Source: an optimization exercise on an open RTL-to-GDS flow (aim: small area). Production flows keep margins and buffers that such runs may drop. In this exercise RTL edits were held to simulation tests only and were not proved equivalent to the original. The series may have gaps, and a smaller design here may also do less where the tests do not look. No activity file was given, so power comes from the tool's default toggle rates. The clock port is modelled as an ideal driver; clocking choices that lean on that would not hold on a real chip.

File: design.v
module Axi4LiteSupporter (
    input       S_AXI_ACLK,
    input       S_AXI_ARESETN,
    input       S_AXI_AWVALID,
    input       S_AXI_WVALID,
    input       S_AXI_BREADY,
    input       S_AXI_ARVALID,
    input       S_AXI_RREADY,
    output      wr,
    output      rd,
    output      S_AXI_AWREADY,
    output      S_AXI_WREADY,
    output      S_AXI_BVALID,
    output      S_AXI_ARREADY,
    output      S_AXI_RVALID
    );
    reg rd1;
    assign wr = ~rd1 & S_AXI_AWVALID & S_AXI_WVALID & S_AXI_BREADY;
    assign rd = ~rd1 & S_AXI_ARVALID;
    assign S_AXI_AWREADY = wr;
    assign S_AXI_WREADY  = wr;
    assign S_AXI_BVALID  = wr;
    assign S_AXI_ARREADY = rd;
    assign S_AXI_RVALID  = rd1;
    always @(posedge S_AXI_ACLK) begin
        if (!S_AXI_ARESETN)
            rd1 <= 1'b0;
        else if (rd1)
            rd1 <= ~S_AXI_RREADY;
        else
            rd1 <= S_AXI_ARVALID;
    end
endmodule
module FIR_Filter #(parameter C_S_AXI_ADDR_WIDTH = 6, C_S_AXI_DATA_WIDTH = 32, TAP_WIDTH=16)
    (
    input       S_AXI_ACLK,
    input       S_AXI_ARESETN,
    input       [C_S_AXI_ADDR_WIDTH-1:0] S_AXI_AWADDR,
    input       S_AXI_AWVALID,
    output      S_AXI_AWREADY,
    input       [C_S_AXI_DATA_WIDTH-1:0] S_AXI_WDATA,
    input       [3:0] S_AXI_WSTRB,
    input       S_AXI_WVALID,
    output      S_AXI_WREADY,
    output      [1:0] S_AXI_BRESP,
    output      S_AXI_BVALID,
    input       S_AXI_BREADY,
    input       [C_S_AXI_ADDR_WIDTH-1:0] S_AXI_ARADDR,
    input       S_AXI_ARVALID,
    output      S_AXI_ARREADY,
    output      [C_S_AXI_DATA_WIDTH-1:0] S_AXI_RDATA,
    output      [1:0] S_AXI_RRESP,
    output      S_AXI_RVALID,
    input       S_AXI_RREADY,
    input       signed [15:0] attenInput0,
    input       signed [15:0] attenInput1,
    input       signed [15:0] attenInput2,
    input       signed [15:0] attenInput3,
    input       signed [15:0] attenInput4,
    input       signed [15:0] attenInput5,
    input       signed [15:0] attenInput6,
    input       signed [15:0] attenInput7,
    input       signed [15:0] attenInput8,
    input       signed [15:0] attenInput9,
    input       signed [15:0] attenInput10,
    input       signed [15:0] attenInput11,
    input       signed [15:0] attenInput12
    );
    wire wr, rd;
    Axi4LiteSupporter bus (
        .S_AXI_ACLK(S_AXI_ACLK),
        .S_AXI_ARESETN(S_AXI_ARESETN),
        .S_AXI_AWVALID(S_AXI_AWVALID),
        .S_AXI_WVALID(S_AXI_WVALID),
        .S_AXI_BREADY(S_AXI_BREADY),
        .S_AXI_ARVALID(S_AXI_ARVALID),
        .S_AXI_RREADY(S_AXI_RREADY),
        .wr(wr),
        .rd(rd),
        .S_AXI_AWREADY(S_AXI_AWREADY),
        .S_AXI_WREADY(S_AXI_WREADY),
        .S_AXI_BVALID(S_AXI_BVALID),
        .S_AXI_ARREADY(S_AXI_ARREADY),
        .S_AXI_RVALID(S_AXI_RVALID)
    );
    assign S_AXI_BRESP = 2'b00;
    assign S_AXI_RRESP = 2'b00;
    reg        busy;             
    reg [1:0]  phase;            
    localparam PRE = 2'd0, MAC = 2'd1, GAIN = 2'd2;
    reg [3:0]  cnt;              
    reg [3:0]  band;
    reg        ch;
    reg [3:0]  nm1;              
    reg signed [30:0] acc;       
    reg signed [29:0] r;         
    reg        doneQ;
    wire idle_wr   = wr & ~busy;
    wire addr_hi0  = (S_AXI_AWADDR[5:2] == 4'd0);
    wire wr_ntaps  = idle_wr & addr_hi0 & (S_AXI_AWADDR[1:0] == 2'd0);
    wire wr_tap    = idle_wr & addr_hi0 & (S_AXI_AWADDR[1:0] == 2'd1);
    wire wr_sample = idle_wr & addr_hi0 & S_AXI_AWADDR[1];
    wire done_now  = ~busy & ~wr_sample;
    wire pre_rot = busy & (phase == PRE) & (cnt != 4'd15);
    wire in_mac  = busy & (phase == MAC);
    wire in_gain = busy & (phase == GAIN);
    reg [15:0] tr [0:12][0:15];
    integer f, i;
    always @(posedge S_AXI_ACLK) begin
        for (f = 0; f < 13; f = f + 1) begin
            if (pre_rot | (in_mac & (band == f)) | (wr_tap & (S_AXI_WDATA[31:28] == f))) begin
                for (i = 0; i < 15; i = i + 1)
                    tr[f][i] <= tr[f][i+1];
                tr[f][15] <= wr_tap ? S_AXI_WDATA[15:0] : tr[f][0];
            end
        end
    end
    reg [15:0] hist [0:1][0:15];
    integer c;
    always @(posedge S_AXI_ACLK) begin
        for (c = 0; c < 2; c = c + 1) begin
            if (wr_sample & (S_AXI_AWADDR[0] == c)) begin
                hist[c][0] <= S_AXI_WDATA[15:0];
                for (i = 1; i < 16; i = i + 1)
                    hist[c][i] <= hist[c][i-1];
            end
        end
    end
    reg [15:0] head, gain_sel;
    always @* begin
        head = tr[0][0];
        for (f = 1; f < 13; f = f + 1)
            if (band == f) head = tr[f][0];
        case (band)
            4'd0:  gain_sel = attenInput0;
            4'd1:  gain_sel = attenInput1;
            4'd2:  gain_sel = attenInput2;
            4'd3:  gain_sel = attenInput3;
            4'd4:  gain_sel = attenInput4;
            4'd5:  gain_sel = attenInput5;
            4'd6:  gain_sel = attenInput6;
            4'd7:  gain_sel = attenInput7;
            4'd8:  gain_sel = attenInput8;
            4'd9:  gain_sel = attenInput9;
            4'd10: gain_sel = attenInput10;
            4'd11: gain_sel = attenInput11;
            default: gain_sel = attenInput12;
        endcase
    end
    wire [15:0] xs = hist[ch][cnt];
    wire signed [15:0] opa = in_gain ? acc[30:15] : xs;
    wire signed [15:0] opb = in_gain ? gain_sel : head;
    wire signed [31:0] prod = opa * opb;
    wire [30:0] addend = in_gain ? {1'b0, r} : acc;
    wire [30:0] sum = addend + prod[30:0];
    always @(posedge S_AXI_ACLK) begin
        if (!S_AXI_ARESETN) begin
            busy <= 1'b0;
            r <= 30'd0;
        end else begin
            if (wr_ntaps)
                nm1 <= S_AXI_WDATA[3:0] - 4'd1;
            if (wr_sample) begin
                busy  <= 1'b1;
                phase <= PRE;
                cnt   <= nm1;
                band  <= 4'd0;
                ch    <= S_AXI_AWADDR[0];
                acc   <= 31'h4000;
                r     <= 30'h2000;
            end
            if (busy) begin
                case (phase)
                    PRE: begin
                        if (cnt == 4'd15) begin
                            phase <= MAC;
                            cnt <= 4'd0;
                        end else
                            cnt <= cnt + 4'd1;
                    end
                    MAC: begin
                        acc <= sum;
                        if (cnt == nm1) begin
                            phase <= GAIN;
                            cnt <= 4'd0;
                        end else
                            cnt <= cnt + 4'd1;
                    end
                    default: begin
                        r <= sum[29:0];
                        acc <= 31'h4000;
                        band <= band + 4'd1;
                        if (band == 4'd12)
                            busy <= 1'b0;
                        else
                            phase <= MAC;
                    end
                endcase
            end
        end
    end
    always @(posedge S_AXI_ACLK)
        if (rd) doneQ <= done_now;
    assign S_AXI_RDATA = {doneQ, 15'd0, r[29:14]};
endmodule
File: run.sh
#!/bin/bash
# synth_recipe.tcl (not shown) runs the flow's synth.tcl, then flattens the netlist and writes it again
# the make line also repeats each setting of config.mk as NAME=value (left out here)
make -C /OpenROAD-flow-scripts/flow DESIGN_CONFIG=/design/flow/config.mk WORK_HOME=/design/flow/orfs CLKGATE_MAP_FILE= SYNTH_SCRIPT=/design/flow/synth_recipe.tcl finish
File: config.mk
export PLATFORM = sky130hd
export DESIGN_NAME = FIR_Filter
export DESIGN_NICKNAME = FIR_Filter
export VERILOG_FILES = /design/flow/design.v
export SDC_FILE = /design/flow/constraint.sdc
export NUM_CORES = 4
export LEC_CHECK = 0
export ABC_AREA = 1
export CAP_MARGIN = 20
export CORE_MARGIN = 2
export CORE_UTILIZATION = 65
export SLEW_MARGIN = 20
File: constraint.sdc
create_clock -name core_clock -period 50.0 [get_ports {S_AXI_ACLK}]
set_input_delay 10.0000 -clock core_clock [delete_from_list [all_inputs] [get_ports {S_AXI_ACLK}]]
set_output_delay 10.0000 -clock core_clock [all_outputs]
set_load 0.01 [all_outputs]
Run 1, routing view:
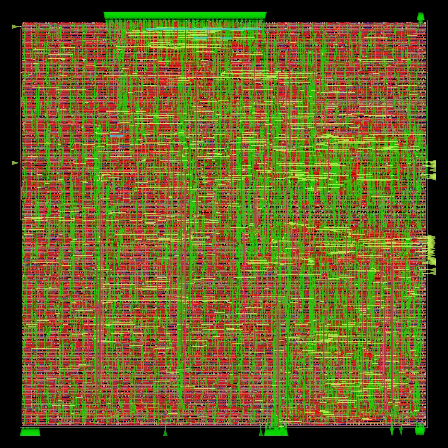
Met1 Wirelength: 128 mm
total track usage: 26.7%
wirelength, routed: 293 mm

Run 1, floorplan with the power grid:
Pins as bars on the die edge. Tap cells in gray.
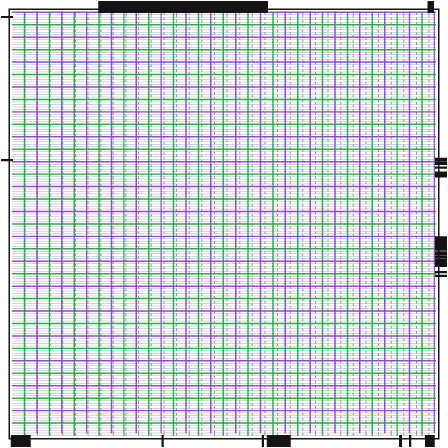
VSS -> green
VDD -> purple
met5 straps = 34
tap cells = 2838
met1 rails = 171

Run 1, signal wires on met2:
Cells faint in the background.
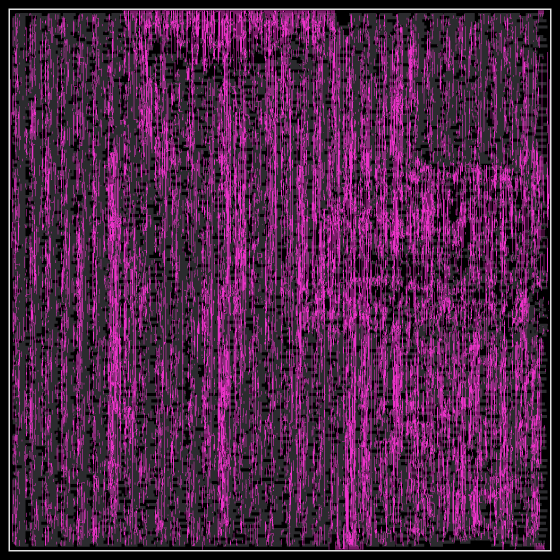
main direction = vertical
share of all routed wire = 46%

Run 1, path with the least slack:
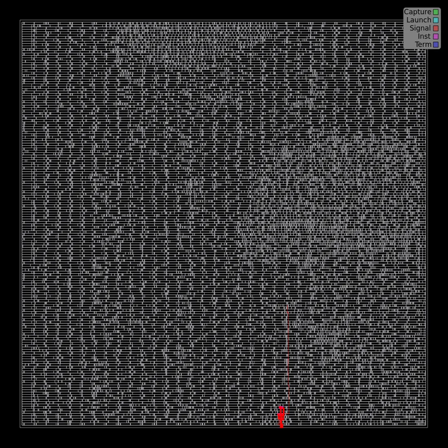
final core occ: 73.7%
final setup TNS: 0 ns
fin cells: 11200

==> summary.md, run 1 <==
| Metric | Value |
|---|---|
| Nets | 8663 |
| Post-Syn Instances | 7470 |
| Die footprint | 0.219 mm2 |
| Core area | 0.214 mm2 |
| CTS max path bufs | 4 |
| IO Port Bufs | 262 |
| R2r startpoint | band[1] |
| Synthesis Warnings | 4 |
| Detailed-route wire length per cell | 26.3 um |
| Setup crit start | S_AXI_BREADY |
| First-pass GRT wire length | 420 mm |
| Dominant cell type by area after synthesis | edfxtp_1 |
| Clock network area share | 7.54% |
| Placed cell count | 10500 |
| Hold_buf cts | 0 |
| Die Ht | 468 um |
| Slew Limit Fails | 0 |
| Clkbuf count | 455 |
| Antenna viol nets, final | 0 |
| Inverters | 783 |
| Status | complete, no violations |
| Most frequent cell after synthesis | edfxtp_1 |
| Hold depth | 0 |
| # diodes | 15 |
| Area grow syn2layout | 13.0% |
| Static leakage | 53.8 nW |
| Total internal power | 0.00675 W |
| Worst setup EP type | primary output |
| Max reg flops | 3328 |
| Met2 Routed Length | 135 mm |
| Top cell type's share of synthesized area | 83.5% |
| Signal buf overhead | 2.29% |
Run 1, ports around the boundary:
Pins as bars across the die edge, other pins in gray.
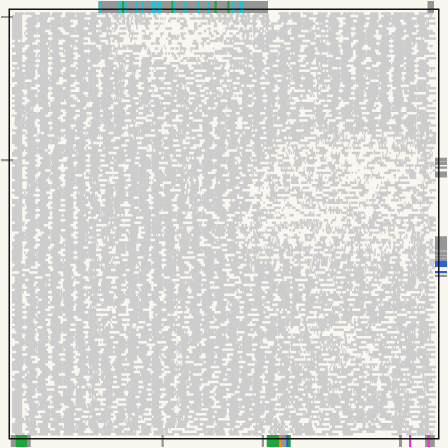

==> run 2: a larger rewrite; changed files in full <==
==> design.v <==
module Axi4LiteSupporter (
    input       S_AXI_ACLK,
    input       S_AXI_ARESETN,
    input       S_AXI_AWVALID,
    input       S_AXI_WVALID,
    input       S_AXI_BREADY,
    input       S_AXI_ARVALID,
    input       S_AXI_RREADY,
    output      wr,
    output      rd,
    output      S_AXI_AWREADY,
    output      S_AXI_WREADY,
    output      S_AXI_BVALID,
    output      S_AXI_ARREADY,
    output      S_AXI_RVALID
    );
    reg rd1;
    assign wr = ~rd1 & S_AXI_AWVALID & S_AXI_WVALID & S_AXI_BREADY;
    assign rd = ~rd1 & S_AXI_ARVALID;
    assign S_AXI_AWREADY = wr;
    assign S_AXI_WREADY  = wr;
    assign S_AXI_BVALID  = wr;
    assign S_AXI_ARREADY = rd;
    assign S_AXI_RVALID  = rd1;
    always @(posedge S_AXI_ACLK) begin
        if (!S_AXI_ARESETN)
            rd1 <= 1'b0;
        else if (rd1)
            rd1 <= ~S_AXI_RREADY;
        else
            rd1 <= S_AXI_ARVALID;
    end
endmodule
module FIR_Filter #(parameter C_S_AXI_ADDR_WIDTH = 6, C_S_AXI_DATA_WIDTH = 32, TAP_WIDTH=16)
    (
    input       S_AXI_ACLK,
    input       S_AXI_ARESETN,
    input       [C_S_AXI_ADDR_WIDTH-1:0] S_AXI_AWADDR,
    input       S_AXI_AWVALID,
    output      S_AXI_AWREADY,
    input       [C_S_AXI_DATA_WIDTH-1:0] S_AXI_WDATA,
    input       [3:0] S_AXI_WSTRB,
    input       S_AXI_WVALID,
    output      S_AXI_WREADY,
    output      [1:0] S_AXI_BRESP,
    output      S_AXI_BVALID,
    input       S_AXI_BREADY,
    input       [C_S_AXI_ADDR_WIDTH-1:0] S_AXI_ARADDR,
    input       S_AXI_ARVALID,
    output      S_AXI_ARREADY,
    output      [C_S_AXI_DATA_WIDTH-1:0] S_AXI_RDATA,
    output      [1:0] S_AXI_RRESP,
    output      S_AXI_RVALID,
    input       S_AXI_RREADY,
    input       signed [15:0] attenInput0,
    input       signed [15:0] attenInput1,
    input       signed [15:0] attenInput2,
    input       signed [15:0] attenInput3,
    input       signed [15:0] attenInput4,
    input       signed [15:0] attenInput5,
    input       signed [15:0] attenInput6,
    input       signed [15:0] attenInput7,
    input       signed [15:0] attenInput8,
    input       signed [15:0] attenInput9,
    input       signed [15:0] attenInput10,
    input       signed [15:0] attenInput11,
    input       signed [15:0] attenInput12
    );
    wire wr, rd;
    Axi4LiteSupporter bus (
        .S_AXI_ACLK(S_AXI_ACLK),
        .S_AXI_ARESETN(S_AXI_ARESETN),
        .S_AXI_AWVALID(S_AXI_AWVALID),
        .S_AXI_WVALID(S_AXI_WVALID),
        .S_AXI_BREADY(S_AXI_BREADY),
        .S_AXI_ARVALID(S_AXI_ARVALID),
        .S_AXI_RREADY(S_AXI_RREADY),
        .wr(wr),
        .rd(rd),
        .S_AXI_AWREADY(S_AXI_AWREADY),
        .S_AXI_WREADY(S_AXI_WREADY),
        .S_AXI_BVALID(S_AXI_BVALID),
        .S_AXI_ARREADY(S_AXI_ARREADY),
        .S_AXI_RVALID(S_AXI_RVALID)
    );
    assign S_AXI_BRESP = 2'b00;
    assign S_AXI_RRESP = 2'b00;
    integer f, i, j, c;
    reg  [3:0]  psi;             
    wire [1:0]  phi = psi[1:0];
    reg  [3:0]  nm1;             
    reg  [3:0]  ptr;             
    reg  [1:0]  cb [0:12];       
    reg         busy;
    reg  [1:0]  st;              
    localparam  SEL = 2'd0, MAC = 2'd1, GAIN = 2'd2;
    reg  [12:0] pend;            
    reg  [3:0]  cur;             
    reg  [3:0]  k;               
    reg  [3:0]  m;               
    reg         ch;
    reg  signed [30:0] acc;
    reg  signed [29:0] r;
    reg         doneQ;
    wire idle_wr   = wr & ~busy;
    wire addr_hi0  = (S_AXI_AWADDR[5:2] == 4'd0);
    wire wr_ntaps  = idle_wr & addr_hi0 & (S_AXI_AWADDR[1:0] == 2'd0);
    wire wr_tap    = idle_wr & addr_hi0 & (S_AXI_AWADDR[1:0] == 2'd1);
    wire wr_sample = idle_wr & addr_hi0 & S_AXI_AWADDR[1];
    wire done_now  = ~busy & ~wr_sample;
    reg  [15:0] fd [0:3];
    reg  [3:0]  fb [0:3];
    reg  [3:0]  fk [0:3];
    reg  [1:0]  frp;
    reg  [2:0]  fcnt;
    wire [1:0]  fwp = frp + fcnt[1:0];
    wire [15:0] hd = fd[frp];
    wire [3:0]  hb = fb[frp];
    wire [3:0]  hk = fk[frp];
    reg  [1:0]  hc;
    always @* begin
        hc = cb[0];
        for (f = 1; f < 13; f = f + 1)
            if (hb == f) hc = cb[f];
    end
    wire retire = (fcnt != 3'd0) & ((hk == 4'd0) | (((hk[1:0] + hc) & 2'd3) == phi));
    always @(posedge S_AXI_ACLK) begin
        if (wr_tap) begin
            fd[fwp] <= S_AXI_WDATA[15:0];
            fb[fwp] <= S_AXI_WDATA[31:28];
            fk[fwp] <= ptr;
        end
        if (retire & (hk == 4'd0))
            for (f = 0; f < 13; f = f + 1)
                if (hb == f) cb[f] <= phi;
    end
    always @(posedge S_AXI_ACLK) begin
        if (!S_AXI_ARESETN) begin
            fcnt <= 3'd0;
        end else begin
            fcnt <= fcnt + {2'b0, wr_tap} - {2'b0, retire};
            if (retire) frp <= frp + 2'd1;
        end
    end
    reg [15:0] tl [0:12][0:3][0:3];
    always @(posedge S_AXI_ACLK) begin
        for (f = 0; f < 13; f = f + 1)
            for (j = 0; j < 4; j = j + 1) begin
                for (i = 0; i < 3; i = i + 1)
                    tl[f][j][i] <= tl[f][j][i+1];
                tl[f][j][3] <= (retire & (hb == f) & (hk[3:2] == j)) ? hd : tl[f][j][0];
            end
    end
    reg [15:0] sr [0:1][0:15];
    reg [3:0]  pc [0:1];
    reg [15:0] hold;
    reg        spend;            
    wire       swr = spend & (psi == pc[ch]);
    always @(posedge S_AXI_ACLK) begin
        for (c = 0; c < 2; c = c + 1) begin
            for (i = 0; i < 15; i = i + 1)
                sr[c][i] <= sr[c][i+1];
            sr[c][15] <= (swr & (ch == c)) ? hold : sr[c][0];
        end
    end
    reg [15:0] tap, gsel;
    always @* begin
        tap = tl[0][k[3:2]][0];
        for (f = 1; f < 13; f = f + 1)
            if (cur == f) tap = tl[f][k[3:2]][0];
        case (cur)
            4'd0:  gsel = attenInput0;
            4'd1:  gsel = attenInput1;
            4'd2:  gsel = attenInput2;
            4'd3:  gsel = attenInput3;
            4'd4:  gsel = attenInput4;
            4'd5:  gsel = attenInput5;
            4'd6:  gsel = attenInput6;
            4'd7:  gsel = attenInput7;
            4'd8:  gsel = attenInput8;
            4'd9:  gsel = attenInput9;
            4'd10: gsel = attenInput10;
            4'd11: gsel = attenInput11;
            default: gsel = attenInput12;
        endcase
    end
    wire [3:0]  sidx = pc[ch] - k - psi;
    wire [15:0] xs = (k == 4'd0) ? hold : sr[ch][sidx];
    wire in_gain = (st == GAIN);
    wire signed [15:0] opa = in_gain ? acc[30:15] : xs;
    wire signed [15:0] opb = in_gain ? gsel : tap;
    wire signed [31:0] prod = opa * opb;
    wire [30:0] addend = in_gain ? {1'b0, r} : acc;
    wire [30:0] sum = addend + prod[30:0];
    wire [1:0] phn = phi + 2'd1;
    wire       anyph = (nm1[1:0] == 2'd3);
    reg        found;
    reg [3:0]  nsel;
    reg [12:0] pmask;
    always @* begin
        pmask = pend;
        if (st == GAIN) pmask[cur] = 1'b0;
        found = 1'b0;
        nsel = 4'd0;
        for (f = 12; f >= 0; f = f - 1)
            if (pmask[f] & (anyph | (cb[f] == phn))) begin
                found = 1'b1;
                nsel = f;
            end
    end
    reg [1:0] ncb;
    always @* begin
        ncb = cb[0];
        for (f = 1; f < 13; f = f + 1)
            if (nsel == f) ncb = cb[f];
    end
    wire can_sel = busy & (((st == SEL) & (fcnt == 3'd0)) | (st == GAIN));
    always @(posedge S_AXI_ACLK) begin
        psi <= psi + 4'd1;
        if (wr_ntaps) begin
            nm1 <= S_AXI_WDATA[3:0] - 4'd1;
            ptr <= 4'd0;
        end
        if (wr_tap)
            ptr <= (ptr == nm1) ? 4'd0 : ptr + 4'd1;
        if (swr)
            spend <= 1'b0;
        if (wr_sample) begin
            hold  <= S_AXI_WDATA[15:0];
            ch    <= S_AXI_AWADDR[0];
            for (c = 0; c < 2; c = c + 1)
                if (S_AXI_AWADDR[0] == c) pc[c] <= pc[c] + 4'd1;
            spend <= 1'b1;
            st    <= SEL;
            pend  <= 13'h1fff;
            acc   <= 31'h4000;
        end
        if (busy) begin
            if (st == MAC) begin
                acc <= sum;
                k   <= (k == nm1) ? 4'd0 : k + 4'd1;
                m   <= m + 4'd1;
                if (m == nm1) st <= GAIN;
            end
            if (st == GAIN) begin
                acc  <= 31'h4000;
                pend <= pmask;
                st   <= SEL;
            end
            if (can_sel & found) begin
                st  <= MAC;
                cur <= nsel;
                k   <= {2'b00, phn - ncb};
                m   <= 4'd0;
            end
        end
        if (!S_AXI_ARESETN) begin
            busy  <= 1'b0;
            spend <= 1'b0;
            r     <= 30'd0;
        end else begin
            if (wr_sample) begin
                busy <= 1'b1;
                r    <= 30'h2000;
            end
            if (busy & (st == GAIN)) begin
                r <= sum[29:0];
                if (pmask == 13'd0) busy <= 1'b0;
            end
        end
    end
    always @(posedge S_AXI_ACLK)
        if (rd) doneQ <= done_now;
    assign S_AXI_RDATA = {doneQ, 15'd0, r[29:14]};
endmodule
Run 2, ports around the boundary:
Pins as bars across the die edge, other pins in gray.
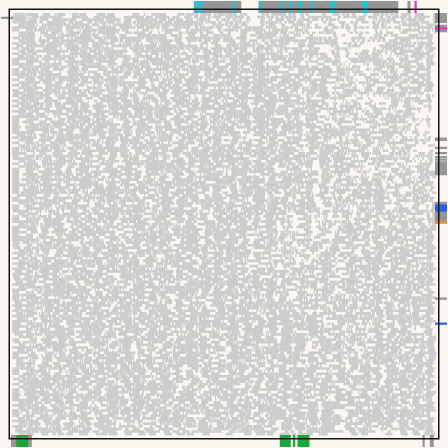
`S_AXI_AWADDR` -> blue  # pins 6, direction input, edge right
`attenInput5` -> cyan  # pins 16, direction input, edge top
`S_AXI_RRESP` -> magenta  # pins 2, direction output, edge 1 top, 1 right
`S_AXI_WDATA` -> green  # pins 32, direction input, edge bottom
`S_AXI_ARVALID` -> orange  # pins 1, direction input, edge right

Run 2, path with the least slack:
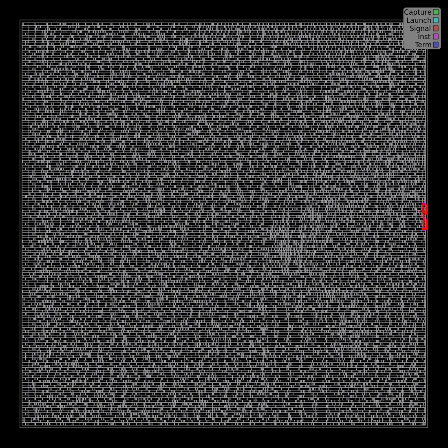
setup ws final: 28.78 ns
fin cells: 14600
Final min period: 21.22 ns
final core occ: 74.1%

Run 2, signal wires on met2:
Cells faint in the background.
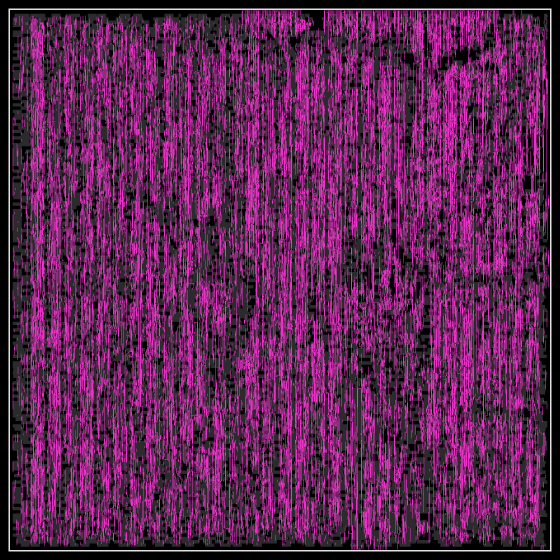
main direction = vertical
share of all routed wire = 47%

Run 2, floorplan with the power grid:
Pins as bars on the die edge. Tap cells in gray.
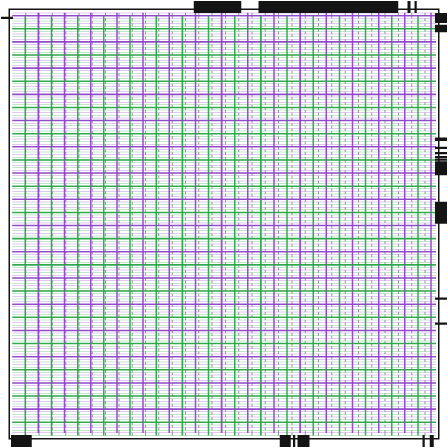
Die Ht: 444 um
core area: 0.192 mm2
Horiz. Die Dim: 444 um
Peak VDD IR: 61.5 uV

==> summary.md, run 2 <==
| Metric | Value |
|---|---|
| Total track usage | 33.7% |
| Die footprint | 0.197 mm2 |
| Worst setup EP type | primary output |
| Dominant cell type by area after synthesis | dfxtp_1 |
| Met1 Wirelength | 142 mm |
| Total internal power | 0.00579 W |
| Area grow syn2layout | 13.5% |
| Detailed-route wire length per cell | 23.0 um |
| R2r startpoint | ch |
| Synthesis Warnings | 6 |
| Placed cell count | 13900 |
| IO Port Bufs | 262 |
| Static leakage | 60.6 nW |
| Max reg flops | 3328 |
| Status | complete, no violations |
| Nets | 12500 |
| Clkbuf count | 538 |
| First-pass GRT wire length | 511 mm |
| CTS max path bufs | 4 |
| Antenna viol nets, final | 0 |
| Slew Limit Fails | 0 |
| Met2 Routed Length | 158 mm |
| Hold depth | 0 |
| Final setup TNS | 0 ns |
| Clock network area share | 9.07% |
| Most frequent cell after synthesis | dfxtp_1 |
Run 2, routing view:
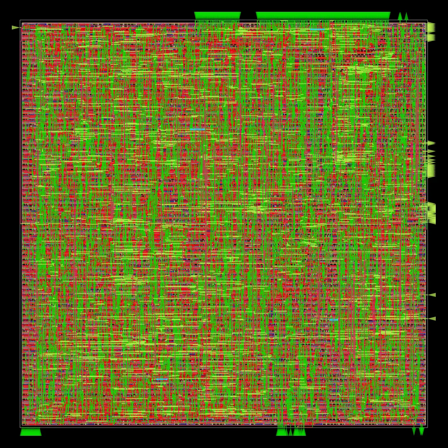

==> run 2 -> run 3 <==
--- a/config.mk
+++ b/config.mk
@@ -10,3 +10,5 @@
 export CORE_MARGIN = 2
 export CORE_UTILIZATION = 65
+export CTS_CLUSTER_DIAMETER = 100
+export CTS_CLUSTER_SIZE = 25
 export SLEW_MARGIN = 20
Run 3, routing view:
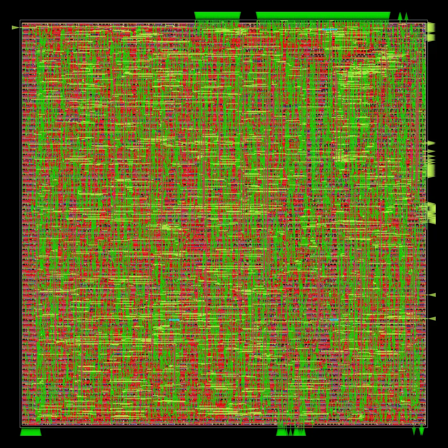
wirelength, routed: 326 mm
Met1 Wirelength: 141 mm

Run 3, signal wires on met2:
Cells faint in the background.
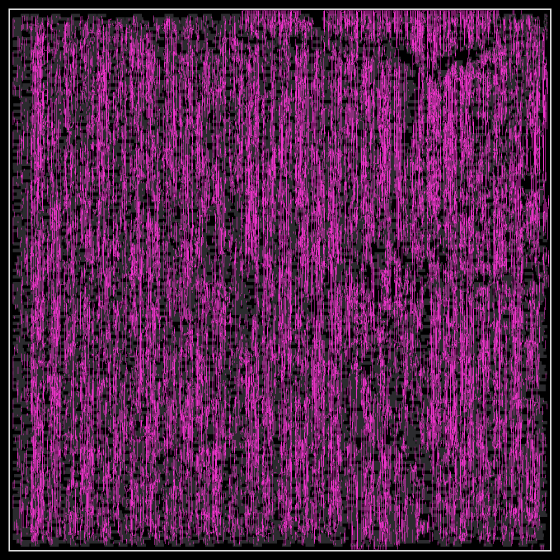
share of all routed wire = 47%
main direction = vertical

Run 3, path with the least slack:
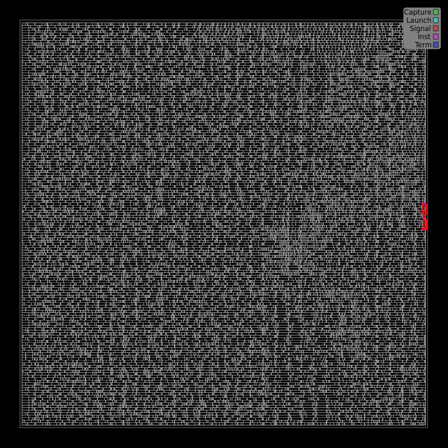
Final min period: 21.22 ns
final core occ: 70.0%
fin cells: 14200
setup ws final: 28.78 ns

Run 3, ports around the boundary:
Pins as bars across the die edge, other pins in gray.
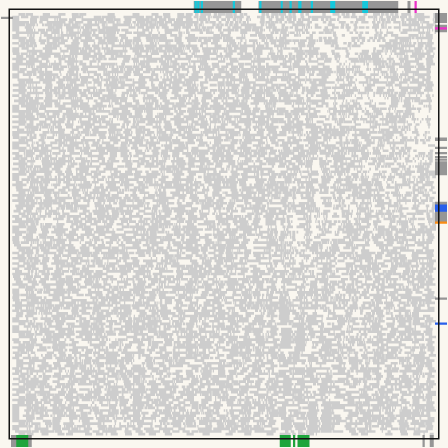
IO Port Bufs: 262

==> summary.md, run 3 <==
| Metric | Value |
|---|---|
| Hold depth | 0 |
| Antenna viol nets, final | 0 |
| Logic depth of the worst path, buffers included | 4 |
| Post-Syn Instances | 11700 |
| # diodes | 3 |
| Met2 Routed Length | 152 mm |
| Clock network area share | 3.71% |
| Nets | 12300 |
| Peak VDD IR | 70.6 uV |
| Inverters | 585 |
| Final setup TNS | 0 ns |
| Horiz. Die Dim | 444 um |
| R2r startpoint | ch |
| Top cell type's share of synthesized area | 62.5% |
| Die footprint | 0.197 mm2 |
| Die Ht | 444 um |
| Clk pwr share | 22.7% |
| Status | complete, no violations |
| Worst reg2reg path depth | 49 |
| Core area | 0.192 mm2 |
| Static leakage | 56.7 nW |
| # resized after CTS | 0 |
| Slew Limit Fails | 0 |
| Dominant cell type by area after synthesis | dfxtp_1 |
| CTS max path bufs | 3 |
| Detailed-route wire length per cell | 23.0 um |
| Hold Fails Final Rpt | 0 |
| Synthesis Warnings | 6 |
| Total internal power | 0.00473 W |
| Std cell rows | 161 |
| Signal buf overhead | 2.89% |
| Max reg flops | 3328 |
| Placed cell count | 13900 |
| Clkbuf count | 204 |
| Most frequent cell after synthesis | dfxtp_1 |
| Fin Clk Skew | 0.0551 ns |
| Post-synth top cells | dfxtp_1 (3928), nand2_1 (3112), nand4_1 (1057), inv_1 (550), clkbuf_1 (341) |
| Relative slew slack | 23.5% |
| Total track usage | 32.6% |
| Largest net degree at the start of global routing | 134 |
| Area grow syn2layout | 7.13% |
==> run 3 -> run 4 <==
==> flow/run.sh (new file) <==
#!/bin/bash
# The standard layout (standard.sh: standard synthesis, then ORFS to
# finish) with two placement/CTS choices passed to ORFS:
#  - port buffers are sky130_fd_sc_hd__buf_1 (every port still gets one);
#  - CTS clusters up to 25 sinks within 100 um per leaf buffer and inserts
#    no dummy loads.
# The full output of the run goes to standard.log; ORFS keeps each step's own
# log under orfs/logs/.
export BUFFER_PORTS_ARGS="-buffer_cell sky130_fd_sc_hd__buf_1"
export CTS_ARGS="-sink_clustering_enable -repair_clock_nets -sink_clustering_size 25 -sink_clustering_max_diameter 100 -dont_use_dummy_load"
bash standard.sh finish > standard.log 2>&1
==> standard.sh (new file) <==
#!/bin/bash
# synth_recipe.tcl (not shown) runs the flow's synth.tcl, then flattens the netlist and writes it again
# the make line also repeats each setting of config.mk as NAME=value (left out here)
make -C /OpenROAD-flow-scripts/flow DESIGN_CONFIG=/design/flow/config.mk WORK_HOME=/design/flow/orfs CLKGATE_MAP_FILE= SYNTH_SCRIPT=/design/flow/synth_recipe.tcl "${@:-finish}"
--- a/config.mk
+++ b/config.mk
@@ -10,5 +10,3 @@
 export CORE_MARGIN = 2
 export CORE_UTILIZATION = 65
-export CTS_CLUSTER_DIAMETER = 100
-export CTS_CLUSTER_SIZE = 25
 export SLEW_MARGIN = 20
removed: run.sh
Run 4, ports around the boundary:
Pins as bars across the die edge, other pins in gray.
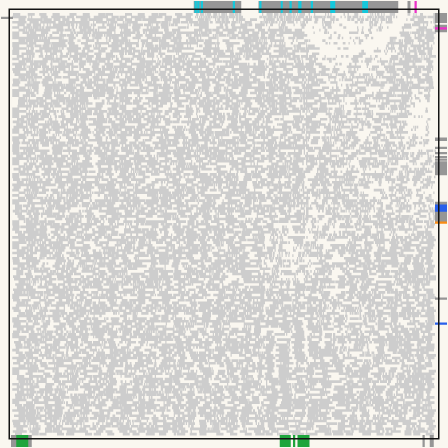
`S_AXI_WDATA` -> green  # pins 32, direction input, edge bottom
`attenInput5` -> cyan  # pins 16, direction input, edge top
`S_AXI_AWADDR` -> blue  # pins 6, direction input, edge right
`S_AXI_RRESP` -> magenta  # pins 2, direction output, edge 1 top, 1 right
`S_AXI_ARVALID` -> orange  # pins 1, direction input, edge right

Run 4, signal wires on met2:
Cells faint in the background.
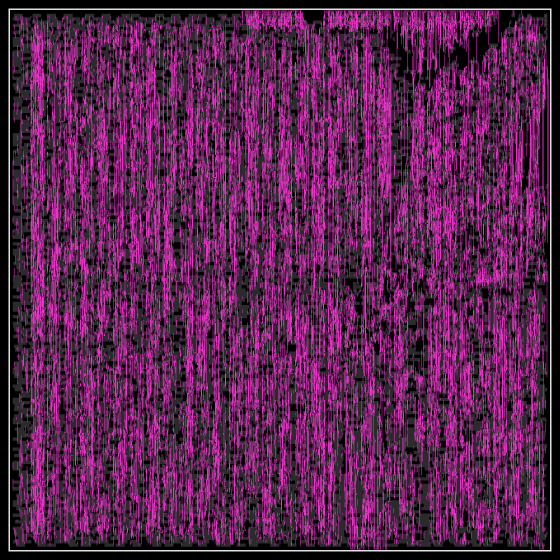
nets with wire on the layer = 9922
wire length on this layer = 152 mm

Run 4, routing view:
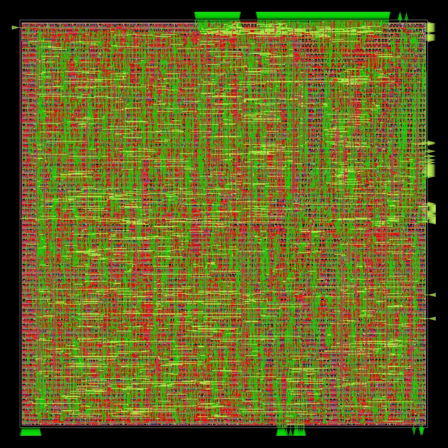
wirelength, routed: 327 mm
Met1 Wirelength: 141 mm

Run 4, path with the least slack:
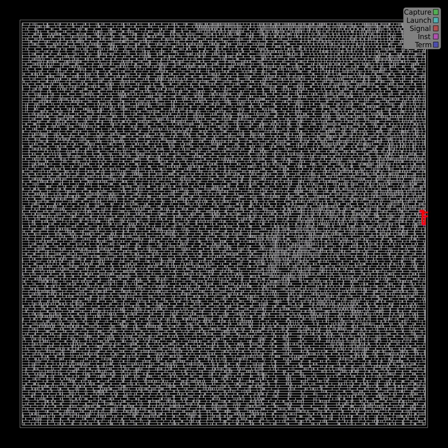
Final min period: 20.46 ns
final core occ: 68.9%

==> summary.md, run 4 <==
| Metric | Value |
|---|---|
| Status | complete, no violations |
| Signal buf overhead | 1.72% |
| Clkbuf count | 182 |
| Total internal power | 0.00468 W |
| Worst setup EP type | primary output |
| Top cell type's share of synthesized area | 62.5% |
| Setup crit start | S_AXI_AWVALID |
| Synthesis Warnings | 6 |
| Pwr top | sequential cells |
| Relative slew slack | 24.3% |
| IO Port Bufs | 262 |
| Max reg flops | 3328 |
| Worst reg2reg path depth | 49 |
| Core area | 0.192 mm2 |
| Area grow syn2layout | 5.50% |
| Post-Syn Instances | 11700 |
| Detailed-route wire length per cell | 23.1 um |
| Antenna viol nets, final | 0 |
| Placed cell count | 13900 |
| Logic depth of the worst path, buffers included | 4 |
| Most frequent cell after synthesis | dfxtp_1 |
| Clock network area share | 3.43% |
| Total track usage | 32.7% |
| Hold depth | 0 |
| Setup ws final | 29.54 ns |
| Post-synth top cells | dfxtp_1 (3928), nand2_1 (3112), nand4_1 (1057), inv_1 (550), clkbuf_1 (341) |
| Die Ht | 444 um |
| Horiz. Die Dim | 444 um |
| First-pass GRT wire length | 496 mm |
| Fin Clk Skew | 0.0916 ns |
| # resized after CTS | 0 |
| Hold Fails Final Rpt | 0 |
| CTS max path bufs | 3 |
| Met2 Routed Length | 152 mm |
| Die footprint | 0.197 mm2 |
| Inverters | 585 |
| Hold_buf cts | 0 |
| Clk pwr share | 22.1% |
| Std cell rows | 161 |
| Peak VDD IR | 94.2 uV |
| Multi-input logic area | 0.0367 mm2 |
| # diodes | 5 |
| Dominant cell type by area after synthesis | dfxtp_1 |
| Fin cells | 14100 |
| Static leakage | 55.8 nW |
| Nets | 12300 |
| R2r startpoint | ch |
## Run 5: large edit since run 4, in outline
design.v: 275 -> 1818 lines; modules unchanged: 1
  mac16: new, 1543 lines
  FIR_Filter: edited, 242 -> 242 lines
==> module FIR_Filter as of run 5 <==
module FIR_Filter #(parameter C_S_AXI_ADDR_WIDTH = 6, C_S_AXI_DATA_WIDTH = 32, TAP_WIDTH=16)
    (
    input       S_AXI_ACLK,
    input       S_AXI_ARESETN,
    input       [C_S_AXI_ADDR_WIDTH-1:0] S_AXI_AWADDR,
    input       S_AXI_AWVALID,
    output      S_AXI_AWREADY,
    input       [C_S_AXI_DATA_WIDTH-1:0] S_AXI_WDATA,
    input       [3:0] S_AXI_WSTRB,
    input       S_AXI_WVALID,
    output      S_AXI_WREADY,
    output      [1:0] S_AXI_BRESP,
    output      S_AXI_BVALID,
    input       S_AXI_BREADY,
    input       [C_S_AXI_ADDR_WIDTH-1:0] S_AXI_ARADDR,
    input       S_AXI_ARVALID,
    output      S_AXI_ARREADY,
    output      [C_S_AXI_DATA_WIDTH-1:0] S_AXI_RDATA,
    output      [1:0] S_AXI_RRESP,
    output      S_AXI_RVALID,
    input       S_AXI_RREADY,
    input       signed [15:0] attenInput0,
    input       signed [15:0] attenInput1,
    input       signed [15:0] attenInput2,
    input       signed [15:0] attenInput3,
    input       signed [15:0] attenInput4,
    input       signed [15:0] attenInput5,
    input       signed [15:0] attenInput6,
    input       signed [15:0] attenInput7,
    input       signed [15:0] attenInput8,
    input       signed [15:0] attenInput9,
    input       signed [15:0] attenInput10,
    input       signed [15:0] attenInput11,
    input       signed [15:0] attenInput12
    );
    wire wr, rd;
    Axi4LiteSupporter bus (
        .S_AXI_ACLK(S_AXI_ACLK),
        .S_AXI_ARESETN(S_AXI_ARESETN),
        .S_AXI_AWVALID(S_AXI_AWVALID),
        .S_AXI_WVALID(S_AXI_WVALID),
        .S_AXI_BREADY(S_AXI_BREADY),
        .S_AXI_ARVALID(S_AXI_ARVALID),
        .S_AXI_RREADY(S_AXI_RREADY),
        .wr(wr),
        .rd(rd),
        .S_AXI_AWREADY(S_AXI_AWREADY),
        .S_AXI_WREADY(S_AXI_WREADY),
        .S_AXI_BVALID(S_AXI_BVALID),
        .S_AXI_ARREADY(S_AXI_ARREADY),
        .S_AXI_RVALID(S_AXI_RVALID)
    );
    assign S_AXI_BRESP = 2'b00;
    assign S_AXI_RRESP = 2'b00;
    integer f, i, j, c;
    reg  [3:0]  psi;             
    wire [1:0]  phi = psi[1:0];
    reg  [3:0]  nm1;             
    reg  [3:0]  ptr;             
    reg  [1:0]  cb [0:12];       
    reg         busy;
    reg  [1:0]  st;              
    localparam  SEL = 2'd0, MAC = 2'd1, GAIN = 2'd2;
    reg  [12:0] pend;            
    reg  [3:0]  cur;             
    reg  [3:0]  k;               
    reg  [3:0]  m;               
    reg         ch;
    reg  signed [30:0] acc;
    reg  signed [29:0] r;
    reg         doneQ;
    wire idle_wr   = wr & ~busy;
    wire addr_hi0  = (S_AXI_AWADDR[5:2] == 4'd0);
    wire wr_ntaps  = idle_wr & addr_hi0 & (S_AXI_AWADDR[1:0] == 2'd0);
    wire wr_tap    = idle_wr & addr_hi0 & (S_AXI_AWADDR[1:0] == 2'd1);
    wire wr_sample = idle_wr & addr_hi0 & S_AXI_AWADDR[1];
    wire done_now  = ~busy & ~wr_sample;
    reg  [15:0] fd [0:3];
    reg  [3:0]  fb [0:3];
    reg  [3:0]  fk [0:3];
    reg  [1:0]  frp;
    reg  [2:0]  fcnt;
    wire [1:0]  fwp = frp + fcnt[1:0];
    wire [15:0] hd = fd[frp];
    wire [3:0]  hb = fb[frp];
    wire [3:0]  hk = fk[frp];
    reg  [1:0]  hc;
    always @* begin
        hc = cb[0];
        for (f = 1; f < 13; f = f + 1)
            if (hb == f) hc = cb[f];
    end
    wire retire = (fcnt != 3'd0) & ((hk == 4'd0) | (((hk[1:0] + hc) & 2'd3) == phi));
    always @(posedge S_AXI_ACLK) begin
        if (wr_tap) begin
            fd[fwp] <= S_AXI_WDATA[15:0];
            fb[fwp] <= S_AXI_WDATA[31:28];
            fk[fwp] <= ptr;
        end
        if (retire & (hk == 4'd0))
            for (f = 0; f < 13; f = f + 1)
                if (hb == f) cb[f] <= phi;
    end
    always @(posedge S_AXI_ACLK) begin
        if (!S_AXI_ARESETN) begin
            fcnt <= 3'd0;
        end else begin
            fcnt <= fcnt + {2'b0, wr_tap} - {2'b0, retire};
            if (retire) frp <= frp + 2'd1;
        end
    end
    reg [15:0] tl [0:12][0:3][0:3];
    always @(posedge S_AXI_ACLK) begin
        for (f = 0; f < 13; f = f + 1)
            for (j = 0; j < 4; j = j + 1) begin
                for (i = 0; i < 3; i = i + 1)
                    tl[f][j][i] <= tl[f][j][i+1];
                tl[f][j][3] <= (retire & (hb == f) & (hk[3:2] == j)) ? hd : tl[f][j][0];
            end
    end
    reg [15:0] sr [0:1][0:15];
    reg [3:0]  pc [0:1];
    reg [15:0] hold;
    reg        spend;            
    wire       swr = spend & (psi == pc[ch]);
    always @(posedge S_AXI_ACLK) begin
        for (c = 0; c < 2; c = c + 1) begin
            for (i = 0; i < 15; i = i + 1)
                sr[c][i] <= sr[c][i+1];
            sr[c][15] <= (swr & (ch == c)) ? hold : sr[c][0];
        end
    end
    reg [15:0] tap, gsel;
    always @* begin
        tap = tl[0][k[3:2]][0];
        for (f = 1; f < 13; f = f + 1)
            if (cur == f) tap = tl[f][k[3:2]][0];
        case (cur)
            4'd0:  gsel = attenInput0;
            4'd1:  gsel = attenInput1;
            4'd2:  gsel = attenInput2;
            4'd3:  gsel = attenInput3;
            4'd4:  gsel = attenInput4;
            4'd5:  gsel = attenInput5;
            4'd6:  gsel = attenInput6;
            4'd7:  gsel = attenInput7;
            4'd8:  gsel = attenInput8;
            4'd9:  gsel = attenInput9;
            4'd10: gsel = attenInput10;
            4'd11: gsel = attenInput11;
            default: gsel = attenInput12;
        endcase
    end
    wire [3:0]  sidx = pc[ch] - k - psi;
    wire [15:0] xs = (k == 4'd0) ? hold : sr[ch][sidx];
    wire in_gain = (st == GAIN);
    wire signed [15:0] opa = in_gain ? acc[30:15] : xs;
    wire signed [15:0] opb = in_gain ? gsel : tap;
    wire [30:0] addend = in_gain ? {1'b0, r} : acc;
    wire [30:0] sum;
    mac16 mac (.a(opa), .b(opb), .c(addend), .s(sum));
    wire [1:0] phn = phi + 2'd1;
    wire       anyph = (nm1[1:0] == 2'd3);
    reg        found;
    reg [3:0]  nsel;
    reg [12:0] pmask;
    always @* begin
        pmask = pend;
        if (st == GAIN) pmask[cur] = 1'b0;
        found = 1'b0;
        nsel = 4'd0;
        for (f = 12; f >= 0; f = f - 1)
            if (pmask[f] & (anyph | (cb[f] == phn))) begin
                found = 1'b1;
                nsel = f;
            end
    end
    reg [1:0] ncb;
    always @* begin
        ncb = cb[0];
        for (f = 1; f < 13; f = f + 1)
            if (nsel == f) ncb = cb[f];
    end
    wire can_sel = busy & (((st == SEL) & (fcnt == 3'd0)) | (st == GAIN));
    always @(posedge S_AXI_ACLK) begin
        psi <= psi + 4'd1;
        if (wr_ntaps) begin
            nm1 <= S_AXI_WDATA[3:0] - 4'd1;
            ptr <= 4'd0;
        end
        if (wr_tap)
            ptr <= (ptr == nm1) ? 4'd0 : ptr + 4'd1;
        if (swr)
            spend <= 1'b0;
        if (wr_sample) begin
            hold  <= S_AXI_WDATA[15:0];
            ch    <= S_AXI_AWADDR[0];
            for (c = 0; c < 2; c = c + 1)
                if (S_AXI_AWADDR[0] == c) pc[c] <= pc[c] + 4'd1;
            spend <= 1'b1;
            st    <= SEL;
            pend  <= 13'h1fff;
            acc   <= 31'h4000;
        end
        if (busy) begin
            if (st == MAC) begin
                acc <= sum;
                k   <= (k == nm1) ? 4'd0 : k + 4'd1;
                m   <= m + 4'd1;
                if (m == nm1) st <= GAIN;
            end
            if (st == GAIN) begin
                acc  <= 31'h4000;
                pend <= pmask;
                st   <= SEL;
            end
            if (can_sel & found) begin
                st  <= MAC;
                cur <= nsel;
                k   <= {2'b00, phn - ncb};
                m   <= 4'd0;
            end
        end
        if (!S_AXI_ARESETN) begin
            busy  <= 1'b0;
            spend <= 1'b0;
            r     <= 30'd0;
        end else begin
            if (wr_sample) begin
                busy <= 1'b1;
                r    <= 30'h2000;
            end
            if (busy & (st == GAIN)) begin
                r <= sum[29:0];
                if (pmask == 13'd0) busy <= 1'b0;
            end
        end
    end
    always @(posedge S_AXI_ACLK)
        if (rd) doneQ <= done_now;
    assign S_AXI_RDATA = {doneQ, 15'd0, r[29:14]};
endmodule
Run 5, floorplan with the power grid:
Pins as bars on the die edge. Tap cells in gray.
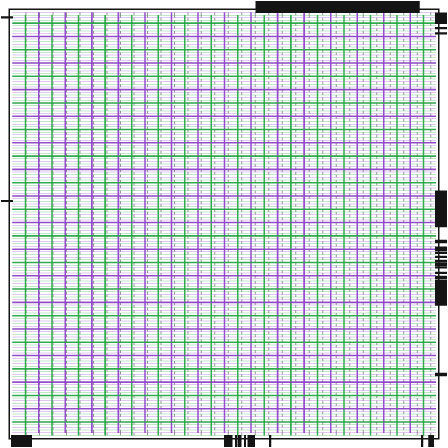
VSS -> green
VDD -> purple
rows = 159
met4 straps = 31
tap cells = 2495
met1 rails = 160

Run 5, ports around the boundary:
Pins as bars across the die edge, other pins in gray.
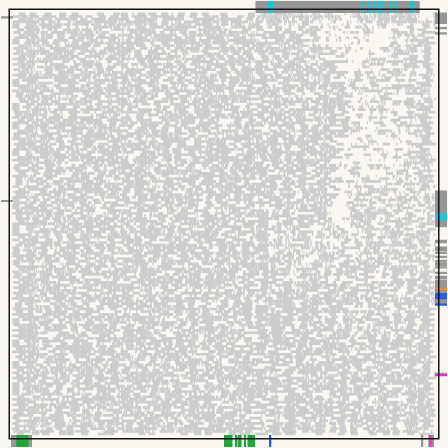
`S_AXI_ARVALID` -> orange  # pins 1, direction input, edge right
`attenInput5` -> cyan  # pins 16, direction input, edge 13 top, 3 right
`S_AXI_AWADDR` -> blue  # pins 6, direction input, edge 5 right, 1 bottom
`S_AXI_WDATA` -> green  # pins 32, direction input, edge bottom
`S_AXI_RRESP` -> magenta  # pins 2, direction output, edge 1 right, 1 bottom
all pins by edge = 181 top, 72 right, 49 bottom, 2 left

Run 5, signal wires on met2:
Cells faint in the background.
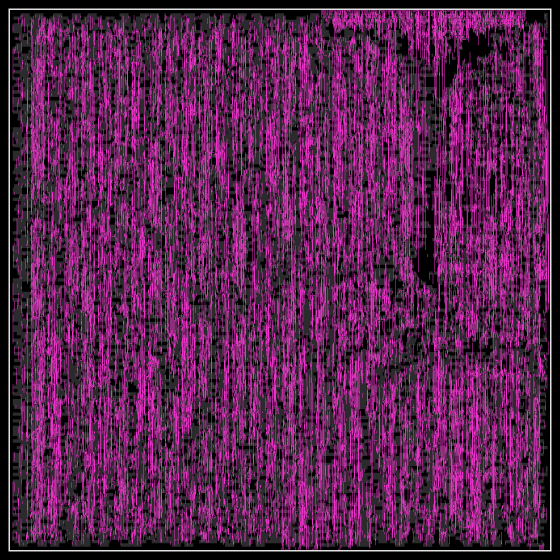
share of all routed wire = 46%
longest straight run = 163 um
wire length on this layer = 150 mm
main direction = vertical

Run 5, routing view:
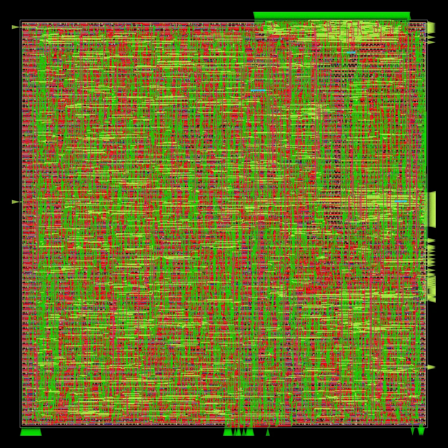
total track usage: 33.5%
routed via count: 80200
Met2 Routed Length: 150 mm
Met1 Wirelength: 139 mm
DR top layer: met5

==> summary.md, run 5 <==
| Metric | Value |
|---|---|
| Final setup vio count | 0 |
| Pwr top | sequential cells |
| IO Port Bufs | 262 |
| Setup crit start | attenInput2[1] |
| Total internal power | 0.00490 W |
| Std cell rows | 159 |
| Clock sink count | 4098 |
| Clk pwr share | 21.5% |
| Placed Area | 0.125 mm2 |
| Area grow syn2layout | 6.06% |
| Core area | 0.187 mm2 |
| Synthesis Warnings | 6 |
| Horiz. Die Dim | 438 um |
| Logic depth of the worst path, buffers included | 50 |
| Top cell type's share of synthesized area | 64.3% |
| Nets | 11800 |
| Clkbuf count | 185 |
| Signal buf overhead | 1.82% |
| Post-Syn Instances | 11300 |
| Status | complete, no violations |
| Worst setup EP type | register |
| Die footprint | 0.192 mm2 |
| Multi-input logic area | 0.0336 mm2 |
| Relative slew slack | 24.9% |
| RSZ-0062 raised after global routing | no |
| Antenna viol nets, final | 0 |
| Largest net degree at the start of global routing | 153 |
| Setup ws final | 25.80 ns |
| Max reg flops | 3328 |
| Slew Limit Fails | 0 |
| Static leakage | 54.5 nW |
| First-pass GRT wire length | 488 mm |
| Hold depth | 0 |
| Post-synth top cells | dfxtp_1 (3928), nand2_1 (2934), nand4_1 (996), inv_1 (563), clkbuf_1 (374) |
| Biggest regs | tl x3328, sr x512, fd x64 |
| Placed cell count | 13500 |
| Worst Max-Slew Pin Slew | 1.12 ns |
| # diodes | 3 |
| Fin Clk Skew | 0.0930 ns |
| Clock network area share | 3.57% |
| IO Count | 304 |
| Final min period | 24.20 ns |
| Worst reg2reg path depth | 64 |
| Final core occ | 69.2% |
| Dominant cell type by area after synthesis | dfxtp_1 |
| Post-synthesis compound-gate area fraction | 5.50% |
| Hold Fails Final Rpt | 0 |
| # resized after CTS | 0 |
| Worst path max stage delay | 0.56 ns |
Run 5, path with the least slack:
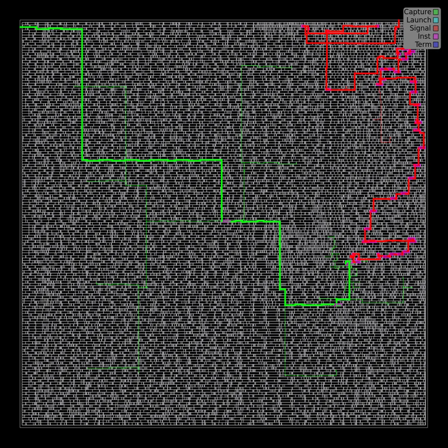

==> run 5 -> run 6 <==
--- a/config.mk
+++ b/config.mk
@@ -9,4 +9,4 @@
 export CAP_MARGIN = 20
 export CORE_MARGIN = 2
-export CORE_UTILIZATION = 65
+export CORE_UTILIZATION = 75
 export SLEW_MARGIN = 20
Run 6, path with the least slack:
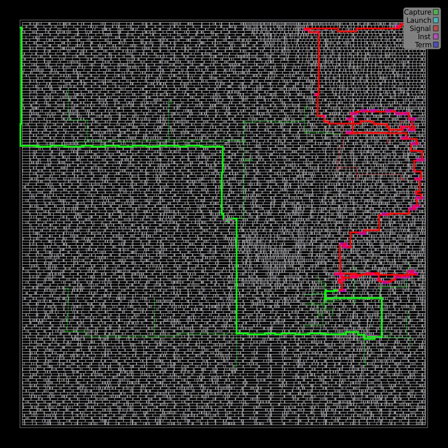
Final min period: 24.29 ns
fin cells: 13400
setup ws final: 25.71 ns

Run 6, routing view:
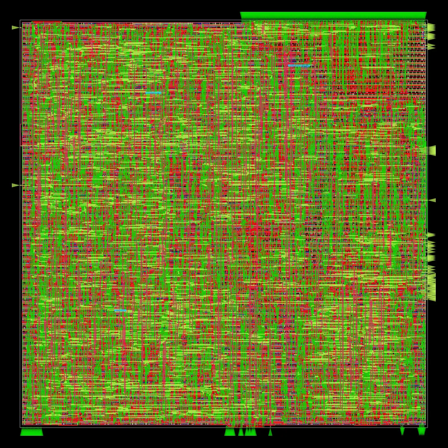
Met1 Wirelength: 130 mm
detailed-route wire length per cell: 25.4 um
Met2 Routed Length: 158 mm

Run 6, floorplan with the power grid:
Pins as bars on the die edge. Tap cells in gray.
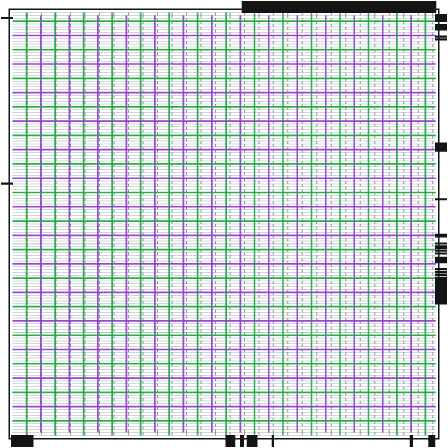
VSS -> green
VDD -> purple
signal pins = 304
met1 rails = 149
met4 straps = 29
tap cells = 2175

Run 6, ports around the boundary:
Pins as bars across the die edge, other pins in gray.
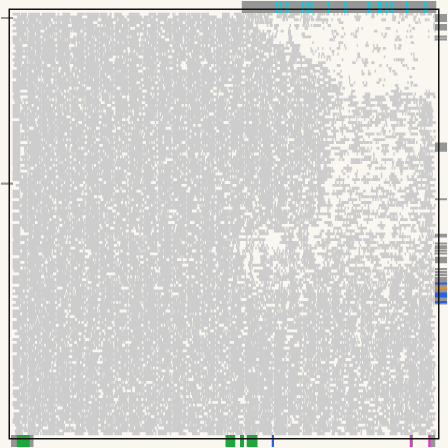
`S_AXI_RRESP` -> magenta  # pins 2, direction output, edge bottom
`S_AXI_AWADDR` -> blue  # pins 6, direction input, edge 5 right, 1 bottom
`S_AXI_ARVALID` -> orange  # pins 1, direction input, edge right
`attenInput5` -> cyan  # pins 16, direction input, edge top
`S_AXI_WDATA` -> green  # pins 32, direction input, edge bottom
all pins by edge = 200 top, 51 bottom, 51 right, 2 left

==> summary.md, run 6 <==
| Metric | Value |
|---|---|
| Static leakage | 54.4 nW |
| # resized after CTS | 0 |
| Signal buf overhead | 1.79% |
| Final core occ | 79.6% |
| Dominant cell type by area after synthesis | dfxtp_1 |
| Final setup TNS | 0 ns |
| Nets | 11800 |
| Setup crit start | attenInput9[1] |
| Clkbuf count | 184 |
| Worst setup EP type | register |
| Status | complete, no violations |
| Relative slew slack | 21.4% |
| # diodes | 3 |
| Total track usage | 40.0% |
| IO Port Bufs | 262 |
| Hold_buf cts | 0 |
| Logic depth of the worst path, buffers included | 50 |
| Post-Syn Instances | 11300 |
| CTS max path bufs | 3 |
| Multi-input logic area | 0.0336 mm2 |
| Post-synth top cells | dfxtp_1 (3928), nand2_1 (2934), nand4_1 (996), inv_1 (563), clkbuf_1 (374) |
| Antenna viol nets, final | 0 |
| Top cell type's share of synthesized area | 64.3% |
| First-pass GRT wire length | 509 mm |
| Synthesis Warnings | 6 |
| Hold Fails Final Rpt | 0 |
| Worst Max-Slew Pin Slew | 1.18 ns |
| Final setup vio count | 0 |
| RSZ-0062 raised after global routing | no |
| Clock network area share | 3.56% |
| Pwr top | sequential cells |
| R2r startpoint | k[2] |
| Worst reg2reg path depth | 62 |
Run 6, signal wires on met2:
Cells faint in the background.
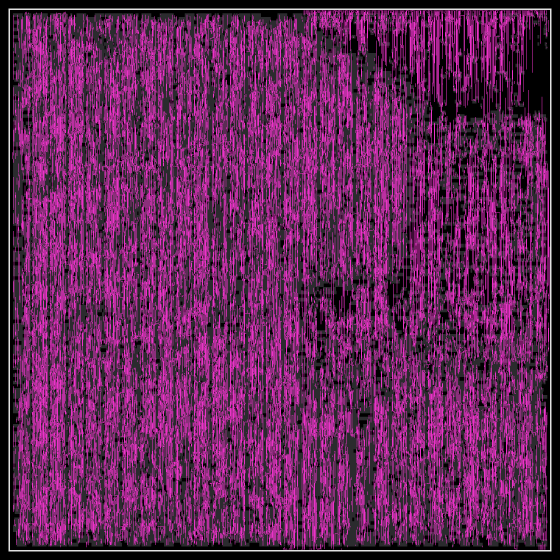

==> run 6 -> run 7 <==
--- a/design.v
+++ b/design.v
@@ -1633,5 +1633,4 @@
     wire [1:0]  phi = psi[1:0];
     reg  [3:0]  nm1;             
-    reg  [3:0]  ptr;             
     reg  [1:0]  cb [0:12];       
     reg         busy;
@@ -1654,11 +1653,10 @@
     reg  [15:0] fd [0:3];
     reg  [3:0]  fb [0:3];
-    reg  [3:0]  fk [0:3];
     reg  [1:0]  frp;
     reg  [2:0]  fcnt;
+    reg  [3:0]  hk;
     wire [1:0]  fwp = frp + fcnt[1:0];
     wire [15:0] hd = fd[frp];
     wire [3:0]  hb = fb[frp];
-    wire [3:0]  hk = fk[frp];
     reg  [1:0]  hc;
     always @* begin
@@ -1672,5 +1670,4 @@
             fd[fwp] <= S_AXI_WDATA[15:0];
             fb[fwp] <= S_AXI_WDATA[31:28];
-            fk[fwp] <= ptr;
         end
         if (retire & (hk == 4'd0))
@@ -1681,7 +1678,12 @@
         if (!S_AXI_ARESETN) begin
             fcnt <= 3'd0;
+            hk <= 4'd0;
         end else begin
             fcnt <= fcnt + {2'b0, wr_tap} - {2'b0, retire};
-            if (retire) frp <= frp + 2'd1;
+            if (retire) begin
+                frp <= frp + 2'd1;
+                hk <= (hk == nm1) ? 4'd0 : hk + 4'd1;
+            end else if (wr_ntaps & (fcnt == 3'd0))
+                hk <= 4'd0;
         end
     end
@@ -1761,10 +1763,7 @@
     always @(posedge S_AXI_ACLK) begin
         psi <= psi + 4'd1;
-        if (wr_ntaps) begin
+        if (wr_ntaps)
             nm1 <= S_AXI_WDATA[3:0] - 4'd1;
-            ptr <= 4'd0;
-        end
-        if (wr_tap)
-            ptr <= (ptr == nm1) ? 4'd0 : ptr + 4'd1;
+        acc <= (busy & (st == MAC)) ? sum : 31'h4000;
         if (swr)
             spend <= 1'b0;
@@ -1777,9 +1776,7 @@
             st    <= SEL;
             pend  <= 13'h1fff;
-            acc   <= 31'h4000;
         end
         if (busy) begin
             if (st == MAC) begin
-                acc <= sum;
                 k   <= (k == nm1) ? 4'd0 : k + 4'd1;
                 m   <= m + 4'd1;
@@ -1787,5 +1784,4 @@
             end
             if (st == GAIN) begin
-                acc  <= 31'h4000;
                 pend <= pmask;
                 st   <= SEL;
Run 7, signal wires on met2:
Cells faint in the background.
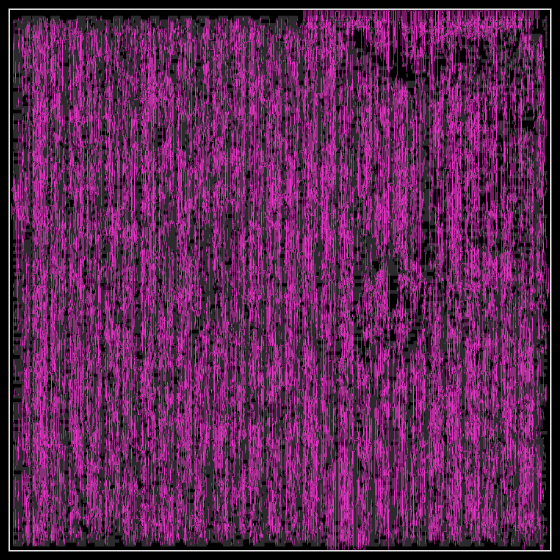
main direction = vertical
longest straight run = 133 um
wire length on this layer = 151 mm
share of all routed wire = 46%
nets with wire on the layer = 10073

Run 7, floorplan with the power grid:
Pins as bars on the die edge. Tap cells in gray.
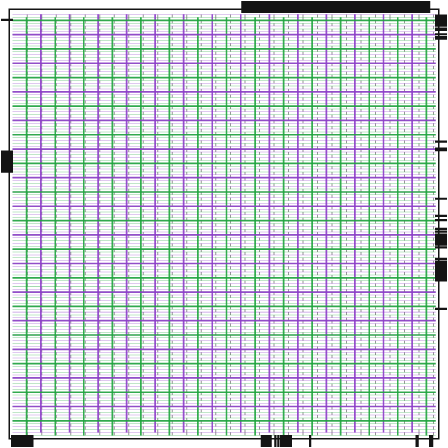
Peak VDD IR: 107 uV
Horiz. Die Dim: 407 um
Die Ht: 407 um

Run 7, path with the least slack:
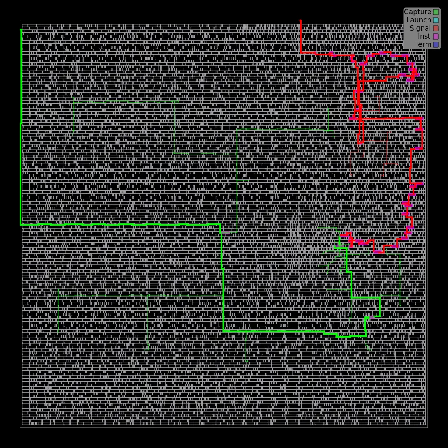
final core occ: 80.0%
fin cells: 13400
setup ws final: 26.62 ns
Final min period: 23.38 ns

Run 7, routing view:
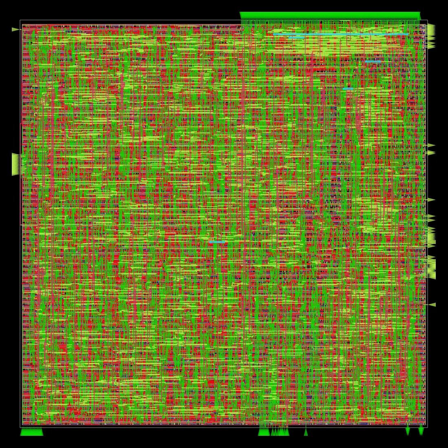
detailed-route wire length per cell: 24.2 um
DR WL met3: 32.0 mm

==> summary.md, run 7 <==
| Metric | Value |
|---|---|
| Hold_buf cts | 0 |
| Biggest regs | tl x3328, sr x512, fd x64 |
| Post-synth top cells | dfxtp_1 (3932), nand2_1 (3105), nand4_1 (1027), inv_1 (586), clkbuf_1 (328) |
| Multi-input logic area | 0.0335 mm2 |
| Most frequent cell after synthesis | dfxtp_1 |
| Final setup vio count | 0 |
| Core area | 0.161 mm2 |
| Placed Area | 0.124 mm2 |
| Routed via count | 82900 |
| Met2 Routed Length | 151 mm |
| Total track usage | 38.8% |
| CTS max path bufs | 3 |
| Signal buf overhead | 1.81% |
| # diodes | 10 |
| Hold Fails Final Rpt | 0 |
| Dominant cell type by area after synthesis | dfxtp_1 |
| Static leakage | 54.4 nW |
| Clk pwr share | 22.9% |
| Area grow syn2layout | 5.71% |
| Hold depth | 0 |
| IO Count | 304 |
| Post-Syn Instances | 11400 |
| Worst setup EP type | register |
| Worst path max stage delay | 0.49 ns |
| Inverters | 613 |
| Logic depth of the worst path, buffers included | 48 |
| Nets | 11800 |
| Std cell rows | 147 |
| Die footprint | 0.166 mm2 |
| Status | complete, no violations |
| Placed cell count | 13200 |
| Top cell type's share of synthesized area | 64.6% |
| DR top layer | met5 |
| Met1 Wirelength | 127 mm |
| IO Port Bufs | 262 |
| Synthesis Warnings | 6 |
| Wirelength, routed | 326 mm |
| Fin Clk Skew | 0.105 ns |
Run 7, ports around the boundary:
Pins as bars across the die edge, other pins in gray.
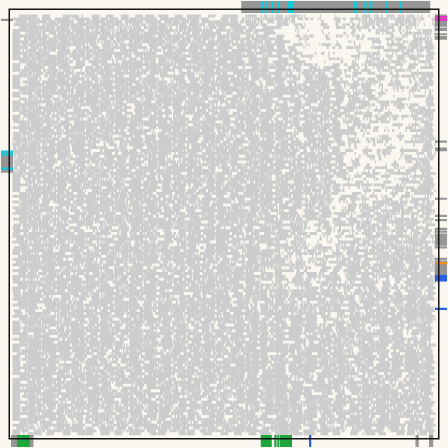

==> run 7 -> run 8 <==
==> flow/run.sh (replaced) <==
#!/bin/bash
# The standard layout (standard.sh: standard synthesis, then ORFS to
# finish) with two placement/CTS choices passed to ORFS:
#  - port buffers are sky130_fd_sc_hd__buf_1 (every port still gets one);
#  - CTS clusters up to 30 sinks within 80 um per leaf buffer and inserts
#    no dummy loads.
# The full output of the run goes to standard.log; ORFS keeps each step's own
# log under orfs/logs/.
export BUFFER_PORTS_ARGS="-buffer_cell sky130_fd_sc_hd__buf_1"
export CTS_ARGS="-sink_clustering_enable -repair_clock_nets -sink_clustering_size 30 -sink_clustering_max_diameter 80 -dont_use_dummy_load"
bash standard.sh finish > standard.log 2>&1
Run 8, ports around the boundary:
Pins as bars across the die edge, other pins in gray.
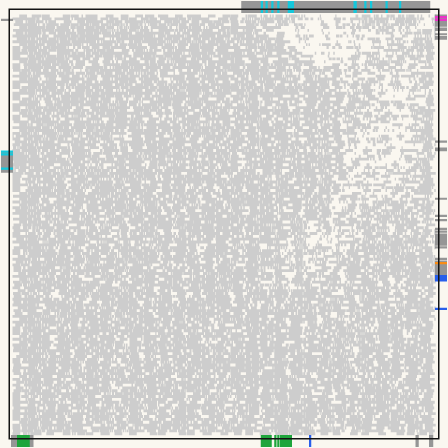
`S_AXI_RRESP` -> magenta  # pins 2, direction output, edge right
`S_AXI_WDATA` -> green  # pins 32, direction input, edge bottom
`S_AXI_AWADDR` -> blue  # pins 6, direction input, edge 5 right, 1 bottom
`S_AXI_ARVALID` -> orange  # pins 1, direction input, edge right
`attenInput5` -> cyan  # pins 16, direction input, edge 13 top, 3 left

Run 8, routing view:
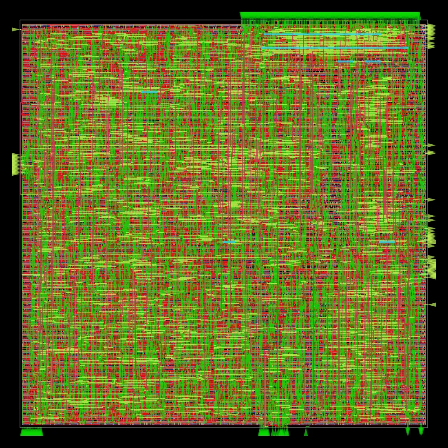
routed via count: 82400
detailed-route wire length per cell: 24.1 um
Met2 Routed Length: 149 mm

Run 8, signal wires on met2:
Cells faint in the background.
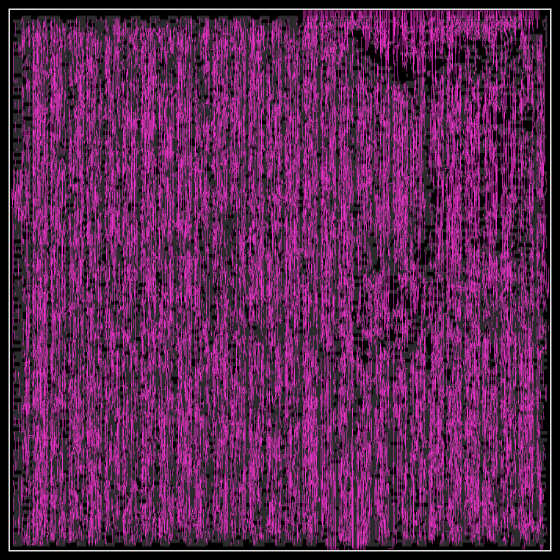
wire length on this layer = 149 mm
longest straight run = 131 um
main direction = vertical
share of all routed wire = 46%

Run 8, path with the least slack:
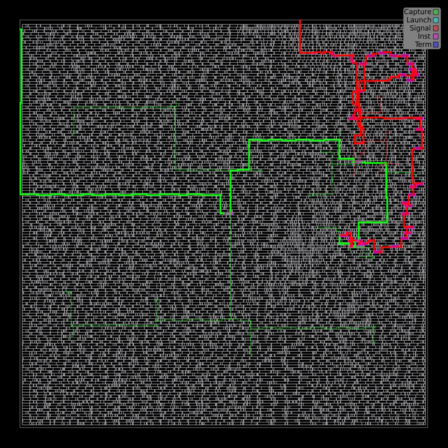
Final min period: 23.42 ns
setup ws final: 26.58 ns
final core occ: 79.6%
fin cells: 13400

==> summary.md, run 8 <==
| Metric | Value |
|---|---|
| Status | complete, no violations |
| Max reg flops | 3328 |
| Hold depth | 0 |
| Most frequent cell after synthesis | dfxtp_1 |
| Total internal power | 0.00452 W |
| Relative slew slack | 25.0% |
| Multi-input logic area | 0.0335 mm2 |
| CTS max path bufs | 3 |
| Logic depth of the worst path, buffers included | 48 |
| IO Count | 304 |
| Total track usage | 38.6% |
| Die Ht | 407 um |
| Biggest regs | tl x3328, sr x512, fd x64 |
| Placed cell count | 13200 |
| R2r startpoint | ch |
| Hold_buf cts | 0 |
| DR WL met3 | 31.8 mm |
| Worst setup EP type | register |
| Largest net degree at the start of global routing | 166 |
| Worst path max stage delay | 0.49 ns |
| Clock sink count | 4082 |
| Hold Fails Final Rpt | 0 |
| Clock network area share | 3.14% |
| Synthesis Warnings | 6 |
| Area grow syn2layout | 5.25% |
| Final setup vio count | 0 |
| IO Port Bufs | 262 |
| Antenna viol nets, final | 0 |
| Placed Area | 0.124 mm2 |
| Peak VDD IR | 93.0 uV |
| Nets | 11800 |
| First-pass GRT wire length | 485 mm |
| Horiz. Die Dim | 407 um |
| Dominant cell type by area after synthesis | dfxtp_1 |
| Signal buf overhead | 1.82% |
| Core area | 0.161 mm2 |
| RSZ-0062 raised after global routing | no |
| Fin Clk Skew | 0.130 ns |

-- static timing again, ports no longer ideal --
In the flow no input, the clock included, has a driving cell. The finished layouts below were timed again as built, in two steps. Step 1: set_driving_cell puts a clkbuf_16 on S_AXI_ACLK and a buf_2 on each other input, an assumption about the parent block. Step 2 times the ports against the registers' clock, not the clock port: input delays grow and output delays shrink by t, the midpoint of the rising clock arrivals with the driver on. a / b / c = ideal / step 1 / step 2; a / b = the first two.
run	t (ns)	slack for setup (ns)	worst register clock-pin slew, ns	worst slew at a driven data input, ns
run 1	1.020	28.306 / 28.266 / 28.266	0.07 / 0.07	0.17
run 2	1.010	28.784 / 28.755 / 28.755	0.07 / 0.07	0.13
run 3	0.931	28.784 / 28.755 / 28.755	0.11 / 0.11	0.12
run 4	0.928	29.541 / 29.517 / 29.517	0.10 / 0.10	0.12
run 5	0.934	25.799 / 25.866 / 24.932	0.10 / 0.10	0.18
run 6	0.907	25.711 / 25.770 / 24.862	0.11 / 0.11	0.12
run 7	0.875	26.622 / 26.655 / 25.780	0.11 / 0.11	0.16
run 8	0.899	26.579 / 26.616 / 25.717	0.11 / 0.11	0.10
After both steps setup and hold are still met in every run listed. The setup slack of run 5, which loses most, moves by +0.067 ns with the drivers and by -0.867 ns with both steps.
